Background: an optimization exercise with open tools, aiming at small area. Do not read the settings as production practice.
At most, simulation tests tie the RTL to the original design; equivalence was not proved.
The series may have gaps, and a smaller design here may also do less where the tests do not look.
Function not checked in runs 4 to 7: the RTL went through the layout flow alone.
Treat power and IR drop as tool artefacts here; the default activity estimate runs too high for this design.

==> run_1/met1.png <==
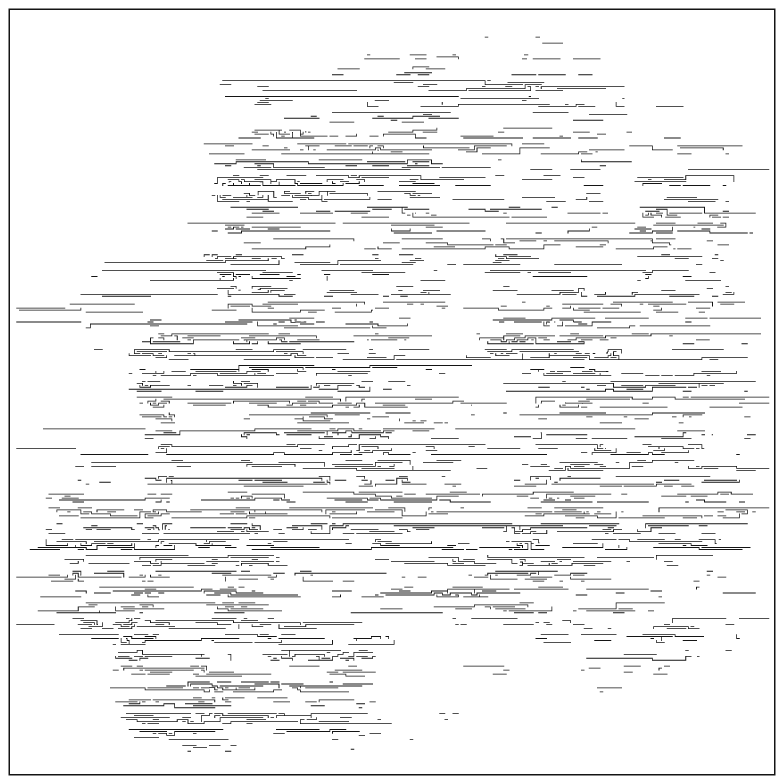
==> run_1/final_worst_path.png <==
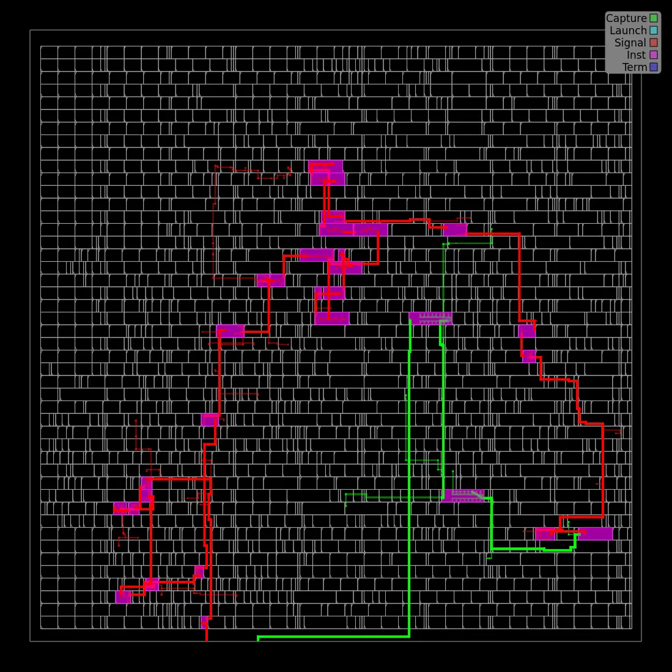
==> run_1/registers.png <==
Other sequential cells in the stronger gray, the rest of the logic in the fainter gray.
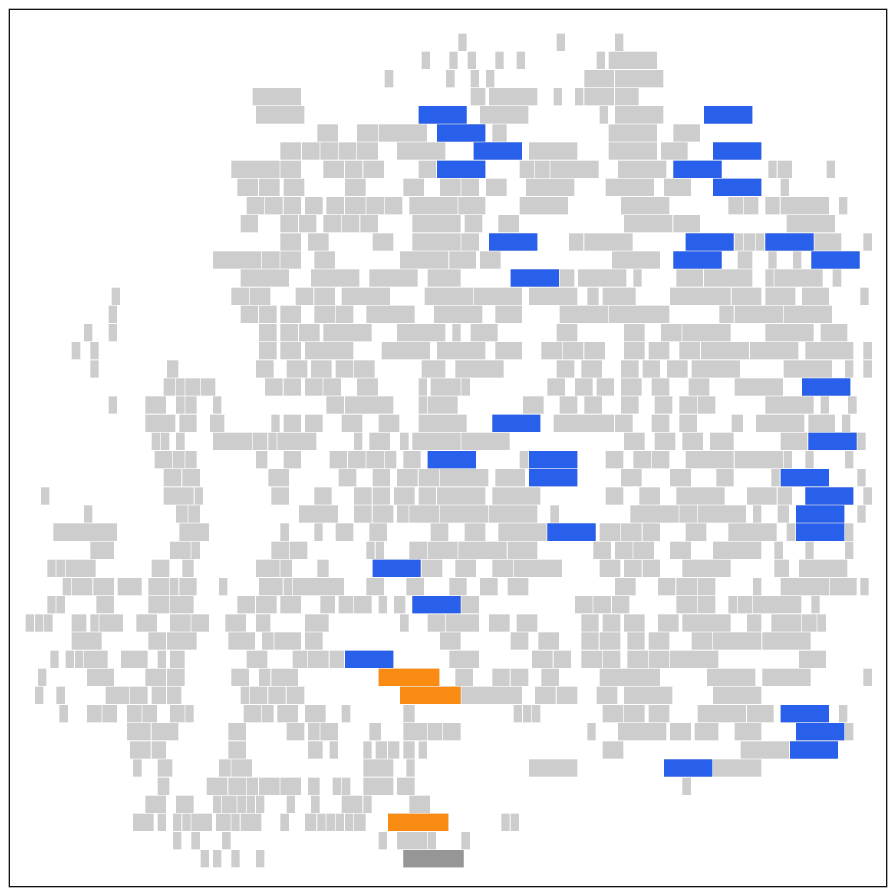
File: flow/design.v
module Multiplier32Bit (
	input[31:0] multiplicand,
	input[31:0] multiplier,
	input clk,
	input enable,
	input reset_n,
	output[31:0] aBus,
	output valid
);
	reg[31:0] acc;     
	reg[2:0] cnt;      
	reg vld;
	wire[31:0] mc = multiplicand;
	wire[31:0] mp = multiplier;
	wire busy = (cnt != 3'd0);
	wire z1 = (mp[31:8] == 24'h0) || (mp[31:8] == 24'hFFFFFF);
	wire z2 = (mp[31:16] == 16'h0) || (mp[31:16] == 16'hFFFF);
	wire z3 = (mp[31:24] == 8'h0) || (mp[31:24] == 8'hFF);
	wire[2:0] d = z1 ? 3'd1 : z2 ? 3'd2 : z3 ? 3'd3 : 3'd4;
	reg[6:0] w;
	always @(*) begin
		case (busy ? cnt - 3'd1 : d)
			3'd0: w = {mp[5:0], 1'b0};
			3'd1: w = mp[11:5];
			3'd2: w = mp[17:11];
			3'd3: w = mp[23:17];
			default: w = mp[29:23];
		endcase
	end
	wire d3 = (d == 3'd3);
	wire d4 = (d == 3'd4);
	wire cp = d3 & mp[23] & ~mp[24];    
	wire cm = d3 & ~mp[23] & mp[24];    
	wire[7:0] mneg;                     
	assign mneg[0] = mc[0];
	genvar i;
	generate
		for (i = 1; i < 8; i = i + 1) begin : gn
			assign mneg[i] = mc[i] ^ (|mc[i-1:0]);
		end
	endgenerate
	wire[1:0] v = {mp[31] ^ (mp[30] & mp[29]), mp[30] ^ mp[29]};
	wire[1:0] init4 = d4 ? {(mc[1] & v[0]) ^ (mc[0] & v[1]), mc[0] & v[0]} : 2'b0;
	wire[7:0] init = ({8{cp}} & mc[7:0]) | ({8{cm}} & mneg) | {6'd0, init4};
	wire[25:0] prev = busy ? acc[25:0] : {18'd0, init};
	wire one0 = w[1] ^ w[0];
	wire two0 = (w[2] & ~w[1] & ~w[0]) | (~w[2] & w[1] & w[0]);
	wire n0 = w[2];
	wire one1 = w[3] ^ w[2];
	wire two1 = (w[4] & ~w[3] & ~w[2]) | (~w[4] & w[3] & w[2]);
	wire n1 = w[4];
	wire one2 = w[5] ^ w[4];
	wire two2 = (w[6] & ~w[5] & ~w[4]) | (~w[6] & w[5] & w[4]);
	wire n2 = w[6];
	wire[31:0] r0;
	wire[29:0] r1;
	wire[27:0] r2;
	wire x0 = one0 & mc[0];
	wire k0 = n0 & ~x0;
	assign r0[0] = x0;
	assign r1[0] = (one1 & mc[0]) ^ n1;
	assign r2[0] = (one2 & mc[0]) ^ n2;
	generate
		for (i = 1; i < 32; i = i + 1) begin : g0
			booth_cell u (.one(one0), .two(two0), .neg(n0), .a(mc[i]), .b(mc[i-1]), .p(r0[i]));
		end
		for (i = 1; i < 30; i = i + 1) begin : g1
			booth_cell u (.one(one1), .two(two1), .neg(n1), .a(mc[i]), .b(mc[i-1]), .p(r1[i]));
		end
		for (i = 1; i < 28; i = i + 1) begin : g2
			booth_cell u (.one(one2), .two(two2), .neg(n2), .a(mc[i]), .b(mc[i-1]), .p(r2[i]));
		end
	endgenerate
	wire[31:0] next;
	wire s1;
	wire c2;
	wire s3;
	wire c4;
	wire s5;
	wire c6;
	wire s7;
	wire c8;
	wire s9;
	wire c10;
	wire s11;
	wire c12;
	wire s13;
	wire c14;
	wire s15;
	wire c16;
	wire s17;
	wire c18;
	wire s19;
	wire c20;
	wire s21;
	wire c22;
	wire s23;
	wire c24;
	wire s25;
	wire c26;
	wire s27;
	wire c28;
	wire s29;
	wire c30;
	wire s31;
	wire c32;
	wire s33;
	wire c34;
	wire s35;
	wire c36;
	wire s37;
	wire c38;
	wire s39;
	wire c40;
	wire s41;
	wire c42;
	wire s43;
	wire c44;
	wire s45;
	wire c46;
	wire s47;
	wire c48;
	wire s49;
	wire c50;
	wire s51;
	wire c52;
	wire s53;
	wire c54;
	wire s55;
	wire s56;
	wire c57;
	wire s58;
	wire c59;
	wire s60;
	wire c61;
	wire s62;
	wire c63;
	wire s64;
	wire c65;
	wire s66;
	wire c67;
	wire s68;
	wire c69;
	wire s70;
	wire c71;
	wire s72;
	wire c73;
	wire s74;
	wire c75;
	wire s76;
	wire c77;
	wire s78;
	wire c79;
	wire s80;
	wire c81;
	wire s82;
	wire c83;
	wire s84;
	wire c85;
	wire s86;
	wire c87;
	wire s88;
	wire c89;
	wire s90;
	wire c91;
	wire s92;
	wire c93;
	wire s94;
	wire c95;
	wire s96;
	wire c97;
	wire s98;
	wire c99;
	wire s100;
	wire c101;
	wire s102;
	wire c103;
	wire s104;
	wire c105;
	wire s106;
	wire c107;
	wire s108;
	wire c109;
	wire s110;
	wire c111;
	wire s112;
	wire c113;
	wire s114;
	wire s115;
	wire c116;
	wire s117;
	wire c118;
	wire s119;
	wire c120;
	wire s121;
	wire c122;
	wire s123;
	wire c124;
	wire s125;
	wire c126;
	wire s127;
	wire c128;
	wire s129;
	wire c130;
	wire s131;
	wire c132;
	wire s133;
	wire c134;
	wire s135;
	wire c136;
	wire s137;
	wire c138;
	wire s139;
	wire c140;
	wire s141;
	wire c142;
	wire s143;
	wire c144;
	wire s145;
	wire c146;
	wire s147;
	wire c148;
	wire s149;
	wire c150;
	wire s151;
	wire c152;
	wire bc153;
	wire s154;
	wire c155;
	wire s156;
	wire c157;
	wire s158;
	wire c159;
	wire s160;
	wire c161;
	wire s162;
	wire c163;
	wire s164;
	wire c165;
	wire s166;
	wire c167;
	wire s168;
	wire c169;
	wire s170;
	wire c171;
	wire s172;
	wire c173;
	wire s174;
	wire c175;
	wire s176;
	wire c177;
	wire bc178;
	wire s179;
	wire c180;
	wire s181;
	wire c182;
	wire s183;
	wire c184;
	wire s185;
	wire c186;
	wire s187;
	wire c188;
	wire s189;
	wire c190;
	wire s191;
	wire c192;
	wire s193;
	wire c194;
	wire s195;
	wire c196;
	wire s197;
	wire c198;
	wire s199;
	wire c200;
	wire s201;
	wire c202;
	wire bc203;
	wire s204;
	wire c205;
	wire s206;
	wire c207;
	wire s208;
	wire c209;
	wire s210;
	wire c211;
	wire s212;
	wire c213;
	wire s214;
	wire s215;
	wire c216;
	wire s217;
	wire c218;
	wire s219;
	wire c220;
	wire s221;
	wire c222;
	wire s223;
	wire c224;
	wire s225;
	half_adder us1 (.a(r0[4]), .b(r1[2]), .s(s1), .co(c2));
	half_adder us3 (.a(r0[5]), .b(r1[3]), .s(s3), .co(c4));
	full_adder us5 (.a(r0[6]), .b(r1[4]), .c(r2[2]), .s(s5), .co(c6));
	full_adder us7 (.a(r0[7]), .b(r1[5]), .c(r2[3]), .s(s7), .co(c8));
	full_adder us9 (.a(r0[8]), .b(r1[6]), .c(r2[4]), .s(s9), .co(c10));
	full_adder us11 (.a(r0[9]), .b(r1[7]), .c(r2[5]), .s(s11), .co(c12));
	full_adder us13 (.a(r0[10]), .b(r1[8]), .c(r2[6]), .s(s13), .co(c14));
	full_adder us15 (.a(r0[11]), .b(r1[9]), .c(r2[7]), .s(s15), .co(c16));
	full_adder us17 (.a(r0[12]), .b(r1[10]), .c(r2[8]), .s(s17), .co(c18));
	full_adder us19 (.a(r0[13]), .b(r1[11]), .c(r2[9]), .s(s19), .co(c20));
	full_adder us21 (.a(r0[14]), .b(r1[12]), .c(r2[10]), .s(s21), .co(c22));
	full_adder us23 (.a(r0[15]), .b(r1[13]), .c(r2[11]), .s(s23), .co(c24));
	full_adder us25 (.a(r0[16]), .b(r1[14]), .c(r2[12]), .s(s25), .co(c26));
	full_adder us27 (.a(r0[17]), .b(r1[15]), .c(r2[13]), .s(s27), .co(c28));
	full_adder us29 (.a(r0[18]), .b(r1[16]), .c(r2[14]), .s(s29), .co(c30));
	full_adder us31 (.a(r0[19]), .b(r1[17]), .c(r2[15]), .s(s31), .co(c32));
	full_adder us33 (.a(r0[20]), .b(r1[18]), .c(r2[16]), .s(s33), .co(c34));
	full_adder us35 (.a(r0[21]), .b(r1[19]), .c(r2[17]), .s(s35), .co(c36));
	full_adder us37 (.a(r0[22]), .b(r1[20]), .c(r2[18]), .s(s37), .co(c38));
	full_adder us39 (.a(r0[23]), .b(r1[21]), .c(r2[19]), .s(s39), .co(c40));
	full_adder us41 (.a(r0[24]), .b(r1[22]), .c(r2[20]), .s(s41), .co(c42));
	full_adder us43 (.a(r0[25]), .b(r1[23]), .c(r2[21]), .s(s43), .co(c44));
	full_adder us45 (.a(r0[26]), .b(r1[24]), .c(r2[22]), .s(s45), .co(c46));
	full_adder us47 (.a(r0[27]), .b(r1[25]), .c(r2[23]), .s(s47), .co(c48));
	full_adder us49 (.a(r0[28]), .b(r1[26]), .c(r2[24]), .s(s49), .co(c50));
	full_adder us51 (.a(r0[29]), .b(r1[27]), .c(r2[25]), .s(s51), .co(c52));
	full_adder us53 (.a(r0[30]), .b(r1[28]), .c(r2[26]), .s(s53), .co(c54));
	assign s55 = r0[31] ^ r1[29] ^ r2[27];
	half_adder us56 (.a(r0[2]), .b(r1[0]), .s(s56), .co(c57));
	half_adder us58 (.a(r0[3]), .b(r1[1]), .s(s58), .co(c59));
	full_adder us60 (.a(s1), .b(r2[0]), .c(n2), .s(s60), .co(c61));
	full_adder us62 (.a(s3), .b(r2[1]), .c(c2), .s(s62), .co(c63));
	full_adder us64 (.a(s5), .b(prev[0]), .c(c4), .s(s64), .co(c65));
	full_adder us66 (.a(s7), .b(prev[1]), .c(c6), .s(s66), .co(c67));
	full_adder us68 (.a(s9), .b(prev[2]), .c(c8), .s(s68), .co(c69));
	full_adder us70 (.a(s11), .b(prev[3]), .c(c10), .s(s70), .co(c71));
	full_adder us72 (.a(s13), .b(prev[4]), .c(c12), .s(s72), .co(c73));
	full_adder us74 (.a(s15), .b(prev[5]), .c(c14), .s(s74), .co(c75));
	full_adder us76 (.a(s17), .b(prev[6]), .c(c16), .s(s76), .co(c77));
	full_adder us78 (.a(s19), .b(prev[7]), .c(c18), .s(s78), .co(c79));
	full_adder us80 (.a(s21), .b(prev[8]), .c(c20), .s(s80), .co(c81));
	full_adder us82 (.a(s23), .b(prev[9]), .c(c22), .s(s82), .co(c83));
	full_adder us84 (.a(s25), .b(prev[10]), .c(c24), .s(s84), .co(c85));
	full_adder us86 (.a(s27), .b(prev[11]), .c(c26), .s(s86), .co(c87));
	full_adder us88 (.a(s29), .b(prev[12]), .c(c28), .s(s88), .co(c89));
	full_adder us90 (.a(s31), .b(prev[13]), .c(c30), .s(s90), .co(c91));
	full_adder us92 (.a(s33), .b(prev[14]), .c(c32), .s(s92), .co(c93));
	full_adder us94 (.a(s35), .b(prev[15]), .c(c34), .s(s94), .co(c95));
	full_adder us96 (.a(s37), .b(prev[16]), .c(c36), .s(s96), .co(c97));
	full_adder us98 (.a(s39), .b(prev[17]), .c(c38), .s(s98), .co(c99));
	full_adder us100 (.a(s41), .b(prev[18]), .c(c40), .s(s100), .co(c101));
	full_adder us102 (.a(s43), .b(prev[19]), .c(c42), .s(s102), .co(c103));
	full_adder us104 (.a(s45), .b(prev[20]), .c(c44), .s(s104), .co(c105));
	full_adder us106 (.a(s47), .b(prev[21]), .c(c46), .s(s106), .co(c107));
	full_adder us108 (.a(s49), .b(prev[22]), .c(c48), .s(s108), .co(c109));
	full_adder us110 (.a(s51), .b(prev[23]), .c(c50), .s(s110), .co(c111));
	full_adder us112 (.a(s53), .b(prev[24]), .c(c52), .s(s112), .co(c113));
	assign s114 = s55 ^ prev[25] ^ c54;
	half_adder us115 (.a(k0), .b(r0[1]), .s(s115), .co(c116));
	full_adder us117 (.a(s56), .b(n1), .c(c116), .s(s117), .co(c118));
	full_adder us119 (.a(s58), .b(c57), .c(c118), .s(s119), .co(c120));
	full_adder us121 (.a(s60), .b(c59), .c(c120), .s(s121), .co(c122));
	full_adder us123 (.a(s62), .b(c61), .c(c122), .s(s123), .co(c124));
	full_adder us125 (.a(s64), .b(c63), .c(c124), .s(s125), .co(c126));
	full_adder us127 (.a(s66), .b(c65), .c(c126), .s(s127), .co(c128));
	half_adder us129 (.a(s68), .b(c67), .s(s129), .co(c130));
	full_adder us131 (.a(s70), .b(c69), .c(c130), .s(s131), .co(c132));
	full_adder us133 (.a(s72), .b(c71), .c(c132), .s(s133), .co(c134));
	full_adder us135 (.a(s74), .b(c73), .c(c134), .s(s135), .co(c136));
	full_adder us137 (.a(s76), .b(c75), .c(c136), .s(s137), .co(c138));
	full_adder us139 (.a(s78), .b(c77), .c(c138), .s(s139), .co(c140));
	assign s141 = ~(s68 ^ c67);
	assign c142 = s68 | c67;
	full_adder us143 (.a(s70), .b(c69), .c(c142), .s(s143), .co(c144));
	full_adder us145 (.a(s72), .b(c71), .c(c144), .s(s145), .co(c146));
	full_adder us147 (.a(s74), .b(c73), .c(c146), .s(s147), .co(c148));
	full_adder us149 (.a(s76), .b(c75), .c(c148), .s(s149), .co(c150));
	full_adder us151 (.a(s78), .b(c77), .c(c150), .s(s151), .co(c152));
	half_adder us154 (.a(s80), .b(c79), .s(s154), .co(c155));
	full_adder us156 (.a(s82), .b(c81), .c(c155), .s(s156), .co(c157));
	full_adder us158 (.a(s84), .b(c83), .c(c157), .s(s158), .co(c159));
	full_adder us160 (.a(s86), .b(c85), .c(c159), .s(s160), .co(c161));
	full_adder us162 (.a(s88), .b(c87), .c(c161), .s(s162), .co(c163));
	full_adder us164 (.a(s90), .b(c89), .c(c163), .s(s164), .co(c165));
	assign s166 = ~(s80 ^ c79);
	assign c167 = s80 | c79;
	full_adder us168 (.a(s82), .b(c81), .c(c167), .s(s168), .co(c169));
	full_adder us170 (.a(s84), .b(c83), .c(c169), .s(s170), .co(c171));
	full_adder us172 (.a(s86), .b(c85), .c(c171), .s(s172), .co(c173));
	full_adder us174 (.a(s88), .b(c87), .c(c173), .s(s174), .co(c175));
	full_adder us176 (.a(s90), .b(c89), .c(c175), .s(s176), .co(c177));
	half_adder us179 (.a(s92), .b(c91), .s(s179), .co(c180));
	full_adder us181 (.a(s94), .b(c93), .c(c180), .s(s181), .co(c182));
	full_adder us183 (.a(s96), .b(c95), .c(c182), .s(s183), .co(c184));
	full_adder us185 (.a(s98), .b(c97), .c(c184), .s(s185), .co(c186));
	full_adder us187 (.a(s100), .b(c99), .c(c186), .s(s187), .co(c188));
	full_adder us189 (.a(s102), .b(c101), .c(c188), .s(s189), .co(c190));
	assign s191 = ~(s92 ^ c91);
	assign c192 = s92 | c91;
	full_adder us193 (.a(s94), .b(c93), .c(c192), .s(s193), .co(c194));
	full_adder us195 (.a(s96), .b(c95), .c(c194), .s(s195), .co(c196));
	full_adder us197 (.a(s98), .b(c97), .c(c196), .s(s197), .co(c198));
	full_adder us199 (.a(s100), .b(c99), .c(c198), .s(s199), .co(c200));
	full_adder us201 (.a(s102), .b(c101), .c(c200), .s(s201), .co(c202));
	half_adder us204 (.a(s104), .b(c103), .s(s204), .co(c205));
	full_adder us206 (.a(s106), .b(c105), .c(c205), .s(s206), .co(c207));
	full_adder us208 (.a(s108), .b(c107), .c(c207), .s(s208), .co(c209));
	full_adder us210 (.a(s110), .b(c109), .c(c209), .s(s210), .co(c211));
	full_adder us212 (.a(s112), .b(c111), .c(c211), .s(s212), .co(c213));
	assign s214 = s114 ^ c113 ^ c213;
	assign s215 = ~(s104 ^ c103);
	assign c216 = s104 | c103;
	full_adder us217 (.a(s106), .b(c105), .c(c216), .s(s217), .co(c218));
	full_adder us219 (.a(s108), .b(c107), .c(c218), .s(s219), .co(c220));
	full_adder us221 (.a(s110), .b(c109), .c(c220), .s(s221), .co(c222));
	full_adder us223 (.a(s112), .b(c111), .c(c222), .s(s223), .co(c224));
	assign s225 = s114 ^ c113 ^ c224;
	assign next[0] = x0;
	assign next[1] = s115;
	assign next[2] = s117;
	assign next[3] = s119;
	assign next[4] = s121;
	assign next[5] = s123;
	assign next[6] = s125;
	assign next[7] = s127;
	assign next[8] = c128 ? s141 : s129;
	assign next[9] = c128 ? s143 : s131;
	assign next[10] = c128 ? s145 : s133;
	assign next[11] = c128 ? s147 : s135;
	assign next[12] = c128 ? s149 : s137;
	assign next[13] = c128 ? s151 : s139;
	assign bc153 = c128 ? c152 : c140;
	assign next[14] = bc153 ? s166 : s154;
	assign next[15] = bc153 ? s168 : s156;
	assign next[16] = bc153 ? s170 : s158;
	assign next[17] = bc153 ? s172 : s160;
	assign next[18] = bc153 ? s174 : s162;
	assign next[19] = bc153 ? s176 : s164;
	assign bc178 = bc153 ? c177 : c165;
	assign next[20] = bc178 ? s191 : s179;
	assign next[21] = bc178 ? s193 : s181;
	assign next[22] = bc178 ? s195 : s183;
	assign next[23] = bc178 ? s197 : s185;
	assign next[24] = bc178 ? s199 : s187;
	assign next[25] = bc178 ? s201 : s189;
	assign bc203 = bc178 ? c202 : c190;
	assign next[26] = bc203 ? s215 : s204;
	assign next[27] = bc203 ? s217 : s206;
	assign next[28] = bc203 ? s219 : s208;
	assign next[29] = bc203 ? s221 : s210;
	assign next[30] = bc203 ? s223 : s212;
	assign next[31] = bc203 ? s225 : s214;
	always @(posedge clk) begin
		acc <= next;
	end
	always @(posedge clk, negedge reset_n) begin
		if (reset_n == 0) begin
			cnt <= 0;
			vld <= 0;
		end else if (enable) begin
			cnt <= d;
			vld <= 0;
		end else if (busy) begin
			cnt <= cnt - 3'd1;
			vld <= (cnt == 3'd1);
		end else begin
			vld <= 0;
		end
	end
	assign aBus = acc;
	assign valid = vld;
endmodule
module booth_cell (
	input one,
	input two,
	input neg,
	input a,
	input b,
	output p
);
	wire m_n;
	aoi22 u0 (.a1(one), .a2(a), .b1(two), .b2(b), .y(m_n));
	xnor2 u1 (.a(m_n), .b(neg), .y(p));
endmodule
module aoi22 (
	input a1,
	input a2,
	input b1,
	input b2,
	output y
);
	assign y = ~((a1 & a2) | (b1 & b2));
endmodule
module xnor2 (
	input a,
	input b,
	output y
);
	assign y = ~(a ^ b);
endmodule
module full_adder (
	input a,
	input b,
	input c,
	output s,
	output co
);
	assign s = a ^ b ^ c;
	assign co = (a & b) | (a & c) | (b & c);
endmodule
module half_adder (
	input a,
	input b,
	output s,
	output co
);
	assign s = a ^ b;
	assign co = a & b;
endmodule
File: flow/flow/run.sh
#!/bin/bash
export BUFFER_PORTS_ARGS="-buffer_cell sky130_fd_sc_hd__buf_1"
export POST_FLOORPLAN_TCL="$PWD/flow/downsize.tcl"
bash standard.sh RECOVER_POWER=100 finish > standard.log 2>&1
File: flow/flow/downsize.tcl
# Sourced after floorplanning (POST_FLOORPLAN_TCL): set every logic cell to
# the smallest drive strength of its function. Placement-stage repair and
# timing repair size up again where timing or slew needs it.
set db [ord::get_db]
set n 0
foreach inst [[ord::get_db_block] getInsts] {
  set m [[$inst getMaster] getName]
  if {![regexp {^(sky130_fd_sc_hd__[a-z0-9]+)_([0-9]+)$} $m -> base drive]} { continue }
  if {[regexp {dfxtp|dfrtp|conb|tap|fill|decap|clkbuf|clkinv|clkdly|dly} $base]} { continue }
  foreach d {0 1 2} {
    if {$d >= $drive} { break }
    set cand "${base}_$d"
    if {[$db findMaster $cand] != "NULL" && [llength [get_lib_cells -quiet $cand]] > 0 && [lsearch $::env(DONT_USE_CELLS) $cand] < 0} {
      replace_cell [$inst getName] $cand
      incr n
      break
    }
  }
}
puts "downsize: $n cells set to their smallest drive strength"
File: flow/standard.sh
#!/bin/bash
# synth_recipe.tcl (not shown) runs the flow's synth.tcl, then flattens the netlist and writes it again
# the make line also repeats each setting of config.mk as NAME=value (left out here)
make -C /OpenROAD-flow-scripts/flow DESIGN_CONFIG=/design/flow/config.mk WORK_HOME=/design/flow/orfs CLKGATE_MAP_FILE= SYNTH_SCRIPT=/design/flow/synth_recipe.tcl "${@:-finish}"
File: flow/config.mk
export PLATFORM = sky130hd
export DESIGN_NAME = Multiplier32Bit
export DESIGN_NICKNAME = Multiplier32Bit
export VERILOG_FILES = /design/flow/design.v
export SDC_FILE = /design/flow/constraint.sdc
export NUM_CORES = 4
export LEC_CHECK = 0
export CAP_MARGIN = 20
export CORE_MARGIN = 2
export CORE_UTILIZATION = 40
export SLEW_MARGIN = 20
export SYNTH_HIERARCHICAL = 1
export SYNTH_MINIMUM_KEEP_SIZE = 0
File: flow/constraint.sdc
create_clock -name core_clock -period 10.0 [get_ports {clk}]
set_input_delay 2.0000 -clock core_clock [delete_from_list [all_inputs] [get_ports {clk}]]
set_output_delay 2.0000 -clock core_clock [all_outputs]
set_load 0.01 [all_outputs]
==> notes.md, run 1 <==
Floorplan:
- The core outline area is 0.0159 mm2.
- The vertical die dimension is 131 um.
- The flow inserted 216 tap cells.
- The number of rows in the core area is 46.
- The area enclosed by the die boundary is 0.0172 mm2.

Outcome:
- The run finished with no timing, DRC or antenna violations.

Global routing:
- For this run, global-route usage on met3 was measured as 0.0193.
- The number of global-route vias before repair is 5377.
- The most used routing layer in global routing is met2.
- The global-route met2 utilization is 0.343.
- The initial antenna violation count was 0.
- Entering global routing, the biggest net connects 31 pins.
- The leftover overflow at the end of global routing is 0.
- The overall track demand over capacity in global routing is 0.198.
- The global-route met1 utilization is 0.266.
- The wire length of the first global-routing pass is approximately 28 mm.

Clock tree:
- The source-to-sink clock delay at the later pin of the worst-skew pair is 0.29 ns.
- The clock tree buffer depth is 2.
- The clock transition at the registers of the reported paths is 0.06 ns.
- After clock tree synthesis, the flow added hold-fix buffers numbering 0.
- The total number of H-tree levels is 2.
- The clock sink count is 36.
- Post-CTS timing repair inserted 0 buffers for setup.
- The root buffer cell chosen for the clock tree is sky130_fd_sc_hd__clkbuf_16.
- The total CTS buffers is 5.
- The number of gates resized after CTS is 0.

Yosys:
- The portion of synthesized area spent on multiplexers is 0.0621.
- Of the total synthesized cell area, the portion taken by full adders, half adders and majority gates is 0.335.
- The netlist uses 64 different library cells.
- In the synthesized netlist the async set-or-reset flop fraction comes to 0.111.
- After synthesis, the largest family of logic cells by area is adder cells.
- The sequential element share of the synthesized area is 0.114.
- Of the post-synthesis cell area, the dominant cell type holds 0.296.
- For this run, the leading register cell type out of synthesis is sky130_fd_sc_hd__dfxtp_1.
- Synthesis inferred 36 register bits.
- By count the netlist is led by sky130_fd_sc_hd__fa_1, sky130_fd_sc_hd__xnor2_1, sky130_fd_sc_hd__a22oi_2.
- During synthesis, Yosys emitted a total of 7 warnings.
- The synthesized-area fraction occupied by ao, oa, aoi and oai cells was 0.255.
- The average cell area after synthesis is 11.5 um2.
- sky130_fd_sc_hd__fa_1 is the most common cell in the netlist.
- Of the total synthesized cell area, the portion taken by AND, OR, NAND and NOR gates is 0.0791.
- The number of cells produced by synthesis is ~570.
- The synthesized netlist occupies a cell area of 0.00648 mm2.
- After synthesis, the cell types taking the most area are sky130_fd_sc_hd__fa_1, sky130_fd_sc_hd__a22oi_2, sky130_fd_sc_hd__xnor2_1, sky130_fd_sc_hd__dfxtp_1, sky130_fd_sc_hd__ha_1.
- Of the total synthesized cell area, the portion taken by XOR and XNOR cells is 0.134.
- The library cell occupying the most area in the post-synthesis netlist is sky130_fd_sc_hd__fa_1.

Routing:
- For this block, wires on met1 add up to 7.69 mm.
- The first detailed-routing pass took 8 iterations.
- The routed length per placed instance is 18.8 um.
- After the first detailed-routing iteration, the DRC count stood at roughly 360.
- The routed layout has 5085 vias.
- Detailed routing placed a total of 765 um of wire on met3.
- The via density per instance is 5.60.
- After detailed routing, the number of remaining DRC violations is 0.
- The detailed router used layers up to and including met4.
- The number of routed nets with antenna violations is 0.

Place:
- The number of buffers inserted by port buffering is 99.
- The HPWL after detailed placement is ~14 mm.
- Routability-driven placement finished with a final weighted congestion of about 0.89.
- After detailed placement, the total cell area comes to 0.00682 mm2.

Finish:
- The number of flip-flops in the largest register is 32.
- The area occupied by multi-input gates is between 0.005 and 0.006 mm2.
- Of all the cell area in the finished design, non-clock buffers hold 0.0835.
- Fill cells in the final layout number 1601.
- From synthesis to final layout, the design area changed by 7.72%.
- The layout has 21 inverters outside the clock class.
- The number of clock buffer instances in the layout is 6.
- Of the total standard cell area in the layout, the multi-input combinational portion is 0.739.
- The combined flip-flop and latch cell area is 741 um2.
- acc holds more flip-flops than any other register.
- At the end of the flow, the number of nets in the layout was just under 900.
- The total of plain and repair buffers excluding clock buffers is 128.
- The cell class with the largest area share is multi-input gates.
- The final standard cell area without fillers is 0.00698 mm2.
- The number of multi-input combinational cells in the layout is between 400 and 500.
- The largest registers in the layout are acc x32, cnt x3, vld x1.
- Of all the cell area in the finished design, the clock network holds 0.0219.
- The fraction of layout cells with a size suffix above 1 is 0.0679.
- The count of sequential standard cells is 36.
- The number of diodes is 0.
- Of the total standard cell area in the layout, the sequential portion is 0.106.

Worst hold path:
- The worst hold path depth is 1.
- The type of the worst min-delay path is reg -> reg.

Setup path:
- At the worst endpoint, the arrival time is between 9 and 10 ns.
- The critical path class is in -> reg.
- The cell count of the worst reg-to-reg path is 28.
- The kind of capture point of the worst setup path is a flop.
- The cell count along the critical path is 27.
- Of all nets on the critical path, the largest fanout is 13.
- At the worst endpoint, the required time is 10.16 ns.
- Among all stages on the critical path, the largest delay is contributed by sky130_fd_sc_hd__xnor2_2.
- The kind of cell with the highest combined delay along the critical path is adder cells.
- The buffering stage count on the worst path with inverters included is 6.
- In this design, the stage delay of the slowest critical-path cell is 0.54 ns.
- Among the stages of the critical path, the cell type that occurs most often is sky130_fd_sc_hd__fa_1.

STA:
- The count of final hold-check violations is 0.
- The post-route worst hold slack is ~0.56 ns.
- The worst setup skew after layout is roughly 0.0081 ns.
- Setup repair after global routing left no endpoint under its margin.
- Setup violations remaining at the end of the flow were counted as 0.
- The final count of pins violating max slew came to 0.
- Measured against its own limit, the worst slew margin works out to 0.321.
- At the pin with the least slew margin, the transition time is 1.01 ns.

Job:
- The max capacitance violation total is 0.
## Picture notes: met1.png
nets with wire on the layer	768
main direction	horizontal
wire length on this layer	7690 um
share of all routed wire	45%
longest straight run	45.1 um

## Picture notes: final_worst_path.png
Final Worst Setup Slack: 0.510 ns
utilization after layout: 0.440
sum of negative setup slack: 0 ns
time the final worst path needs with I/O delays and setup: 9.49 ns

## Picture notes: registers.png
signal	color	placed flops
`acc`	blue	32
`cnt`	orange	3
not colored	1

-- run 1: kinds of logic after synthesis --
logic type	after synthesis
buf+inv	31
fa+ha+maj	116
simple gates	91
flops	36
compound gates	157
xor+xnor	98
mux	37
-- run 1: per-stage QoR --
stage	std cells	worst slack, ns
global placement	900	0.224
floorplan	566	0.0393
detailed placement	900	0.0868
CTS	908	0.377
global route	908	0.0181
finish	908	0.510
-- run 1: cell usage in the layout (no fill, tap or decap), drive strengths merged, types with 3 or more instances in the layout --
cell type and count:
dfxtp 32, nand4 6, mux2 23, and2 22
clkbuf 11, nor3 5, buf 123, xnor2 94
a32oi 3, o21ai 12, nand3b 3, a2111oi 4
a21oi 11, mux2i 14, nand3 4, a221oi 4
xor2 4, o311ai 4, inv 22, nor4 7
a211oi 7, a22oi 88, dfrtp 4, nor2 15
ha 20, o2111ai 4, a31oi 4, nand2 18
fa 96
-- run 1: path summary, 6_finish.rpt --
kind,from,endpoint,slack (ns)
worst max-delay path,multiplier[25],acc[30],0.51
worst min-delay path,cnt[2],vld,0.56
worst max register to register,cnt[0],acc[30],1.66
worst min register to register,cnt[2],vld,0.56
max in group asynchronous,reset_n,cnt[2],8.29
min in group asynchronous,reset_n,vld,1.53
==> run 2: changes to the inputs <==
--- a/flow/config.mk
+++ b/flow/config.mk
@@ -5,6 +5,7 @@
 export SDC_FILE = /design/flow/constraint.sdc
 export NUM_CORES = 4
 export LEC_CHECK = 0
+export ABC_AREA = 1
 export CAP_MARGIN = 20
 export CORE_MARGIN = 2
 export CORE_UTILIZATION = 40
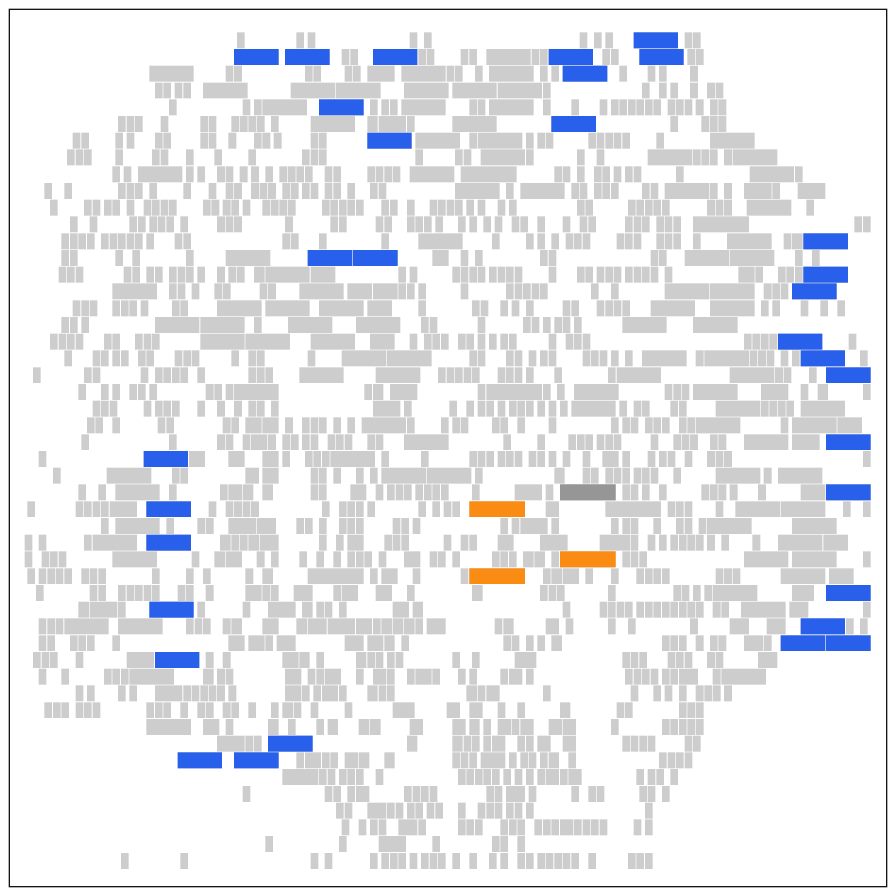
(run_2/registers.png)
Other sequential cells in the stronger gray, the rest of the logic in the fainter gray.
signal	color	placed flops
`cnt`	orange	3
`acc`	blue	32

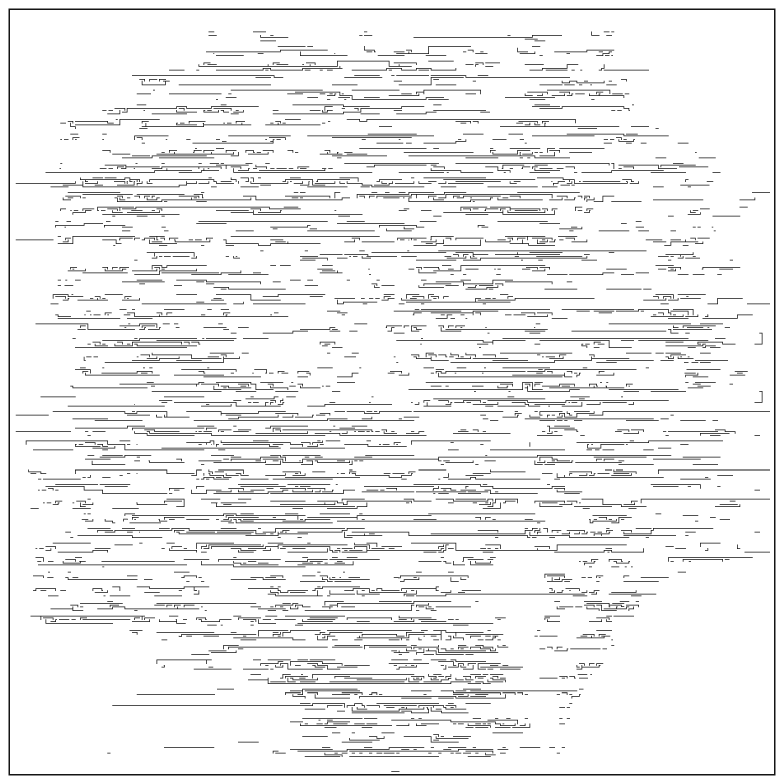
(run_2/met1.png)
main direction	horizontal
share of all routed wire	47%
longest straight run	38.8 um
nets with wire on the layer	1455
wire length on this layer	9840 um

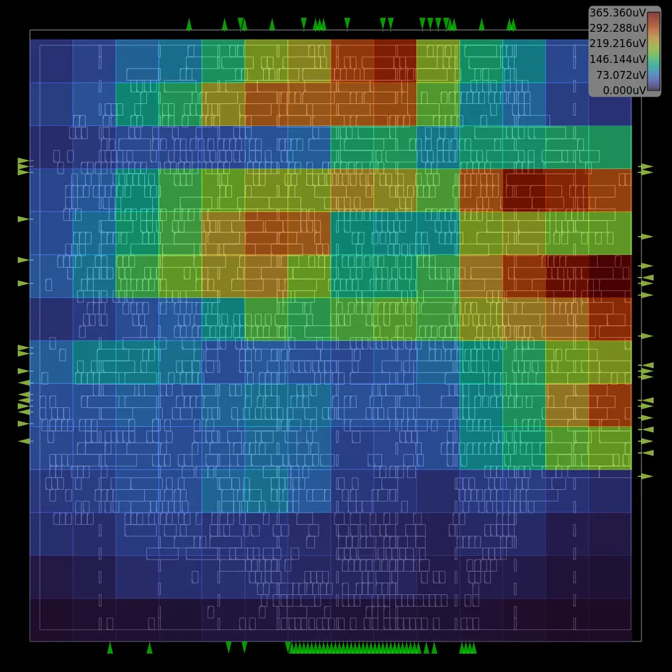
(run_2/final_ir_drop.png)

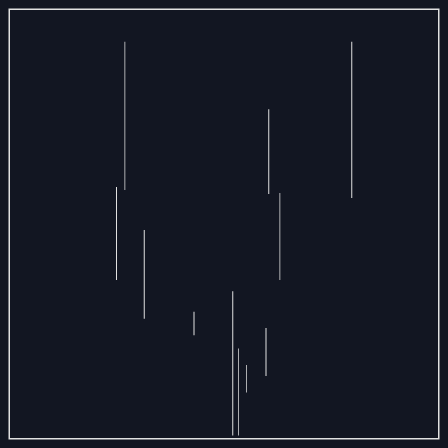
(run_2/met4.png)
wire length on this layer	325 um
share of all routed wire	1.6%

==> run 2 against run 1 <==
Compared with the run above: routed wire length increased by 23%; maximum frequency is 0.82% higher; utilization rose by 1.6 points; clock skew shrank 0.0027 ns; cell area grew 22%; first-iteration DRC count is 10% higher; area after synthesis up 18%; die area up 17%.
==> notes.md, run 2 <==
Finish:
- In the layout the commonest cells are sky130_fd_sc_hd__nand2_1, sky130_fd_sc_hd__inv_1, sky130_fd_sc_hd__fa_1, sky130_fd_sc_hd__buf_1, sky130_fd_sc_hd__nor2_1.
- The number of flip-flops in the largest register is 32.
- The final standard cell area without fillers is 0.00852 mm2.
- acc holds more flip-flops than any other register.
- The commonest non-fill, non-tap cell in the layout is sky130_fd_sc_hd__nand2_1.
- In the final layout, the registers with the most flip-flops are acc x32, cnt x3, vld x1.
- The fraction of layout cells with a size suffix above 1 is 0.0302.
- The final layout contains about 1600 nets.
- The number of diodes is 0.
- From synthesis to final layout, the design area changed by 11.4%.

Setup path:
- The start point of the critical path is multiplier[24].
- The worst setup path is of the in -> reg kind.
- On the critical path, the stage with the largest delay is an instance of sky130_fd_sc_hd__fa_1.
- At the worst endpoint, the arrival time is between 9 and 10 ns.
- Counting cells, the worst reg-to-reg path comes to 40.
- The buffering stage count on the worst path with inverters included is 8.
- The cell count along the critical path is 44.
- The most frequent cell on the critical path is sky130_fd_sc_hd__nand2_1.
- In this design, the largest share of critical-path delay is due to adder cells.
- The maximum fanout count along the critical path is 14.
- The endpoint of the lowest-slack register-to-register path is acc[30].
- The worst setup path is launched from a primary input.
- The kind of capture point of the worst setup path is a flop.
- At the worst endpoint, the required time is 10.18 ns.
- The delay of the slowest cell on the worst path is 0.50 ns.
- The worst reg-to-reg setup slack is 1.76 ns.
- The startpoint identified for the worst register-to-register timing path is cnt[0].
- The capturing element of the worst setup path is acc[30].

Job:
- Across the run, the number of max-cap violations was 0.

Yosys:
- For this run, the register share of the synthesized area comes to 0.0969.
- Measured against the total synthesized area, the mux share comes to 0.0146.
- The share of the synthesized area in the top cell type is 0.312.
- The most repeated cell in the gate-level netlist after synthesis is sky130_fd_sc_hd__nand2_1.
- Counting flops with an async set or reset pin after synthesis yields a share of 0.111.
- The post-synthesis cell type count is 44.
- The number of synthesized flops with an enable pin is 0.
- The post-synthesis share of cell area spent on xor and xnor gates is 0.0115.
- Ranked by total cell area, the synthesized netlist is headed by sky130_fd_sc_hd__nand2_1, sky130_fd_sc_hd__fa_1, sky130_fd_sc_hd__inv_1, sky130_fd_sc_hd__dfxtp_1, sky130_fd_sc_hd__ha_1.
- The mapped netlist covers 0.00765 mm2.
- The synthesized-area fraction occupied by ao, oa, aoi and oai cells came to 0.0330.
- The leading register cell type out of synthesis is sky130_fd_sc_hd__dfxtp_1.
- The number of cells produced by synthesis is 1298.
- The warning count from the yosys run is 7.
- The average cell area after synthesis is roughly 6 um2.
- By area, the combinational part of the netlist is dominated by simple AND/OR/NAND/NOR gates.
- Counting instances in the post-synthesis netlist gives the leading cell types as sky130_fd_sc_hd__nand2_1, sky130_fd_sc_hd__inv_1, sky130_fd_sc_hd__fa_1.
- Counting flops and latches in the post-synthesis netlist gives 36.
- Of the total synthesized cell area, the portion taken by full adders, half adders and majority gates is 0.284.
- The fraction of the mapped netlist area in simple logic gates is 0.393.
- Summed over all instances, the cell type with the most area after synthesis is sky130_fd_sc_hd__nand2_1.
- The net count of the mapped netlist is between 1000 and 1500.

Worst hold path:
- The startpoint identified for the worst hold timing path is cnt[2].
- The min-delay analysis places its worst path in the category reg -> reg.

Place:
- After detailed placement, the total cell area comes to 0.00832 mm2.
- OpenSTA, run right after detailed placement, puts the worst setup slack at -0.349 ns.
- The number of buffers inserted by port buffering is 99.
- The final RePlAce weighted congestion is 0.893.
- The HPWL after detailed placement is 16.8 mm.

Global routing:
- The pin count of the biggest net entering global routing is 58.
- The overall track demand over capacity in global routing is 0.215.
- The first global-routing pass estimated 34.4 mm of wire.
- The leftover overflow at the end of global routing is 0.
- The initial antenna violation count is 0.
- The number of global-route vias before repair is 7047.

Clock tree:
- CTS placed an instance of sky130_fd_sc_hd__clkbuf_16 at the clock tree root.
- The clock sink count is 36.
- The hold buffer count at cts is 0.
- Gates resized during post-CTS repair numbered 1.
- The clock reaches the later pin of the worst-skew pair after 0.30 ns.
- The total number of H-tree levels is 2.
- In this run the deepest clock path goes through 2 buffers.
- The TritonCTS clock tree is built.
- Post-CTS timing repair inserted 0 buffers for setup.
- Clock-pin slew was measured on the worst setup and hold paths at 0.06 ns.
- The total CTS buffers is 5.

Routing:
- The via density per instance is around 4.6.
- The DRC violation total after the first TritonRoute iteration is 396.
- Summed over all layers, the routed wires come to 20.9 mm.
- Across all layers, the routed design uses 7565 vias.
- The remaining routing DRC violations is 0.
- Dividing the detail-routed wire length by the instance count gives 12.6 um.
- The number of routed nets with antenna violations is 0.
- The first detailed-routing pass took 5 iterations.

STA:
- The count of final hold-check violations was 0.
- Setup slack on the critical path of the routed design comes to between 0.5 and 0.6 ns.
- The smallest clock period supported by the final layout is computed as 9.41 ns.
- The max-slew headroom at the worst pin is 0.589.
- The transition time of the tightest slew-check pin is 0.617 ns.
- Dividing the final minimum period by the clock period gives 0.941.
- The final count of pins violating max slew is 0.
- The worst setup skew after layout is approximately 0.0054 ns.
- The highest attainable clock frequency is 106 MHz.
- Setup violations remaining at the end of the flow were counted as 0.
- Final hold analysis gives a worst-case slack of 0.502 ns.

Floorplan:
- The number of rows in the core area is 50.
- From left edge to right edge, the die measures 142 um.
- For this configuration, the core starts out at a cell density of 0.409.
- The vertical die dimension is between 100 and 150 um.
- The number of placed I/O pins is 100.
- The core outline area is ~0.019 mm2.
- The area enclosed by the die boundary is 0.0202 mm2.

Outcome:
- The flow ran to the end and the layout has no timing, DRC or antenna violations.
-- run 2: per-stage QoR --
step,instances,utilization,setup TNS (ns)
finish,1656,0.455,0
global route,1656,0.455,-0.0712
CTS,1654,0.453,0
detailed placement,1646,0.445,-1.80
global placement,1646,0.445,-0.850
floorplan,1298,-,0
-- run 2: cell type report --
type                            count  area (um2)
Tap cell                          234         293
Fill cell                        2037       10200
Inverter                          327        1230
Sequential cell                    36         741
Timing Repair Buffer              124         559
Multi-Input combinational cell    927        5550
Clock buffer                        8         146
-- run 2: how the worst min path moves through the flow --
stage / cells past startpoint / endpoint
2_1_floorplan: 1 / vld
3_3_place_gp: 1 / vld
3_5_place_dp: 1 / vld
4_1_cts: 1 / vld
5_1_grt: 1 / vld
6_report: 1 / vld
-- run 2: routing by layer --
metal / GRT usage / up-vias / wire length [um]
met1: 0.288 / 3403 / 9840
met4: 0.0458 / 0 / 325
met5: 0 / - / 0
met3: 0.0310 / 24 / 919
li1: - / 3958 / -
met2: 0.370 / 180 / 9840
==> run 3: changes to the inputs <==
--- a/flow/flow/downsize.tcl
+++ b/flow/flow/downsize.tcl
@@ -10,7 +10,7 @@
   foreach d {0 1 2} {
     if {$d >= $drive} { break }
     set cand "${base}_$d"
-    if {[$db findMaster $cand] != "NULL" && [llength [get_lib_cells -quiet $cand]] > 0 && [lsearch $::env(DONT_USE_CELLS) $cand] < 0} {
+    if {[$db findMaster $cand] != "NULL" && [llength [get_lib_cells -quiet $cand]] > 0 && ![sta::is_dont_use [get_lib_cells $cand]]} {
       replace_cell [$inst getName] $cand
       incr n
       break
==> run 3 against run 2 <==
Compared with the run above: the flow now stops in floorplan; synthesized cell count unchanged; area after synthesis is the same.
==> notes.md, run 3 <==
Yosys:
- Counting flops and latches in the post-synthesis netlist gives 36.
- A synthesized cell averages 5.89 um2.
- The share of the synthesized area in the top cell type is 0.312.
- sky130_fd_sc_hd__nand2_1 takes more of the synthesized area than any other cell.
- After synthesis, the cell types taking the most area are sky130_fd_sc_hd__nand2_1, sky130_fd_sc_hd__fa_1, sky130_fd_sc_hd__inv_1, sky130_fd_sc_hd__dfxtp_1, sky130_fd_sc_hd__ha_1.
- The net count of the mapped netlist is 1481.
- The warning count from the yosys run is 7.
- Ranked by instance count, the synthesized netlist is headed by sky130_fd_sc_hd__nand2_1, sky130_fd_sc_hd__inv_1, sky130_fd_sc_hd__fa_1.
- The number of cells produced by synthesis is 1298.
- The most common cell in the synthesized netlist is sky130_fd_sc_hd__nand2_1.
- The number of synthesized flops with an enable pin is 0.
- Counting flops with an async set or reset pin after synthesis yields a share of 0.111.
- The leading register cell type out of synthesis is sky130_fd_sc_hd__dfxtp_1.
- The sequential element share of the synthesized area is 0.0969.
- The mapped netlist covers 0.00765 mm2.
- In this run, distinct cell masters in the synthesized netlist total between 40 and 50.

Outcome:
- The run stopped with a tool error.
- The stopping stage is floorplan.
- The tool reported: "Error: floorplan.tcl, 161 invalid command name ”sta::is_dont_use”".

Floorplan:
- The initial utilization of the core area, before any placement, comes to 0.409.
- The number of rows in the core area is 50.
- The floorplan die width is 142 um.
- The die is 142 um tall.
==> run 3: cell counts after synthesis <==
No cell type changed its count.
==> run 3: cells by family after synthesis <==
kind of cell | after synthesis | synth area share
xor+xnor | 10 | 0.0115
compound gates | 40 | 0.0331
fa+ha+maj | 116 | 0.284
mux | 10 | 0.0146
buf+inv | 335 | 0.167
simple gates | 751 | 0.393
flops | 36 | 0.0969
==> run 3: Yosys stat by module, one instance, submodules excluded, a selection <==
module,area [um2],times used
full_adder,20.0,96
Multiplier32Bit,2670,1
aoi22,15.0,87
xnor2,18.8,87
half_adder,12.5,9
==> run 4: a larger rewrite; changed files in full <==
removed: flow/flow/run.sh
removed: flow/flow/downsize.tcl
removed: flow/standard.sh
==> flow/design.v <==
module Multiplier32Bit (
	input[31:0] multiplicand,
	input[31:0] multiplier,
	input clk,
	input enable,
	input reset_n,
	output[31:0] aBus,
	output valid
);
	wire[63:0] first, second;
	assign first = { { 32{multiplicand[31] } }, multiplicand };
	assign second = { { 32{multiplier[31] } }, multiplier };
	wire[63:0] resultFull;
	reg[31:0] resultHold;
	reg outputResult;
	reg validOutput;
	reg[2:0] delayCounter;
	assign resultFull = first * second;
	always @(posedge clk) begin
		if (enable) begin
			resultHold <= resultFull[31:0];
		end else if (delayCounter == 1) begin
			resultHold <= resultFull[31:0];
		end else begin
			resultHold <= resultHold;
		end
	end
	always @(posedge clk, negedge reset_n) begin
		if (reset_n == 0) begin
			outputResult <= 0;
		end else if (enable) begin
			outputResult <= 0;
		end else if (delayCounter == 1) begin
			outputResult <= 1;
		end else begin
			outputResult <= 0;
		end
	end
	always @(posedge clk, negedge reset_n) begin
		if (reset_n == 0) begin
			validOutput <= 0;
		end else begin
			if (validOutput == 0 && enable == 1) begin
				validOutput <= 1'b1;
			end else if (validOutput == 1 && delayCounter == 0) begin 
				validOutput <= 1'b0;
			end else begin
				validOutput <= validOutput;
			end
		end
	end
	always @(posedge clk, negedge reset_n) begin
		if (reset_n == 0) begin
			delayCounter <= 0;
		end else if (enable) begin
			if (multiplier[31:8] == 0 || multiplier[31:8] == 24'hFFFFFF) begin
				delayCounter <= 1;
			end else if (multiplier[31:16] == 0 || multiplier[31:16] == 16'hFFFF) begin
				delayCounter <= 2;
			end else if (multiplier[31:24] == 0 || multiplier[31:24] == 8'hFF) begin
				delayCounter <= 3;
			end else begin
				delayCounter <= 4;
			end 
		end else if (delayCounter != 0) begin
			delayCounter <= delayCounter - 1;
		end else begin
			delayCounter <= delayCounter;
		end
	end
	assign aBus = resultHold;
	assign valid = outputResult && delayCounter == 0;
endmodule
==> flow/run.sh <==
#!/bin/bash
# synth_recipe.tcl (not shown) runs the flow's synth.tcl, then flattens the netlist and writes it again
# the make line also repeats each setting of config.mk as NAME=value (left out here)
make -C /OpenROAD-flow-scripts/flow DESIGN_CONFIG=/design/flow/config.mk WORK_HOME=/design/flow/orfs CLKGATE_MAP_FILE= SYNTH_SCRIPT=/design/flow/synth_recipe.tcl finish
==> flow/config.mk <==
export PLATFORM = sky130hd
export DESIGN_NAME = Multiplier32Bit
export DESIGN_NICKNAME = Multiplier32Bit
export VERILOG_FILES = /design/flow/design.v
export SDC_FILE = /design/flow/constraint.sdc
export NUM_CORES = 4
export LEC_CHECK = 0
export CAP_MARGIN = 20
export CORE_MARGIN = 2
export CORE_UTILIZATION = 40
export SLEW_MARGIN = 20
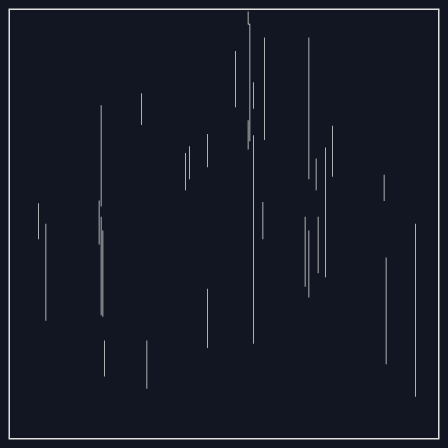
(run_4/met4.png)
nets with wire on the layer	29
main direction	vertical

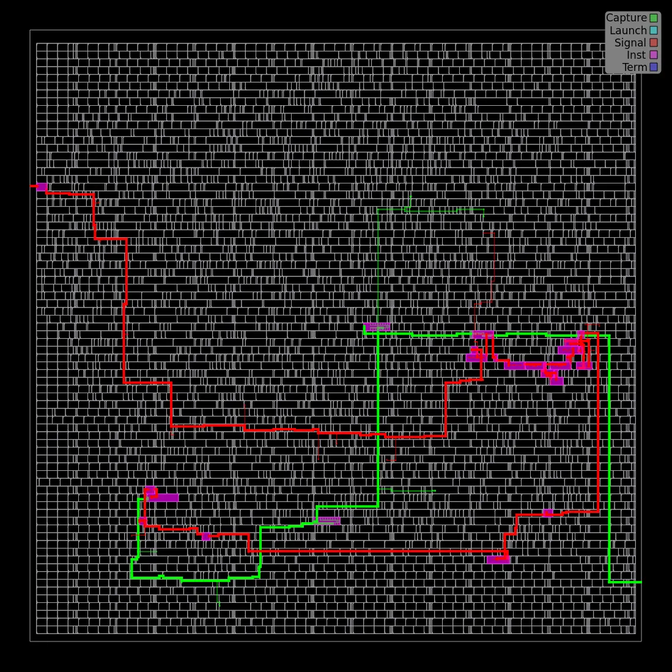
(run_4/final_worst_path.png)
Final Instance Count excl. Fillers: 2531
Final Worst Setup Slack: 0.828 ns
time the final worst path needs with I/O delays and setup: 9.17 ns
utilization after layout: 0.450

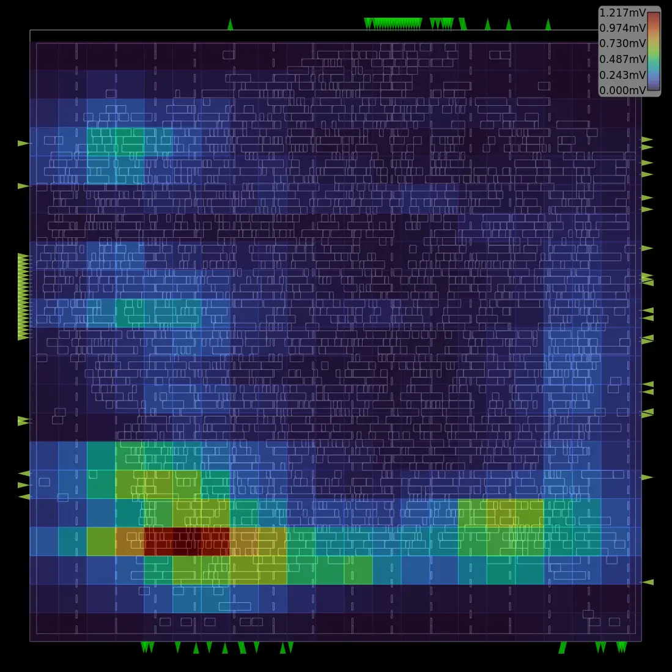
(run_4/final_ir_drop.png)

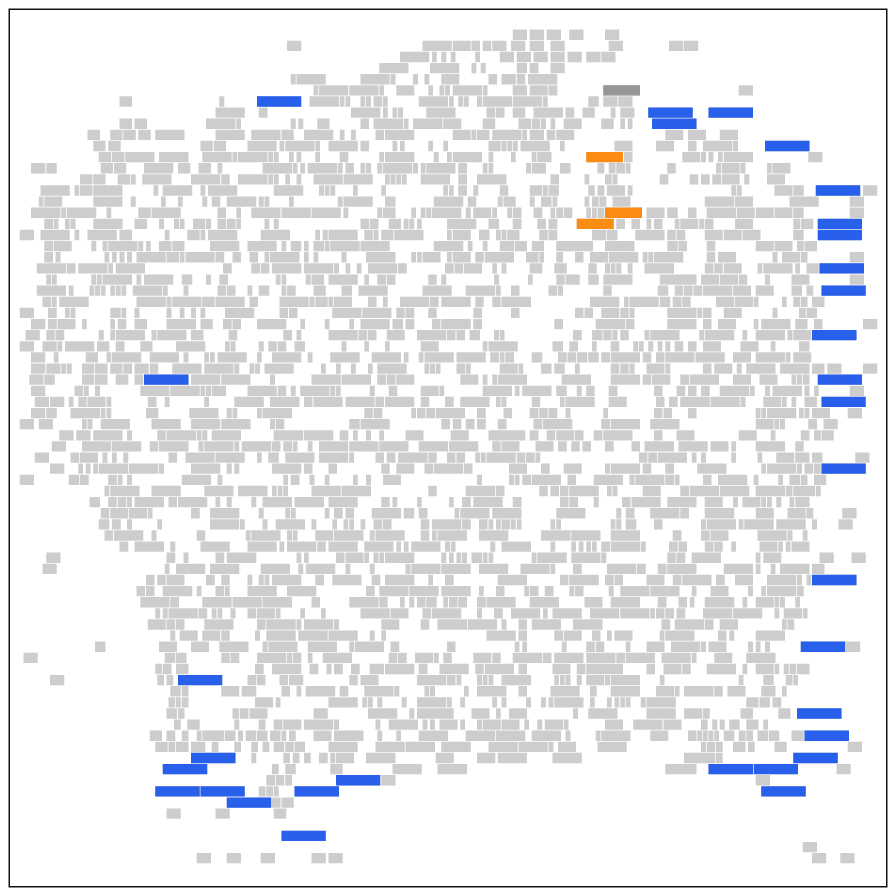
(run_4/registers.png)
Other sequential cells in the stronger gray, the rest of the logic in the fainter gray.
signal	color	placed flops
`resultHold`	blue	32
`delayCounter`	orange	3
not colored	1

==> run 4 against run 3 <==
Compared with the run above: now clean on timing, DRC and antenna; synthesized cell count up 45%; area after synthesis up 130%.
==> notes.md, run 4 <==
Global routing:
- Across every metal layer, demand over resource in global routing totals 0.211.
- The first global-routing pass estimated 75.7 mm of wire.
- Global routing finished with a remaining overflow of 0.
- The number of global-route vias before repair is between 10000 and 15000.
- The initial antenna violation count came to 1.
- Entering global routing, the biggest net connects 33 pins.

Setup path:
- The critical path required time is 10.05 ns.
- The worst register-to-register path begins at delayCounter[1].
- In this design, the stage delay of the slowest critical-path cell is 0.89 ns.
- The buffering stage count on the worst path with inverters included is 5.
- The critical path starts at multiplier[5].
- The slowest stage of the critical path is the sky130_fd_sc_hd__clkdlybuf4s50_1 cell.
- Walking the worst path, the cells encountered are clkdlybuf4s50_1 > and2_1 > fa_1 > fa_1 > inv_1 > fa_1 > fa_1 > inv_1 > ha_1 > ha_1 > fa_1 > inv_1 > fa_1 > inv_1 > ha_1 > a2111oi_2 > nand4_1 > a31o_2 > a31oi_4 > o21a_1 > o31ai_1 > xor2_1.
- The cell type group with the largest total delay on the critical path is adder cells.
- Of all nets on the critical path, the largest fanout is 19.
- The capturing element of the worst setup path is resultHold[30].
- STA classifies the critical path endpoint as a flop.
- The critical path class is in -> reg.
- The worst setup path is launched from a primary input.
- The critical path crosses 22 cells after its start point.
- The number of cells on the worst reg-to-reg path is 4.
- In this run the critical register-to-register path is captured at resultHold[22].
- The arrival time reported for the critical path endpoint is 9.22 ns.
- The most frequent cell on the critical path is sky130_fd_sc_hd__fa_1.
- The worst reg-to-reg setup slack is 8.11 ns.

STA:
- Static timing analysis puts the maximum clock frequency at 109 MHz.
- Between clock sinks in the finished design, the worst skew comes to 0.0145 ns.
- The max-slew headroom at the worst pin is 0.312.
- Setup total negative slack on the finished layout was measured at 0 ns.
- Setup violations remaining at the end of the flow were counted as 0.
- For the pin with the worst max-slew slack, the measured transition is 1.03 ns.
- The tightest hold path in the finished design has a slack of 0.540 ns.
- The count of final hold-check violations is 0.
- The final count of pins violating max slew was 0.
- The final period utilization is 0.917.
- Setup repair after global routing left no endpoint under its margin.

Finish:
- The fraction of layout cells with a size suffix above 1 is 0.0288.
- In the final layout, flip-flops and latches occupy 0.00106 mm2.
- The area growth from synthesis to layout is 10.4%.
- The finished cells cover 0.0195 mm2.
- resultHold holds more flip-flops than any other register.
- The register with the most flip-flops in the layout has 32 of them.
- In the final layout, the registers with the most flip-flops are resultHold x32, delayCounter x3, outputResult x1.
- The final-layout fill cell count is 4281.
- The area occupied by multi-input gates is 0.0147 mm2.
- The commonest non-fill, non-tap cell in the layout is sky130_fd_sc_hd__inv_1.
- The count of nets after finishing is around 2600.
- The top cell types in the final layout, fill and taps aside, are sky130_fd_sc_hd__inv_1, sky130_fd_sc_hd__fa_1, sky130_fd_sc_hd__and2_1.

Clock tree:
- The clock transition at the registers of the reported paths is 0.08 ns.
- The number of gates resized after CTS is 0.
- In this run, CTS created clock tree buffers numbering 5.
- For this design, the sink count on the clock tree is 36.
- TritonCTS built the clock tree.
- Buffers added to address setup during post-CTS repair amount to 0.
- The hold buffer count at cts is 0.
- The root buffer cell chosen for the clock tree is sky130_fd_sc_hd__clkbuf_16.
- Clock latency on the worst-skew pair, taken at its later pin, is 0.32 ns.
- The clock tree buffer depth is 2.
- The total number of H-tree levels is 2.

Routing:
- Summing over every cut layer, the via total after detailed routing is 12400.
- The first TritonRoute pass finished after 5 iterations.
- The number of routed nets with antenna violations is 0.
- The via density per instance is 4.90.
- The routed length per placed instance is around 18 um.
- The detailed router finished its first iteration with 564 violations.
- In the routed design, unresolved DRC markers number 0.
- The wire length after detailed routing is 46.0 mm.

Place:
- The pre-CTS worst setup slack is 0.519 ns.
- The final RePlAce weighted congestion is approximately 0.83.
- The HPWL after detailed placement is 38.9 mm.
- The number of buffers inserted by port buffering is 99.
- The post-placement cell area is 0.0194 mm2.
- Once placement completed, the tool counted placed cells totaling 2522.

Yosys:
- In the synthesized netlist, the cells that appear most often are sky130_fd_sc_hd__inv_1, sky130_fd_sc_hd__fa_1, sky130_fd_sc_hd__and2_1.
- When the netlist entered floorplanning its net count stood at about 2500.
- For this run, the leading register cell type out of synthesis is sky130_fd_sc_hd__edfxtp_1.
- Yosys instantiated no cell more often than sky130_fd_sc_hd__inv_1.
- Sorting the synthesized cells by area gives the leading types as sky130_fd_sc_hd__fa_1, sky130_fd_sc_hd__and2_1, sky130_fd_sc_hd__ha_1, sky130_fd_sc_hd__inv_1, sky130_fd_sc_hd__edfxtp_1.
- The fraction of synthesis flops using an asynchronous set or reset pin is 0.111.
- In this run, synthesis produced a sequential element count of 36.
- The warning count from the yosys run is 1.
- The number of synthesized flops with an enable pin is 32.
- In this run the cell area of the synthesized design comes to 0.0177 mm2.
- The number of different library cells used by synthesis comes to 43.
- The number of cells produced by synthesis is between 1500 and 2000.
- The share of the synthesized area in the top cell type is 0.462.
- In this run the mean area of a mapped cell was 9.35 um2.
- The share of the Yosys chip area taken by registers is 0.0601.
- The library cell occupying the most area in the post-synthesis netlist is sky130_fd_sc_hd__fa_1.

Floorplan:
- The floorplan step set the die width to approximately 210 um.
- The area enclosed by the die boundary is 0.0458 mm2.
- The initial utilization of the core area, before any placement, comes to 0.407.
- The number of rows in the core area is 76.
- The core outline area is 0.0434 mm2.
- The number of placed I/O pins is 100.
- The vertical die dimension is 214 um.

Worst hold path:
- The end of the worst hold path is delayCounter[1].
- Along the worst hold path, the cell count comes to 2.
- The type of the worst min-delay path is reg -> reg.
- The origin of the worst min-delay path is delayCounter[1].

Outcome:
- The run finished with no timing, DRC or antenna violations.

Job:
- Across the run, the number of max-cap violations was 0.
[run 4: logic make-up (layout without fill, tap and decap cells)]
kind of cell	count (synthesis)	in the layout	synth area share
xor gates and xnor gates	84	84	0.0417
buffers and inverters	519	576	0.111
AOI/OAI and AO/OA	78	78	0.0305
and+or+nand+nor	610	610	0.186
DFF	36	36	0.0601
adders and majority gates	561	561	0.571
other	0	1	0
[run 4: layout make-up]
type,count,area share
clock inverters,3,0.000706
multi-input cells,1333,0.752
well taps,585,0.0375
repair buffers,141,0.0670
inverters,427,0.0822
flip-flops and latches,36,0.0544
clock buffers,5,0.00642
diodes,1,0.000128
[run 4: worst reg2reg max path, cell delays in order (launching register included)]
cell and delay, ns:
sky130_fd_sc_hd__dfrtp_1 0.38, sky130_fd_sc_hd__inv_1 0.10, sky130_fd_sc_hd__ha_1 0.17, sky130_fd_sc_hd__nand2b_1 0.09
sky130_fd_sc_hd__nand2b_2 0.73
[run 4: metal layers]
layer	vias to the layer above	GRT usage	share of wire
met1	6480	0.274	0.43
met4	0	0.0528	0.024
met2	243	0.371	0.50
met5	-	0	0
li1	5625	-	-
met3	65	0.0295	0.043
==> run 5: changes to the inputs <==
==> flow/design.v (replaced) <==
module Multiplier32Bit (
	input[31:0] multiplicand,
	input[31:0] multiplier,
	input clk,
	input enable,
	input reset_n,
	output[31:0] aBus,
	output valid
);
	reg[31:0] acc;
	reg[2:0] cnt;      
	reg vld;
	wire[31:0] mc = multiplicand;
	wire[31:0] mp = multiplier;
	wire z1 = (mp[31:8] == 24'h0) || (mp[31:8] == 24'hFFFFFF);
	wire z2 = (mp[31:16] == 16'h0) || (mp[31:16] == 16'hFFFF);
	wire z3 = (mp[31:24] == 8'h0) || (mp[31:24] == 8'hFF);
	wire[2:0] d = z1 ? 3'd1 : z2 ? 3'd2 : z3 ? 3'd3 : 3'd4;
	wire[2:0] j = enable ? d : cnt - 3'd1;
	reg[6:0] w;
	always @(*) begin
		case (j)
			3'd0: w = {mp[5:0], 1'b0};
			3'd1: w = mp[11:5];
			3'd2: w = mp[17:11];
			3'd3: w = mp[23:17];
			default: w = mp[29:23];
		endcase
	end
	wire d3 = (d == 3'd3);
	wire d4 = (d == 3'd4);
	wire cp = d3 & mp[23] & ~mp[24];    
	wire cm = d3 & ~mp[23] & mp[24];    
	wire[1:0] v = {mp[31] ^ (mp[30] & mp[29]), mp[30] ^ mp[29]};
	wire[1:0] init4 = d4 ? {(mc[1] & v[0]) ^ (mc[0] & v[1]), mc[0] & v[0]} : 2'b0;
	wire[7:0] init3 = ({8{cp}} & mc[7:0]) | ({8{cm}} & ~mc[7:0]);
	wire[7:0] init = init3 | {6'd0, init4};
	wire[31:0] prev = enable ? {24'd0, init} : acc;
	wire cin = enable & cm;
	wire[32:0] mcx = {mc, 1'b0};
	wire[31:0] r0, r1, r2;
	wire n0, n1, n2;
	booth_row #(32) b0 (.mcx(mcx[32:0]), .b(w[2:0]), .row(r0), .neg(n0));
	booth_row #(30) b1 (.mcx(mcx[30:0]), .b(w[4:2]), .row(r1[31:2]), .neg(n1));
	booth_row #(28) b2 (.mcx(mcx[28:0]), .b(w[6:4]), .row(r2[31:4]), .neg(n2));
	assign r1[1:0] = 2'b0;
	assign r2[3:0] = 4'b0;
	wire[31:0] next = {prev[25:0], 6'd0} + r0 + r1 + r2 + {25'd0, cin, 1'b0, n2, 1'b0, n1, 1'b0, n0};
	always @(posedge clk) begin
		acc <= next;
	end
	always @(posedge clk, negedge reset_n) begin
		if (reset_n == 0) begin
			cnt <= 0;
			vld <= 0;
		end else if (enable) begin
			cnt <= d;
			vld <= 0;
		end else if (cnt != 0) begin
			cnt <= cnt - 3'd1;
			vld <= (cnt == 3'd1);
		end else begin
			vld <= 0;
		end
	end
	assign aBus = acc;
	assign valid = vld;
endmodule
module booth_row #(parameter W = 32) (
	input[W:0] mcx,
	input[2:0] b,
	output[W-1:0] row,
	output neg
);
	wire one = b[1] ^ b[0];
	wire two = (b[2] & ~b[1] & ~b[0]) | (~b[2] & b[1] & b[0]);
	assign neg = b[2];
	genvar i;
	generate
		for (i = 0; i < W; i = i + 1) begin : g
			assign row[i] = ((one & mcx[i+1]) | (two & mcx[i])) ^ neg;
		end
	endgenerate
endmodule
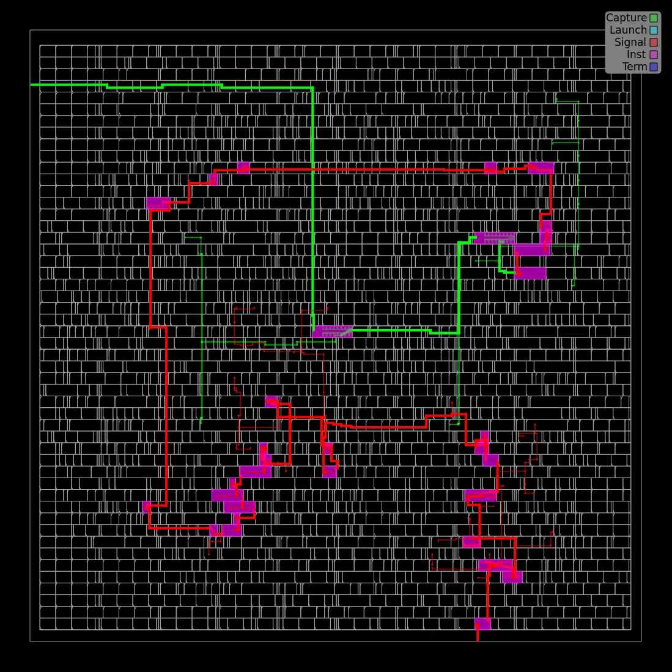
(run_5/final_worst_path.png)
time the final worst path needs with I/O delays and setup: 9.56 ns
Final Instance Count excl. Fillers: 1310

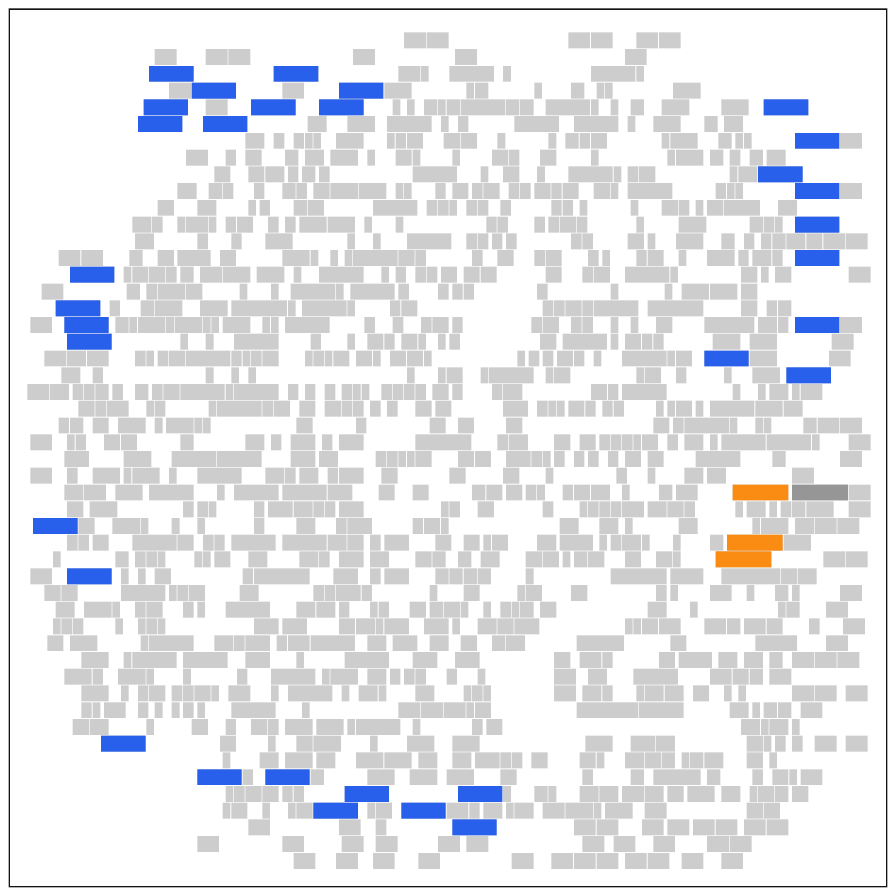
(run_5/registers.png)
Other sequential cells in the stronger gray, the rest of the logic in the fainter gray.
signal	color	placed flops
`cnt`	orange	3
`acc`	blue	32
not colored	1

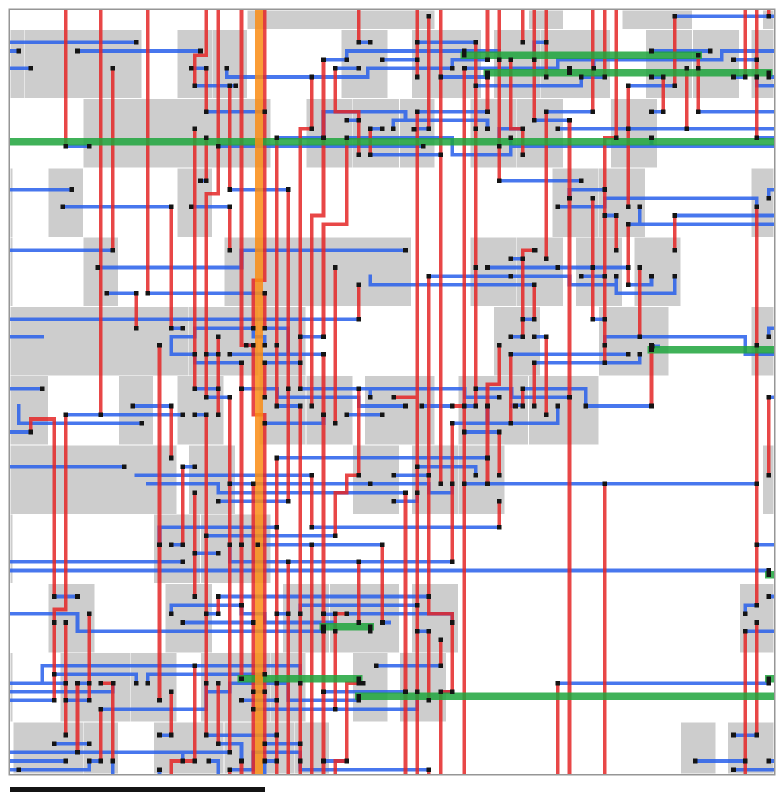
(run_5/zoom.png)
Bar = 10 um. Window x 56 to 86, y 85 to 115 um. Cells in gray, sequential cells in the stronger gray; small squares are vias.
layer	color
met2	red
met1	blue
met4	orange
met3	green
sequential cells in the window	0
cells with their middle in the window	64
most frequent	o21ai_0 (22), a22oi_1 (11), a21oi_1 (10)

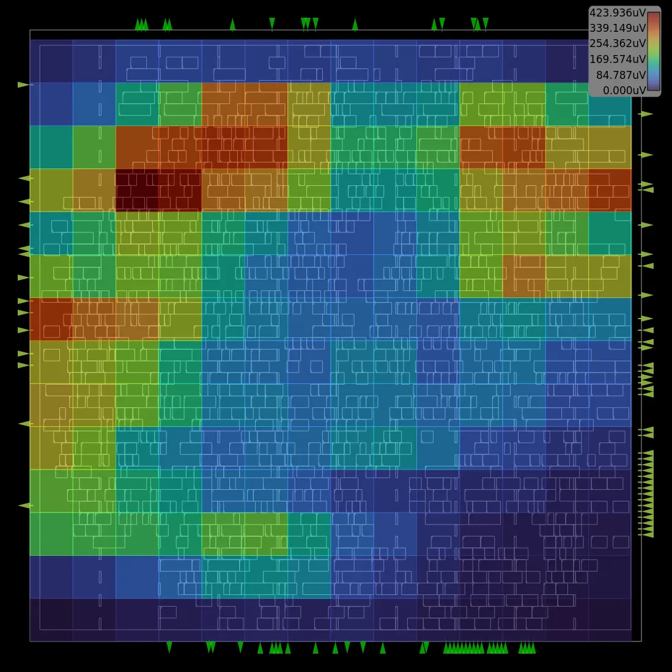
(run_5/final_ir_drop.png)

==> run 5 against run 4 <==
Compared with the run above: still clean; synthesized cell count fell by 47%; largest cell class unchanged; non-clock buffer count rose by 8; clock-buffer cell count did not move; sequential share of layout area rose by 2.7 points; die area fell by 56%; worst hold slack got worse by 0.049 ns; register-to-register slack got worse by 5.7 ns; flip-flop and latch count did not move.
==> notes.md, run 5 <==
Floorplan:
- The die is 142 um tall.
- The die covers 0.0202 mm2.
- The initial utilization of the core area, before any placement, comes to 0.409.
- The die is approximately 140 um wide.
- The core region is 0.0187 mm2.

Finish:
- In the layout the commonest cells are sky130_fd_sc_hd__inv_1, sky130_fd_sc_hd__o21ai_0, sky130_fd_sc_hd__clkdlybuf4s50_1.
- In the final layout, the share of cells above drive strength 1 is 0.103.
- The finished cells cover between 0.009 and 0.01 mm2.
- In the final design database the tool counted approximately 1300 nets.
- The register name with the most flops is acc.
- The core utilization of the finished layout is 0.488.
- The commonest non-fill, non-tap cell in the layout is sky130_fd_sc_hd__inv_1.
- The largest registers in the layout are acc x32, cnt x3, vld x1.
- The number of antenna diodes in the final layout is 0.
- The register with the most flip-flops in the layout has 32 of them.

Clock tree:
- The hold buffer count at cts is 0.
- No sink is reached through more buffers than the 2 on the longest clock path.
- The total CTS buffers is 5.
- The H-tree was split into 2 levels.
- The clock transition at the registers of the reported paths is 0.06 ns.
- The TritonCTS clock tree is built.
- The source-to-sink clock delay at the later pin of the worst-skew pair is 0.30 ns.
- The cell sitting at the root of the clock tree is a sky130_fd_sc_hd__clkbuf_16.

Yosys:
- Of the synthesized area, sequential elements account for 0.0968.
- The leading register cell type out of synthesis is sky130_fd_sc_hd__dfxtp_1.
- After synthesis the netlist holds a flip-flop and latch count of 36.
- Of the total synthesized cell area, the portion taken by AND, OR, NAND and NOR gates is 0.127.
- The share of the synthesized area in the top cell type is 0.141.
- In the post-synthesis netlist, the biggest area contributors are sky130_fd_sc_hd__fa_1, sky130_fd_sc_hd__ha_1, sky130_fd_sc_hd__dfxtp_1, sky130_fd_sc_hd__o21ai_0, sky130_fd_sc_hd__a21oi_1.
- The post-synthesis cell type count is 79.
- Of the total synthesized cell area, the portion taken by full adders, half adders and majority gates is 0.246.
- By count the netlist is led by sky130_fd_sc_hd__inv_1, sky130_fd_sc_hd__o21ai_0, sky130_fd_sc_hd__a21oi_1.
- After synthesis, the largest family of logic cells by area is compound AO/OA/AOI/OAI gates.
- For this run, the number of Yosys warnings is 1.
- sky130_fd_sc_hd__inv_1 is the most common cell in the netlist.
- The post-synthesis instance area is 0.00765 mm2.
- A synthesized cell averages 7.64 um2.
- The net count of the mapped netlist is about 1200.
- After synthesis, the share of flip-flops with an asynchronous set or reset is 0.111.
- In the synthesized netlist, the number of instances is 1001.
- The number of synthesized flops with an enable pin is 0.
- Of the post-synthesis cell area, the part taken by muxes is 0.0499.
- The library cell occupying the most area in the post-synthesis netlist is sky130_fd_sc_hd__fa_1.
- The synthesized-area fraction occupied by ao, oa, aoi and oai cells is 0.331.

STA:
- The final count of pins violating max slew was 0.
- Setup violations remaining at the end of the flow were counted as 0.
- The worst setup skew after layout is 0.0114 ns.
- Hold timing on the final database bottoms out at a slack of 0.491 ns.
- For the pin with the worst max-slew slack, the measured transition is between 0.8 and 0.9 ns.
- After layout, the worst setup slack is 0.444 ns.
- The post-route setup TNS is 0 ns.
- The final period utilization is 0.956.
- Measured against its own limit, the worst slew margin works out to 0.425.
- The count of final hold-check violations is 0.

Place:
- The HPWL after detailed placement is 18.7 mm.
- The post-placement cell area is 0.00898 mm2.
- The count of buffers added on input and output ports is 99.
- Routability-driven placement finished with a final weighted congestion of 0.919.
- In this run, placement finished with an instance count of 1302.
- OpenSTA, run right after detailed placement, puts the worst setup slack at -0.0134 ns.

Routing:
- The via density per instance is 5.80.
- The wire length after detailed routing is around 24 mm.
- The detailed route wirelength on metal3 is between 1.5 and 2 mm.
- For this block, wires on met1 add up to 11.3 mm.
- The total length of routed met2 wires is 10.8 mm.
- Once detail routing completed, the nets flagged for antenna violations numbered 0.
- The remaining routing DRC violations is 0.
- The first routing iteration left 691 violations.
- The highest routed metal layer is met4.
- The number of iterations in the first detailed-routing pass is 5.
- The overall via count from detail_route is 7596.

Setup path:
- The critical path required time is 10.17 ns.
- The kind of capture point of the worst setup path is a flop.
- The endpoint identified for the worst register-to-register timing path is acc[31].
- The most frequent cell on the critical path is sky130_fd_sc_hd__fa_1.
- The cell count of the worst reg-to-reg path is 28.
- Data arrives at the worst endpoint at around 9.7 ns.
- The start point of the critical path is multiplier[24].
- STA classifies the critical path startpoint as a primary input.
- The capturing element of the worst setup path is acc[31].
- The largest single stage delay on the critical path is 0.56 ns.
- The reg-to-reg critical path startpoint is cnt[0].
- In this run the register-to-register setup slack is 2.38 ns.
- The critical-path cell with the highest stage delay is sky130_fd_sc_hd__clkdlybuf4s50_1.
- In this run the worst path has a maximum fanout of 14.

Global routing:
- The global-route met1 utilization is 0.345.
- The global-route met2 utilization is 0.392.
- After global routing the overflow that remains totals 0.
- The fraction of met3 tracks used by global routing is 0.0283.
- The overall track demand over capacity in global routing is 0.241.
- The number of global-route vias before repair is 7167.
- The wire length of the first global-routing pass is 38.5 mm.
- Entering global routing, the biggest net connects 33 pins.
- The initial antenna violation count is 0.

Outcome:
- The flow ran to the end and the layout has no timing, DRC or antenna violations.

Worst hold path:
- The type of the worst min-delay path is reg -> reg.
- The worst hold path terminates at cnt[1].
- Along the worst hold path, the cell count comes to 1.

Job:
- The max capacitance violation total is 0.
[run 5: cell count changes after synthesis, sizes merged, moves of 32 or more]
cell / delta
a21oi: +63
a22oi: +58
and2: -339
dfxtp: +32
edfxtp: -32
fa: -354
ha: -89
inv: -309
nand2: -131
nor2: +37
o21ai: +103
xnor2: -34
[run 5: area by class of cell]
type / count / area (um2)
clock inverter: 3 / 18.8
timing repair buffer: 149 / 1360
clock buffer: 5 / 125
multi-input combinational: 765 / 6160
fill: 1876 / 9570
tap: 234 / 293
inverter: 118 / 443
sequential: 36 / 741
[run 5: worst max-delay path: cells and delay by family]
| kind | cells | cell delay [ns] |
|---|---|---|
| AO/OA/AOI/OAI | 14 | 3.03 |
| XOR/XNOR | 2 | 0.53 |
| multiplexers | 1 | 0.24 |
| buffers and inverters | 4 | 0.91 |
| adder cells (fa/ha/maj) | 4 | 1.69 |
| AND/OR/NAND/NOR | 4 | 1.31 |
[run 5: logic make-up after synthesis]
kind of cell    after synthesis
mux                          35
simple gates                193
flops                        36
fa+ha+maj                   118
compound gates              379
buf+inv                     200
xor+xnor                     40
[run 5: what timing repair did]
item | in CTS | in global routing
resized for setup | 0 | 3
buffers inserted | 0 | 0
setup endpoints to repair | 0 | 1
## Run 6: large edit since run 5, in outline
flow/design.v: 84 -> 576 lines; modules unchanged: 0
  Multiplier32Bit: edited, 68 -> 576 lines
  removed: booth_row
--- a/flow/config.mk
+++ b/flow/config.mk
@@ -6,4 +6,5 @@
 export NUM_CORES = 4
 export LEC_CHECK = 0
+export ABC_AREA = 1
 export CAP_MARGIN = 20
 export CORE_MARGIN = 2
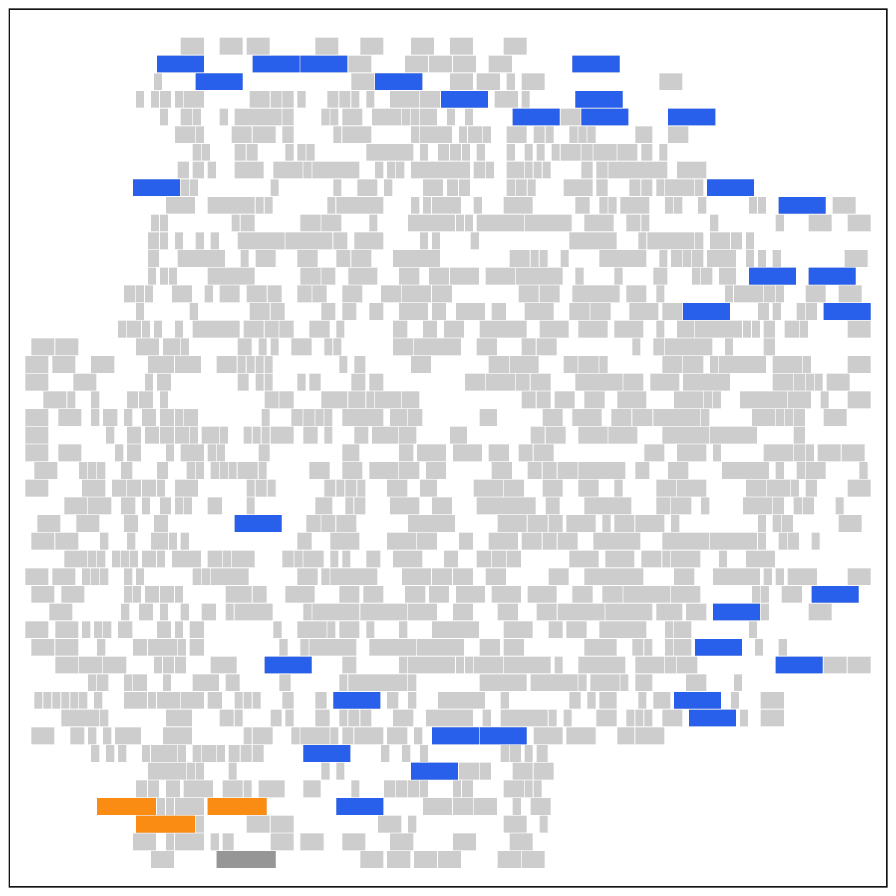
(run_6/registers.png)
Other sequential cells in the stronger gray, the rest of the logic in the fainter gray.
signal	color	placed flops
`cnt`	orange	3
`acc`	blue	32
not colored	1

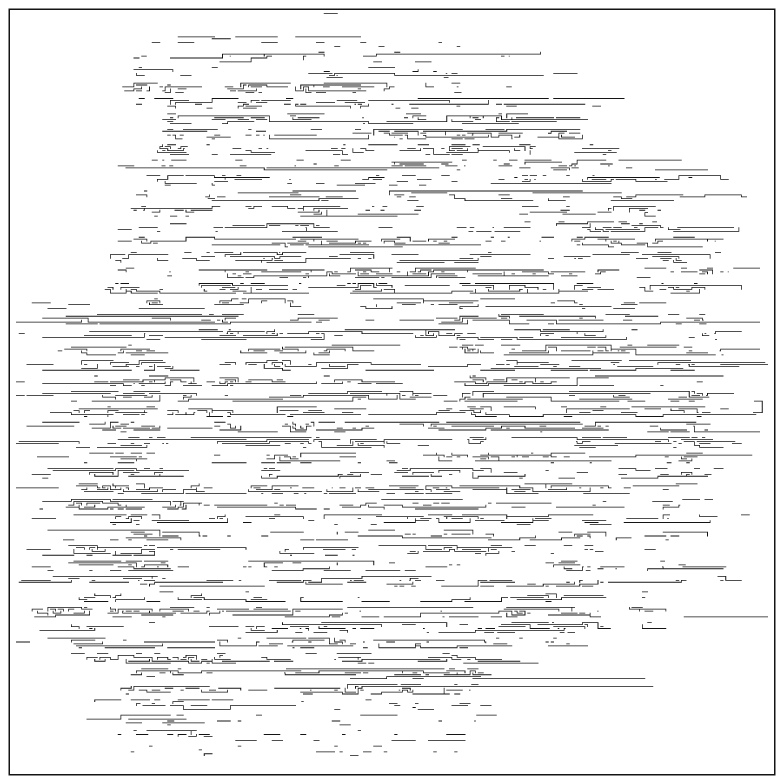
(run_6/met1.png)
wire length on this layer	8370 um
main direction	horizontal
nets with wire on the layer	1026
share of all routed wire	47%

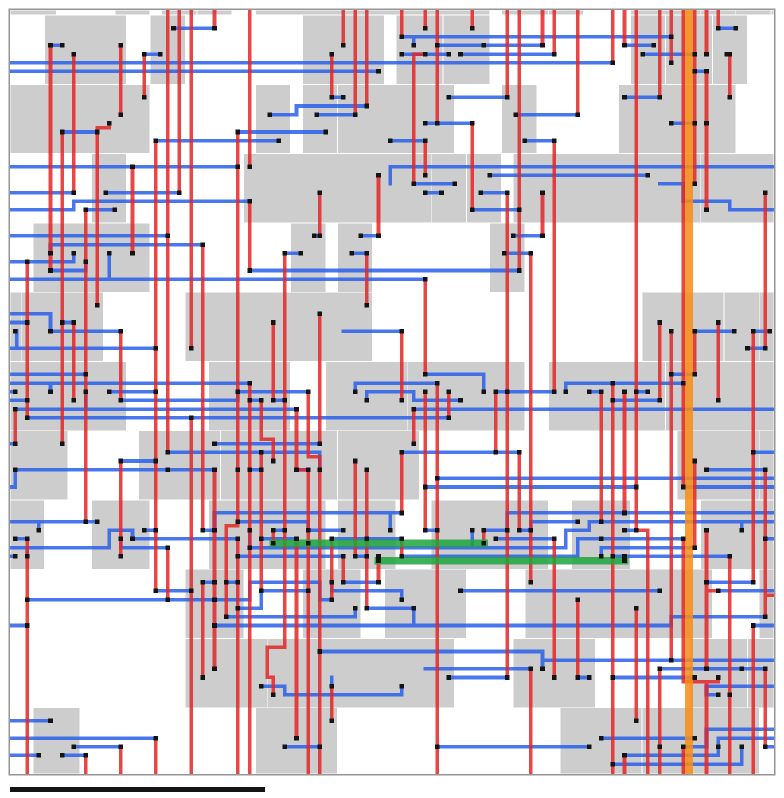
(run_6/zoom.png)
Bar = 10 um. Window x 52 to 82, y 79 to 109 um. Cells in gray, sequential cells in the stronger gray; small squares are vias.
layer	color
met2	red
met1	blue
met4	orange
met3	green
sequential cells in the window	0
cells with their middle in the window	57
most frequent	xor2_1 (14), inv_1 (13), o22ai_2 (9)

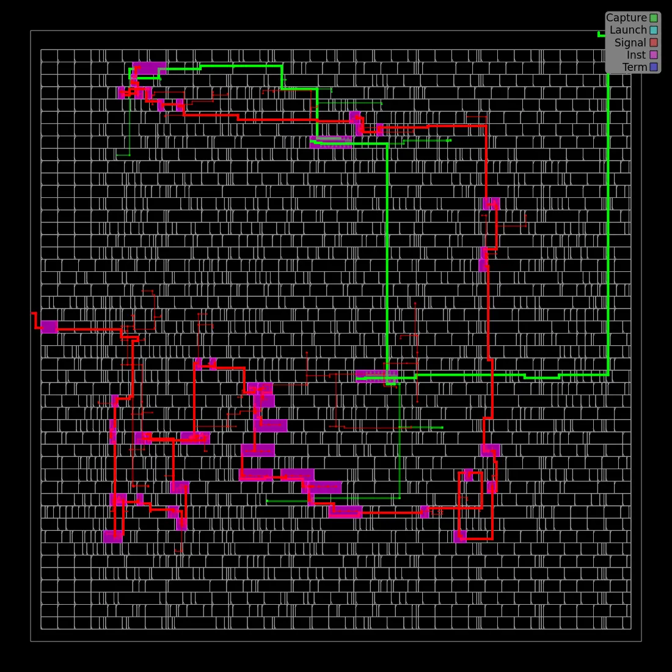
(run_6/final_worst_path.png)
time the final worst path needs with I/O delays and setup: 9.28 ns
Final Instance Count excl. Fillers: 1198

==> run 6 against run 5 <==
Compared with the run above: die area shrank 10%; utilization is 0.43 points higher; highest routed layer unchanged; worst hold slack improved by 0.044 ns; first-iteration DRC count down 59%; routed wire length is 27% lower; non-clock buffer count down 30; register-to-register slack lost 0.50 ns; global-route usage decreased by 3.7 points.
==> notes.md, run 6 <==
Yosys:
- The portion of synthesized area spent on multiplexers is 0.00439.
- The net count of the mapped netlist is 1049.
- The number of cells produced by synthesis is 886.
- The library cell occupying the most area in the post-synthesis netlist is sky130_fd_sc_hd__fa_1.
- For this run, the number of Yosys warnings is 1.
- Ranked by instance count, the synthesized netlist is headed by sky130_fd_sc_hd__inv_1, sky130_fd_sc_hd__nand2_1, sky130_fd_sc_hd__xor2_1.
- The post-synthesis share of cell area spent on xor and xnor gates is 0.150.
- The largest family of logic cells by synthesized area is adder cells.
- Among all flip-flop cells after synthesis, the most frequent one is sky130_fd_sc_hd__dfxtp_1.
- The synthesized-area fraction occupied by ao, oa, aoi and oai cells is 0.177.
- The sequential element share of the synthesized area is 0.108.

Finish:
- The core utilization of the finished layout is 0.493.
- After filler insertion, the fill cell instance count of the layout stands at 1653.
- The largest registers in the layout are acc x32, cnt x3, vld x1.
- The combined flip-flop and latch cell area is roughly 740 um2.
- The area occupied by multi-input gates is ~0.0052 mm2.
- The signed area change from the synthesized netlist to the final layout is 19.9%.
- The count of nets after finishing is between 1000 and 1500.
- Of the cells placed in the final design, the portion with a size suffix greater than 1 is 0.132.

Clock tree:
- The number of setup buffers added after CTS is 0.
- The clock transition at the registers of the reported paths is 0.06 ns.
- The TritonCTS clock tree is built.
- For this design, the sink count on the clock tree is 36.
- In this run the deepest clock path goes through 2 buffers.

STA:
- Once routing completed, OpenROAD measured the worst setup slack at 0.716 ns.
- Setup repair after global routing left no endpoint under its margin.
- The count of final hold-check violations is 0.
- The max-slew headroom at the worst pin is 0.601.
- Timing would allow up to ~110 MHz.
- The number of setup violations in the final report is 0.
- The post-route worst hold slack is 0.535 ns.
- For the pin with the worst max-slew slack, the measured transition is 0.594 ns.

Worst hold path:
- The worst hold path depth is 1.
- For hold timing, the worst endpoint is vld.
- The type of the worst min-delay path is reg -> reg.
- The origin of the worst min-delay path is cnt[2].

Place:
- OpenSTA, run right after detailed placement, puts the worst setup slack at 0.214 ns.
- The final RePlAce weighted congestion is between 0.8 and 0.9.

Setup path:
- The delay of the slowest cell on the worst path is around 0.62 ns.
- For the worst setup path, the data arrival time is 9.47 ns.
- The buffering stage count on the worst path with inverters included is 8.
- The cell type group with the largest total delay on the critical path is adder cells.
- The reg-to-reg critical path startpoint is cnt[0].
- The start point of the critical path is multiplier[23].
- The worst reg-to-reg setup slack is approximately 1.9 ns.
- Measured in cells, the most critical reg-to-reg path has a length of 45.
- The launching element type of the critical path is a primary input.
- The largest individual stage delay along the critical path comes from the cell sky130_fd_sc_hd__clkdlybuf4s50_1.

Floorplan:
- The die is 135 um wide.
- The die is 135 um tall.
- The number of placed I/O pins is 100.
- The floorplan has 47 rows.

Global routing:
- The most used routing layer in global routing is met2.
- The leftover overflow at the end of global routing is 0.
- The fraction of met3 tracks used by global routing is 0.0285.
- The global-route met1 utilization is 0.279.

Job:
- The max capacitance violation total is 0.

Routing:
- The routed length per placed instance is between 10 and 15 um.
- In the final routing, the length of wire on met1 measures 8.37 mm.
- In this run the remaining antenna-violating nets after routing total 0.

Outcome:
- The run finished with no timing, DRC or antenna violations.
==> run 6: changes by cell type after synthesis, sizes merged, moves of 58 or more <==
| cell | delta |
|---|---|
| a21oi | -62 |
| a22oi | -58 |
| clkbuf | -61 |
| nand2 | +81 |
| o21ai | -77 |
| o22ai | +84 |
| xor2 | +94 |
==> run 6: layout make-up <==
class / instances / area share
flip-flops and latches: 36 / 0.0903
inverters: 170 / 0.0786
multi-input cells: 645 / 0.639
clock buffers: 8 / 0.0191
repair buffers: 119 / 0.139
well taps: 220 / 0.0336
==> run 6: how the worst max path moves through the flow <==
| stage | end | slack (ns) | cells past startpoint |
|---|---|---|---|
| after floorplan | acc[28] | 1.42 | 42 |
| after global placement | acc[31] | 0.48 | 45 |
| after detailed placement | acc[31] | 0.21 | 45 |
| after CTS | acc[31] | 0.51 | 45 |
| after global routing | acc[31] | 0.08 | 49 |
| final | acc[31] | 0.72 | 47 |
==> run 7: changes to the inputs <==
==> flow/flow/run.sh (new file) <==
#!/bin/bash
export BUFFER_PORTS_ARGS="-buffer_cell sky130_fd_sc_hd__buf_1"
bash standard.sh RECOVER_POWER=100 finish > standard.log 2>&1
==> flow/standard.sh (new file) <==
#!/bin/bash
# synth_recipe.tcl (not shown) runs the flow's synth.tcl, then flattens the netlist and writes it again
# the make line also repeats each setting of config.mk as NAME=value (left out here)
make -C /OpenROAD-flow-scripts/flow DESIGN_CONFIG=/design/flow/config.mk WORK_HOME=/design/flow/orfs CLKGATE_MAP_FILE= SYNTH_SCRIPT=/design/flow/synth_recipe.tcl "${@:-finish}"
removed: flow/run.sh
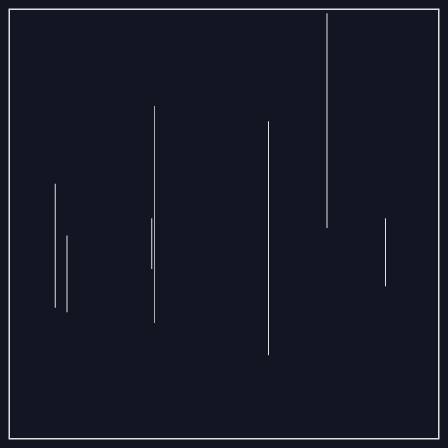
(run_7/met4.png)
main direction	vertical
share of all routed wire	1.8%

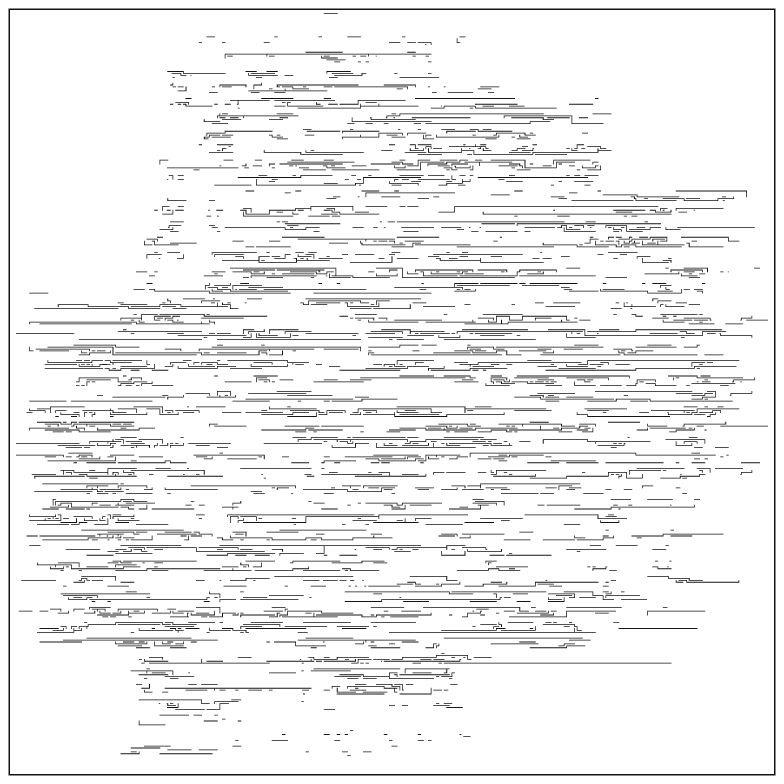
(run_7/met1.png)
nets with wire on the layer	1006
main direction	horizontal
longest straight run	40.0 um
share of all routed wire	47%

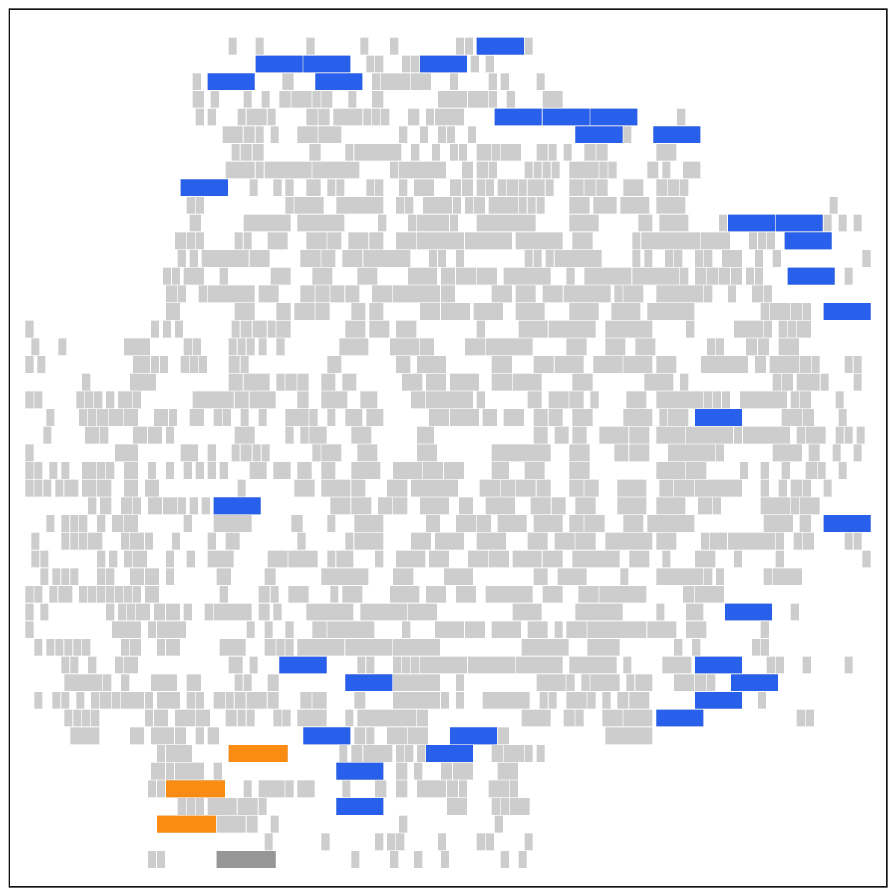
(run_7/registers.png)
Other sequential cells in the stronger gray, the rest of the logic in the fainter gray.
signal	color	placed flops
`cnt`	orange	3
`acc`	blue	32

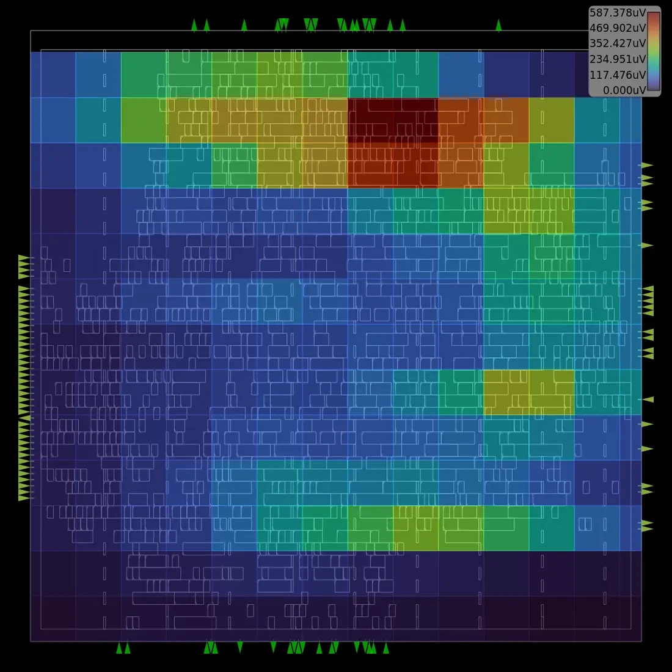
(run_7/final_ir_drop.png)

==> run 7 against run 6 <==
Compared with the run above: critical endpoint is now acc[28]; still clean; clock skew down 0.00059 ns; flip-flop and latch count unchanged; critical path depth down 4; largest cell class unchanged; global-route usage down 0.91 points; utilization down 4.3 points.
==> notes.md, run 7 <==
Outcome:
- The flow ran to the end and the layout has no timing, DRC or antenna violations.

Clock tree:
- Clock-pin slew was measured on the worst setup and hold paths at 0.06 ns.
- The count of buffers added by post-CTS timing repair for setup is 0.
- The clock tree buffer depth is 2.
- CTS placed an instance of sky130_fd_sc_hd__clkbuf_16 at the clock tree root.
- The total CTS buffers is 5.
- The hold buffer count at cts is 0.
- The clock sink count is 36.
- Post-CTS repair changed the size of 0 cells.
- The H-tree was split into 2 levels.
- TritonCTS built the clock tree.
- The source-to-sink clock delay at the later pin of the worst-skew pair is about 0.30 ns.

Setup path:
- The most frequent cell on the critical path is sky130_fd_sc_hd__nand2_1.
- The launching element type of the critical path is a primary input.
- The start point of the critical path is multiplier[29].
- STA classifies the critical path endpoint as a flop.
- The arrival time reported for the critical path endpoint is between 9 and 10 ns.
- The largest single stage delay on the critical path is 0.49 ns.
- The critical path class is in -> reg.
- For the worst flop-to-flop path, the logic depth is 43.
- The critical path required time is ~10 ns.
- The capturing element of the worst setup path is acc[28].
- In this run the critical register-to-register path is captured at acc[28].
- The slowest stage of the critical path belongs to the cell sky130_fd_sc_hd__fa_1.
- The worst reg-to-reg setup slack is 1.86 ns.
- Of all nets on the critical path, the largest fanout is 22.
- The reg-to-reg critical path startpoint is cnt[0].

Place:
- Routability-driven placement finished with a final weighted congestion of 0.952.
- The post-placement cell area is around 0.0073 mm2.
- The cell count after placement is between 1000 and 1500.
- The number of buffers inserted by port buffering is 99.
- The HPWL after detailed placement is 14.0 mm.

Finish:
- The library cells used most frequently in the layout, excluding fill and tap cells, are sky130_fd_sc_hd__inv_1, sky130_fd_sc_hd__nand2_1, sky130_fd_sc_hd__xor2_1.
- The combined flip-flop and latch cell area is 741 um2.
- The area growth from synthesis to layout is 9.51%.
- Leaving out fill and tap cells, the most frequent cell in the layout is sky130_fd_sc_hd__inv_1.
- The number of diodes is 0.
- Summing all multi-input logic gate instances after layout gives 0.00522 mm2.
- The final standard cell area without fillers is 0.00749 mm2.
- Fill cells in the final layout number 1742.
- In the final layout, the share of cells above drive strength 1 is 0.122.
- The register with the most flip-flops in the layout has 32 of them.
- The count of nets after finishing is 1132.
- The register name with the most flops is acc.
- In the final layout, the registers with the most flip-flops are acc x32, cnt x3, vld x1.
- For this run, the number of standard cells in the final layout without fillers is 1190.

Routing:
- The overall via count from detail_route is 5980.
- In the routed design, unresolved DRC markers number 0.
- The routed design has 17.3 mm of wire.
- The via density per instance is between 5 and 6.
- The number of iterations in the first detailed-routing pass is 4.
- The number of routed nets with antenna violations is 0.
- The DRC violation total after the first TritonRoute iteration is 326.
- In the final routed layout, each cell accounts on average for 14.5 um.

Global routing:
- The number of global-route vias before repair is about 5800.
- Entering global routing, the biggest net connects 35 pins.
- The leftover overflow at the end of global routing is 0.
- For this run, the total global-route usage over all layers was measured as 0.196.
- The initial antenna violation count came to 0.
- The wire length of the first global-routing pass is between 20 and 30 mm.

Yosys:
- The post-synthesis cell type count is 45.
- The fraction of the mapped netlist area in simple logic gates is 0.193.
- Measured against the total synthesized area, the mux share comes to 0.00439.
- Of the post-synthesis cell area, the dominant cell type holds 0.167.
- In this run the mean area of a mapped cell was 7.72 um2.
- In the synthesized netlist the async set-or-reset flop fraction comes to 0.111.
- The leading register cell type out of synthesis is sky130_fd_sc_hd__dfxtp_1.
- Ranked by instance count, the synthesized netlist is headed by sky130_fd_sc_hd__inv_1, sky130_fd_sc_hd__nand2_1, sky130_fd_sc_hd__xor2_1.
- The number of synthesized flops with an enable pin is 0.
- Yosys instantiated no cell more often than sky130_fd_sc_hd__inv_1.
- The number of nets in the synthesized netlist is around 1000.
- The library cell occupying the most area in the post-synthesis netlist is sky130_fd_sc_hd__fa_1.
- The post-synthesis share of cell area spent on xor and xnor gates is 0.150.
- The synthesized-area fraction occupied by ao, oa, aoi and oai cells is 0.177.
- For this run, the number of Yosys warnings is 1.
- Of the total synthesized cell area, the portion taken by full adders, half adders and majority gates is 0.238.
- The number of cells produced by synthesis is 886.
- After synthesis, the cell types taking the most area are sky130_fd_sc_hd__fa_1, sky130_fd_sc_hd__xor2_1, sky130_fd_sc_hd__dfxtp_1, sky130_fd_sc_hd__inv_1, sky130_fd_sc_hd__o22ai_2.
- The largest family of logic cells by synthesized area is adder cells.
- Synthesis inferred 36 register bits.
- The post-synthesis instance area is roughly 0.007 mm2.
- Of the synthesized area, sequential elements account for 0.108.

Job:
- Max-cap violations in this run came to 0.

Floorplan:
- The core region is 0.0166 mm2.
- Pin placement for this block handled 100 I/O pins.
- In this run the core area contains 47 standard-cell rows.
- From bottom edge to top edge, the die measures 135 um.
- The starting density of the core is 0.411.
- The floorplan die width is 135 um.
- The area enclosed by the die boundary is 0.0182 mm2.

Worst hold path:
- The worst hold path terminates at vld.
- Along the worst hold path, the cell count comes to 1.
- The worst hold path begins at cnt[2].
- The type of the worst min-delay path is reg -> reg.

STA:
- The max-slew headroom at the worst pin is 0.572.
- The time the worst path needs with I/O delays and setup is about 9.3 ns.
- The final period utilization is 0.931.
- The count of final hold-check violations came to 0.
- Final hold analysis gives a worst-case slack of 0.538 ns.
- The number of setup violations in the final report is 0.
- The post-route setup TNS is 0 ns.
- The transition time of the tightest slew-check pin is ~0.64 ns.
- Setup repair after global routing left no endpoint under its margin.
- The worst setup skew after layout is 0.00782 ns.
- The highest attainable clock frequency is between 100 and 150 MHz.
- The final count of pins violating max slew was 0.

Power:
run 7: cell counts after synthesis:
No cell type changed its count.
run 7: metal layers:
layer	wire length (um)	track usage
met5	0	0
met4	308	0.0509
met3	689	0.0263
met2	8230	0.333
met1	8030	0.262
run 7: layout make-up:
class	instances	share of cell area
flip-flops and latches	36	0.0989
inverters	170	0.0855
well taps	220	0.0367
multi-input cells	645	0.696
clock buffers	8	0.0209
repair buffers	111	0.0616
run 7: critical path, delay by kind of cell:
family | cells | cell delay [ns]
AO/OA/AOI/OAI | 11 | 1.94
buffers and inverters | 8 | 1.02
XOR/XNOR | 2 | 0.31
AND/OR/NAND/NOR | 15 | 1.53
adder cells (fa/ha/maj) | 7 | 2.71
run 7: per-stage QoR:
step	worst slack, ns	utilization
after floorplan	1.42	-
after global placement	0.590	0.441
after detailed placement	0.415	0.441
after CTS	0.695	0.451
after global routing	0.0310	0.450
final	0.688	0.450
==> run 8: too many edits to list; what changed since run 7 <==
flow/design.v: 576 -> 558 lines; modules unchanged: 0
  Multiplier32Bit: edited, 576 -> 481 lines
  booth_cell: new, 12 lines
  aoi22: new, 9 lines
  xnor2: new, 7 lines
  xor2: new, 7 lines
  and2: new, 7 lines
  ao21: new, 8 lines
  inc_cell: new, 8 lines
  full_adder: new, 10 lines
  half_adder: new, 9 lines
==> module and2 as of run 8 <==
module and2 (
	input a,
	input b,
	output y
);
	assign y = a & b;
endmodule
==> module xnor2 as of run 8 <==
module xnor2 (
	input a,
	input b,
	output y
);
	assign y = ~(a ^ b);
endmodule
==> module full_adder as of run 8 <==
module full_adder (
	input a,
	input b,
	input c,
	output s,
	output co
);
	assign s = a ^ b ^ c;
	assign co = (a & b) | (a & c) | (b & c);
endmodule
==> module half_adder as of run 8 <==
module half_adder (
	input a,
	input b,
	output s,
	output co
);
	assign s = a ^ b;
	assign co = a & b;
endmodule
==> module booth_cell as of run 8 <==
module booth_cell (
	input one,
	input two,
	input neg,
	input a,
	input b,
	output p
);
	wire m_n;
	aoi22 u0 (.a1(one), .a2(a), .b1(two), .b2(b), .y(m_n));
	xnor2 u1 (.a(m_n), .b(neg), .y(p));
endmodule
==> module inc_cell as of run 8 <==
module inc_cell (
	input s,
	input t,
	input c,
	output y
);
	assign y = s ^ (t & c);
endmodule
==> module ao21 as of run 8 <==
module ao21 (
	input a1,
	input a2,
	input b,
	output y
);
	assign y = (a1 & a2) | b;
endmodule
==> module aoi22 as of run 8 <==
module aoi22 (
	input a1,
	input a2,
	input b1,
	input b2,
	output y
);
	assign y = ~((a1 & a2) | (b1 & b2));
endmodule
==> module xor2 as of run 8 <==
module xor2 (
	input a,
	input b,
	output y
);
	assign y = a ^ b;
endmodule
==> flow/flow/run.sh (replaced) <==
#!/bin/bash
export BUFFER_PORTS_ARGS="-buffer_cell sky130_fd_sc_hd__buf_1"
export POST_FLOORPLAN_TCL="$PWD/flow/downsize.tcl"
bash standard.sh RECOVER_POWER=100 finish > standard.log 2>&1
==> flow/flow/downsize.tcl (new file) <==
# Sourced after floorplanning (POST_FLOORPLAN_TCL): set every logic cell to
# the smallest drive strength of its function. Placement-stage repair and
# timing repair size up again where timing or slew needs it.
set db [ord::get_db]
set n 0
foreach inst [[ord::get_db_block] getInsts] {
  set m [[$inst getMaster] getName]
  if {![regexp {^(sky130_fd_sc_hd__[a-z0-9]+)_([0-9]+)$} $m -> base drive]} { continue }
  if {[regexp {dfxtp|dfrtp|conb|tap|fill|decap|clkbuf|clkinv|clkdly|dly} $base]} { continue }
  foreach d {0 1 2} {
    if {$d >= $drive} { break }
    set cand "${base}_$d"
    if {[$db findMaster $cand] != "NULL" && [llength [get_lib_cells -quiet $cand]] > 0 && [lsearch $::env(DONT_USE_CELLS) $cand] < 0} {
      replace_cell [$inst getName] $cand
      incr n
      break
    }
  }
}
puts "downsize: $n cells set to their smallest drive strength"
--- a/flow/config.mk
+++ b/flow/config.mk
@@ -6,7 +6,8 @@
 export NUM_CORES = 4
 export LEC_CHECK = 0
-export ABC_AREA = 1
 export CAP_MARGIN = 20
 export CORE_MARGIN = 2
 export CORE_UTILIZATION = 40
 export SLEW_MARGIN = 20
+export SYNTH_HIERARCHICAL = 1
+export SYNTH_MINIMUM_KEEP_SIZE = 0
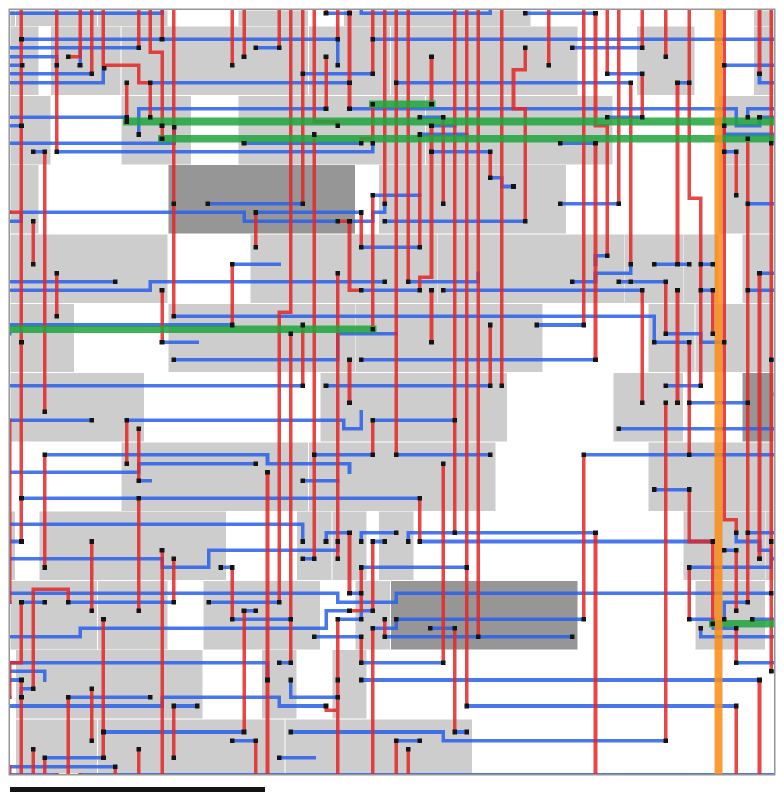
(run_8/zoom.png)
Bar = 10 um. Window x 49 to 79, y 74 to 104 um. Cells in gray, sequential cells in the stronger gray; small squares are vias.
layer	color
met1	blue
met3	green
met2	red
met4	orange
netlist names of flops here include	`acc` (2)
cells with their middle in the window	44
most frequent	fa_1 (18), nor2_1 (6), xnor2_1 (6)
sequential cells in the window	2

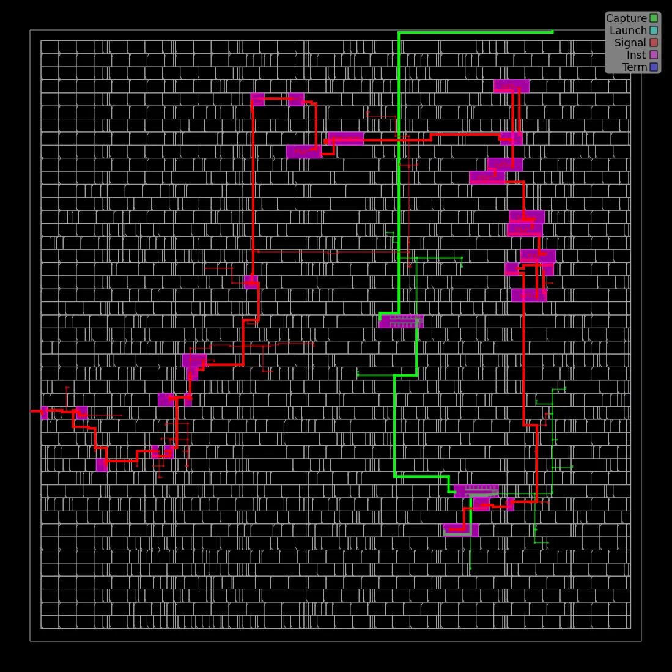
(run_8/final_worst_path.png)
Final Instance Count excl. Fillers: 881
time the final worst path needs with I/O delays and setup: 9.52 ns

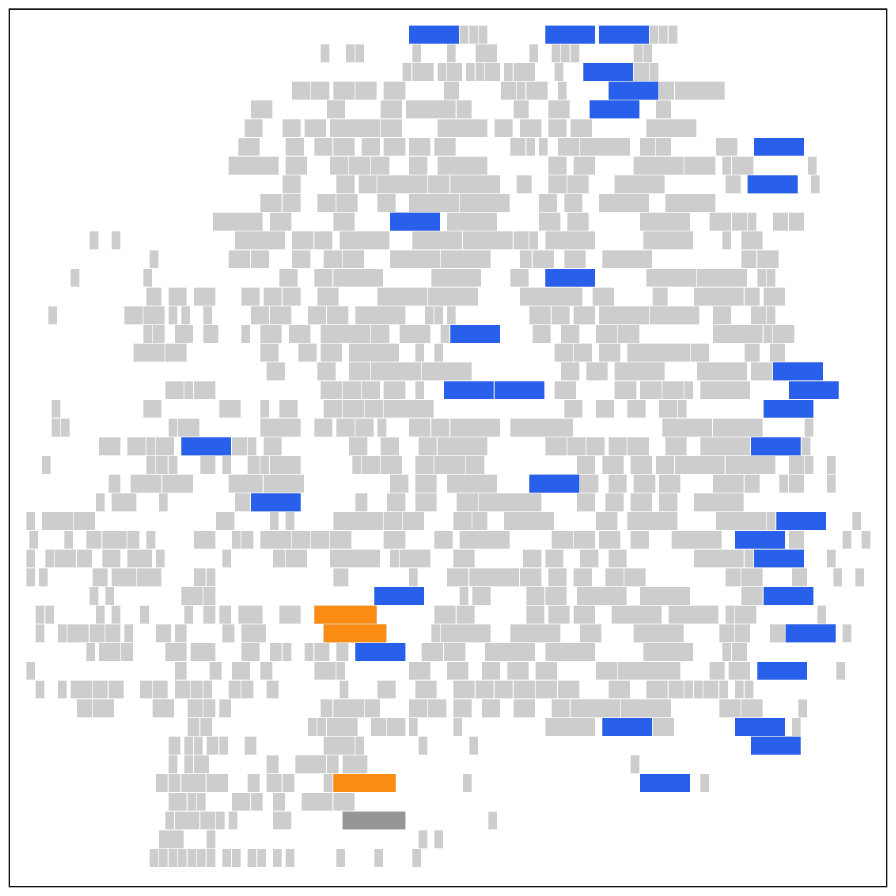
(run_8/registers.png)
Other sequential cells in the stronger gray, the rest of the logic in the fainter gray.
signal	color	placed flops
`acc`	blue	32
`cnt`	orange	3
not colored	1

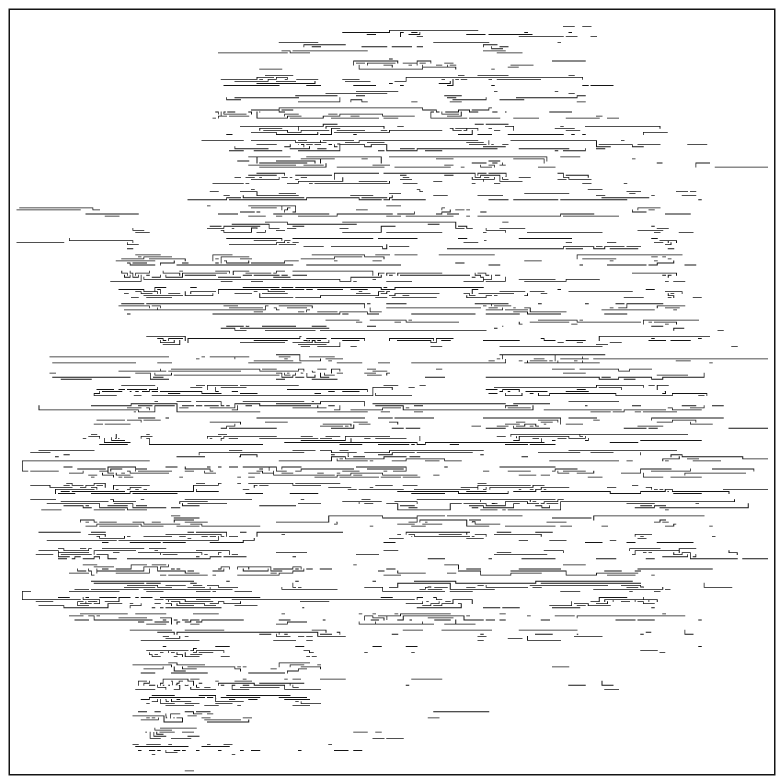
(run_8/met1.png)
nets with wire on the layer	733
share of all routed wire	44%
wire length on this layer	6950 um

==> run 8 against run 7 <==
Compared with the run above: clock skew is 0.00070 ns lower; utilization down 2.3 points; maximum frequency decreased by 2.1%; synthesized cell count fell by 34%; worst hold slack better by 0.14 ns; global-route usage rose by 0.37 points; worst setup slack got worse by 0.20 ns; routed wire length down 7.4%; register-to-register slack better by 0.10 ns; non-clock buffer count increased by 9.
==> notes.md, run 8 <==
Finish:
- acc holds more flip-flops than any other register.
- The signed area change from the synthesized netlist to the final layout is 5.51%.
- Counting the inverters off the clock network in the layout gives 8.
- 0 antenna diodes ended up in the layout.
- The final-layout fill cell count is 1537.
- The multi-input gate share of the layout cell area is 0.742.
- The combined flip-flop and latch cell area is 741 um2.
- The fraction of layout cells with a size suffix above 1 is 0.0404.
- The net count of the finished layout is 853.

Global routing:
- The wire length of the first global-routing pass is 25.8 mm.
- For met3 alone, demand over resource in global routing was 0.0180.
- The number of global-route vias before repair was 5026.
- The initial antenna violation count is 0.
- The most used routing layer in global routing is met2.

Yosys:
- Each instance of the synthesized netlist takes up on average between 10 and 15 um2.
- After synthesis the cells add up to 0.00608 mm2.
- The synthesized-area fraction occupied by ao, oa, aoi and oai cells is 0.262.
- During synthesis, Yosys emitted a total of 7 warnings.
- The commonest cells after synthesis are sky130_fd_sc_hd__xnor2_1, sky130_fd_sc_hd__a22oi_2, sky130_fd_sc_hd__fa_1.
- The number of nets handed over by synthesis was 741.
- The fraction of synthesis flops using an asynchronous set or reset pin is 0.111.

Clock tree:
- The tree is rooted in a sky130_fd_sc_hd__clkbuf_16.
- After clock tree synthesis, the flow added hold-fix buffers numbering 0.
- In this run the number of H-tree levels came out at 2.

Setup path:
- The critical path required time is 10.16 ns.
- Counting both buffers and inverters, the worst setup path holds a total of 3.
- The worst reg-to-reg setup slack is around 2.0 ns.

Routing:
- The routed length per placed instance is 18.1 um.
- Summed over all layers, the routed wires come to between 15 and 20 mm.
- The detail route stage leaves a number of antenna-violating nets equal to 0.

STA:
- The count of final hold-check violations was 0.
- For the pin with the worst max-slew slack, the measured transition is 0.953 ns.
- Setup repair after global routing left no endpoint under its margin.

Outcome:
- The flow ran to the end and the layout has no timing, DRC or antenna violations.

Worst hold path:
- The min-delay analysis places its worst path in the category reg -> reg.

Floorplan:
- The core region is around 0.015 mm2.
## run 8: cell count changes after synthesis, moves of 21 or more
cell,previous run,this run
sky130_fd_sc_hd__o22ai_2,40,0
sky130_fd_sc_hd__inv_1,152,7
sky130_fd_sc_hd__xnor2_1,14,115
sky130_fd_sc_hd__nand4_1,24,3
sky130_fd_sc_hd__o21ai_0,34,12
sky130_fd_sc_hd__xor2_1,103,6
sky130_fd_sc_hd__and2_1,0,41
sky130_fd_sc_hd__fa_1,57,78
sky130_fd_sc_hd__nor2_1,59,27
sky130_fd_sc_hd__o22ai_1,44,2
sky130_fd_sc_hd__a22oi_2,0,87
sky130_fd_sc_hd__ha_1,39,15
sky130_fd_sc_hd__nand2_1,113,42
## run 8: metrics by stage
stage               std cells  utilization  instance area (um2)  hold WS (ns)
floorplan                 581            -                 6130         0.598
global placement          874        0.419                 6300         0.655
detailed placement        874        0.419                 6300         0.673
CTS                       881        0.428                 6440         0.679
global route              881        0.427                 6420         0.712
finish                    881        0.427                 6420         0.673

## Gallery

IR drop over the die.
image #1
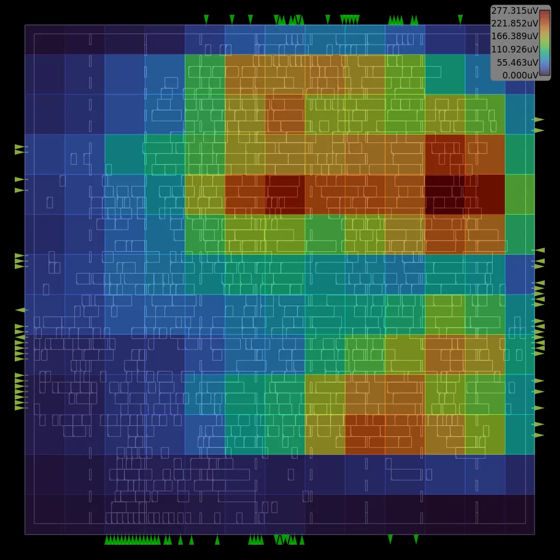
image #2
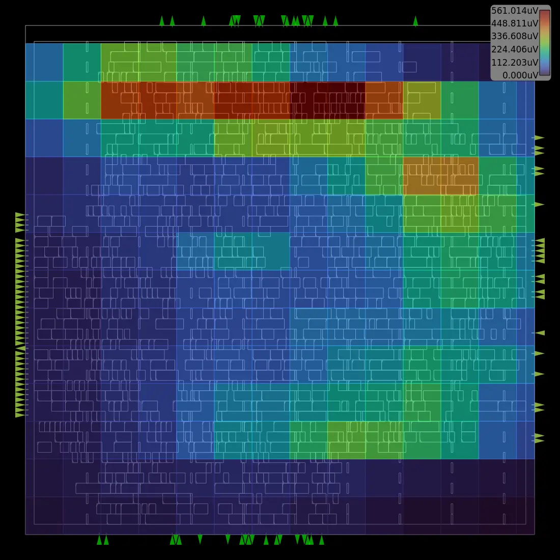
For run 8, see image #1.
For run 6, see image #2.

==> what the ideal ports hide <==
No port has a modelled driver above. Below, the same layouts with a new extraction and two added sets of constraints.
Step 1: set_driving_cell puts a clkbuf_16 on clk and a buf_2 on each other input, an assumption about the parent block.
Step 2 also shifts input and output timing later by t, the mid clock arrival at the registers, as if the neighbouring blocks saw the same clock.
Three values: no drivers, after step 1, after step 2; two values: the first two.
run | t (ns) | slack for setup (ns) | latest minus earliest clock arrival (ns)
run 1 | 0.320 | 0.510 / 0.524 / 0.204 | 0.008 / 0.008
run 2 | 0.335 | 0.587 / 0.607 / 0.272 | 0.005 / 0.006
run 4 | 0.362 | 0.828 / 0.860 / 0.498 | 0.016 / 0.016
run 5 | 0.343 | 0.444 / 0.469 / 0.126 | 0.011 / 0.012
run 6 | 0.338 | 0.716 / 0.738 / 0.400 | 0.009 / 0.008
run 7 | 0.334 | 0.688 / 0.705 / 0.371 | 0.008 / 0.008
run 8 | 0.318 | 0.484 / 0.503 / 0.185 | 0.007 / 0.008
After both steps every run listed still meets setup and hold. For run 4, which loses most, drivers alone change the setup slack by +0.032 ns; drivers and shift together by -0.330 ns.
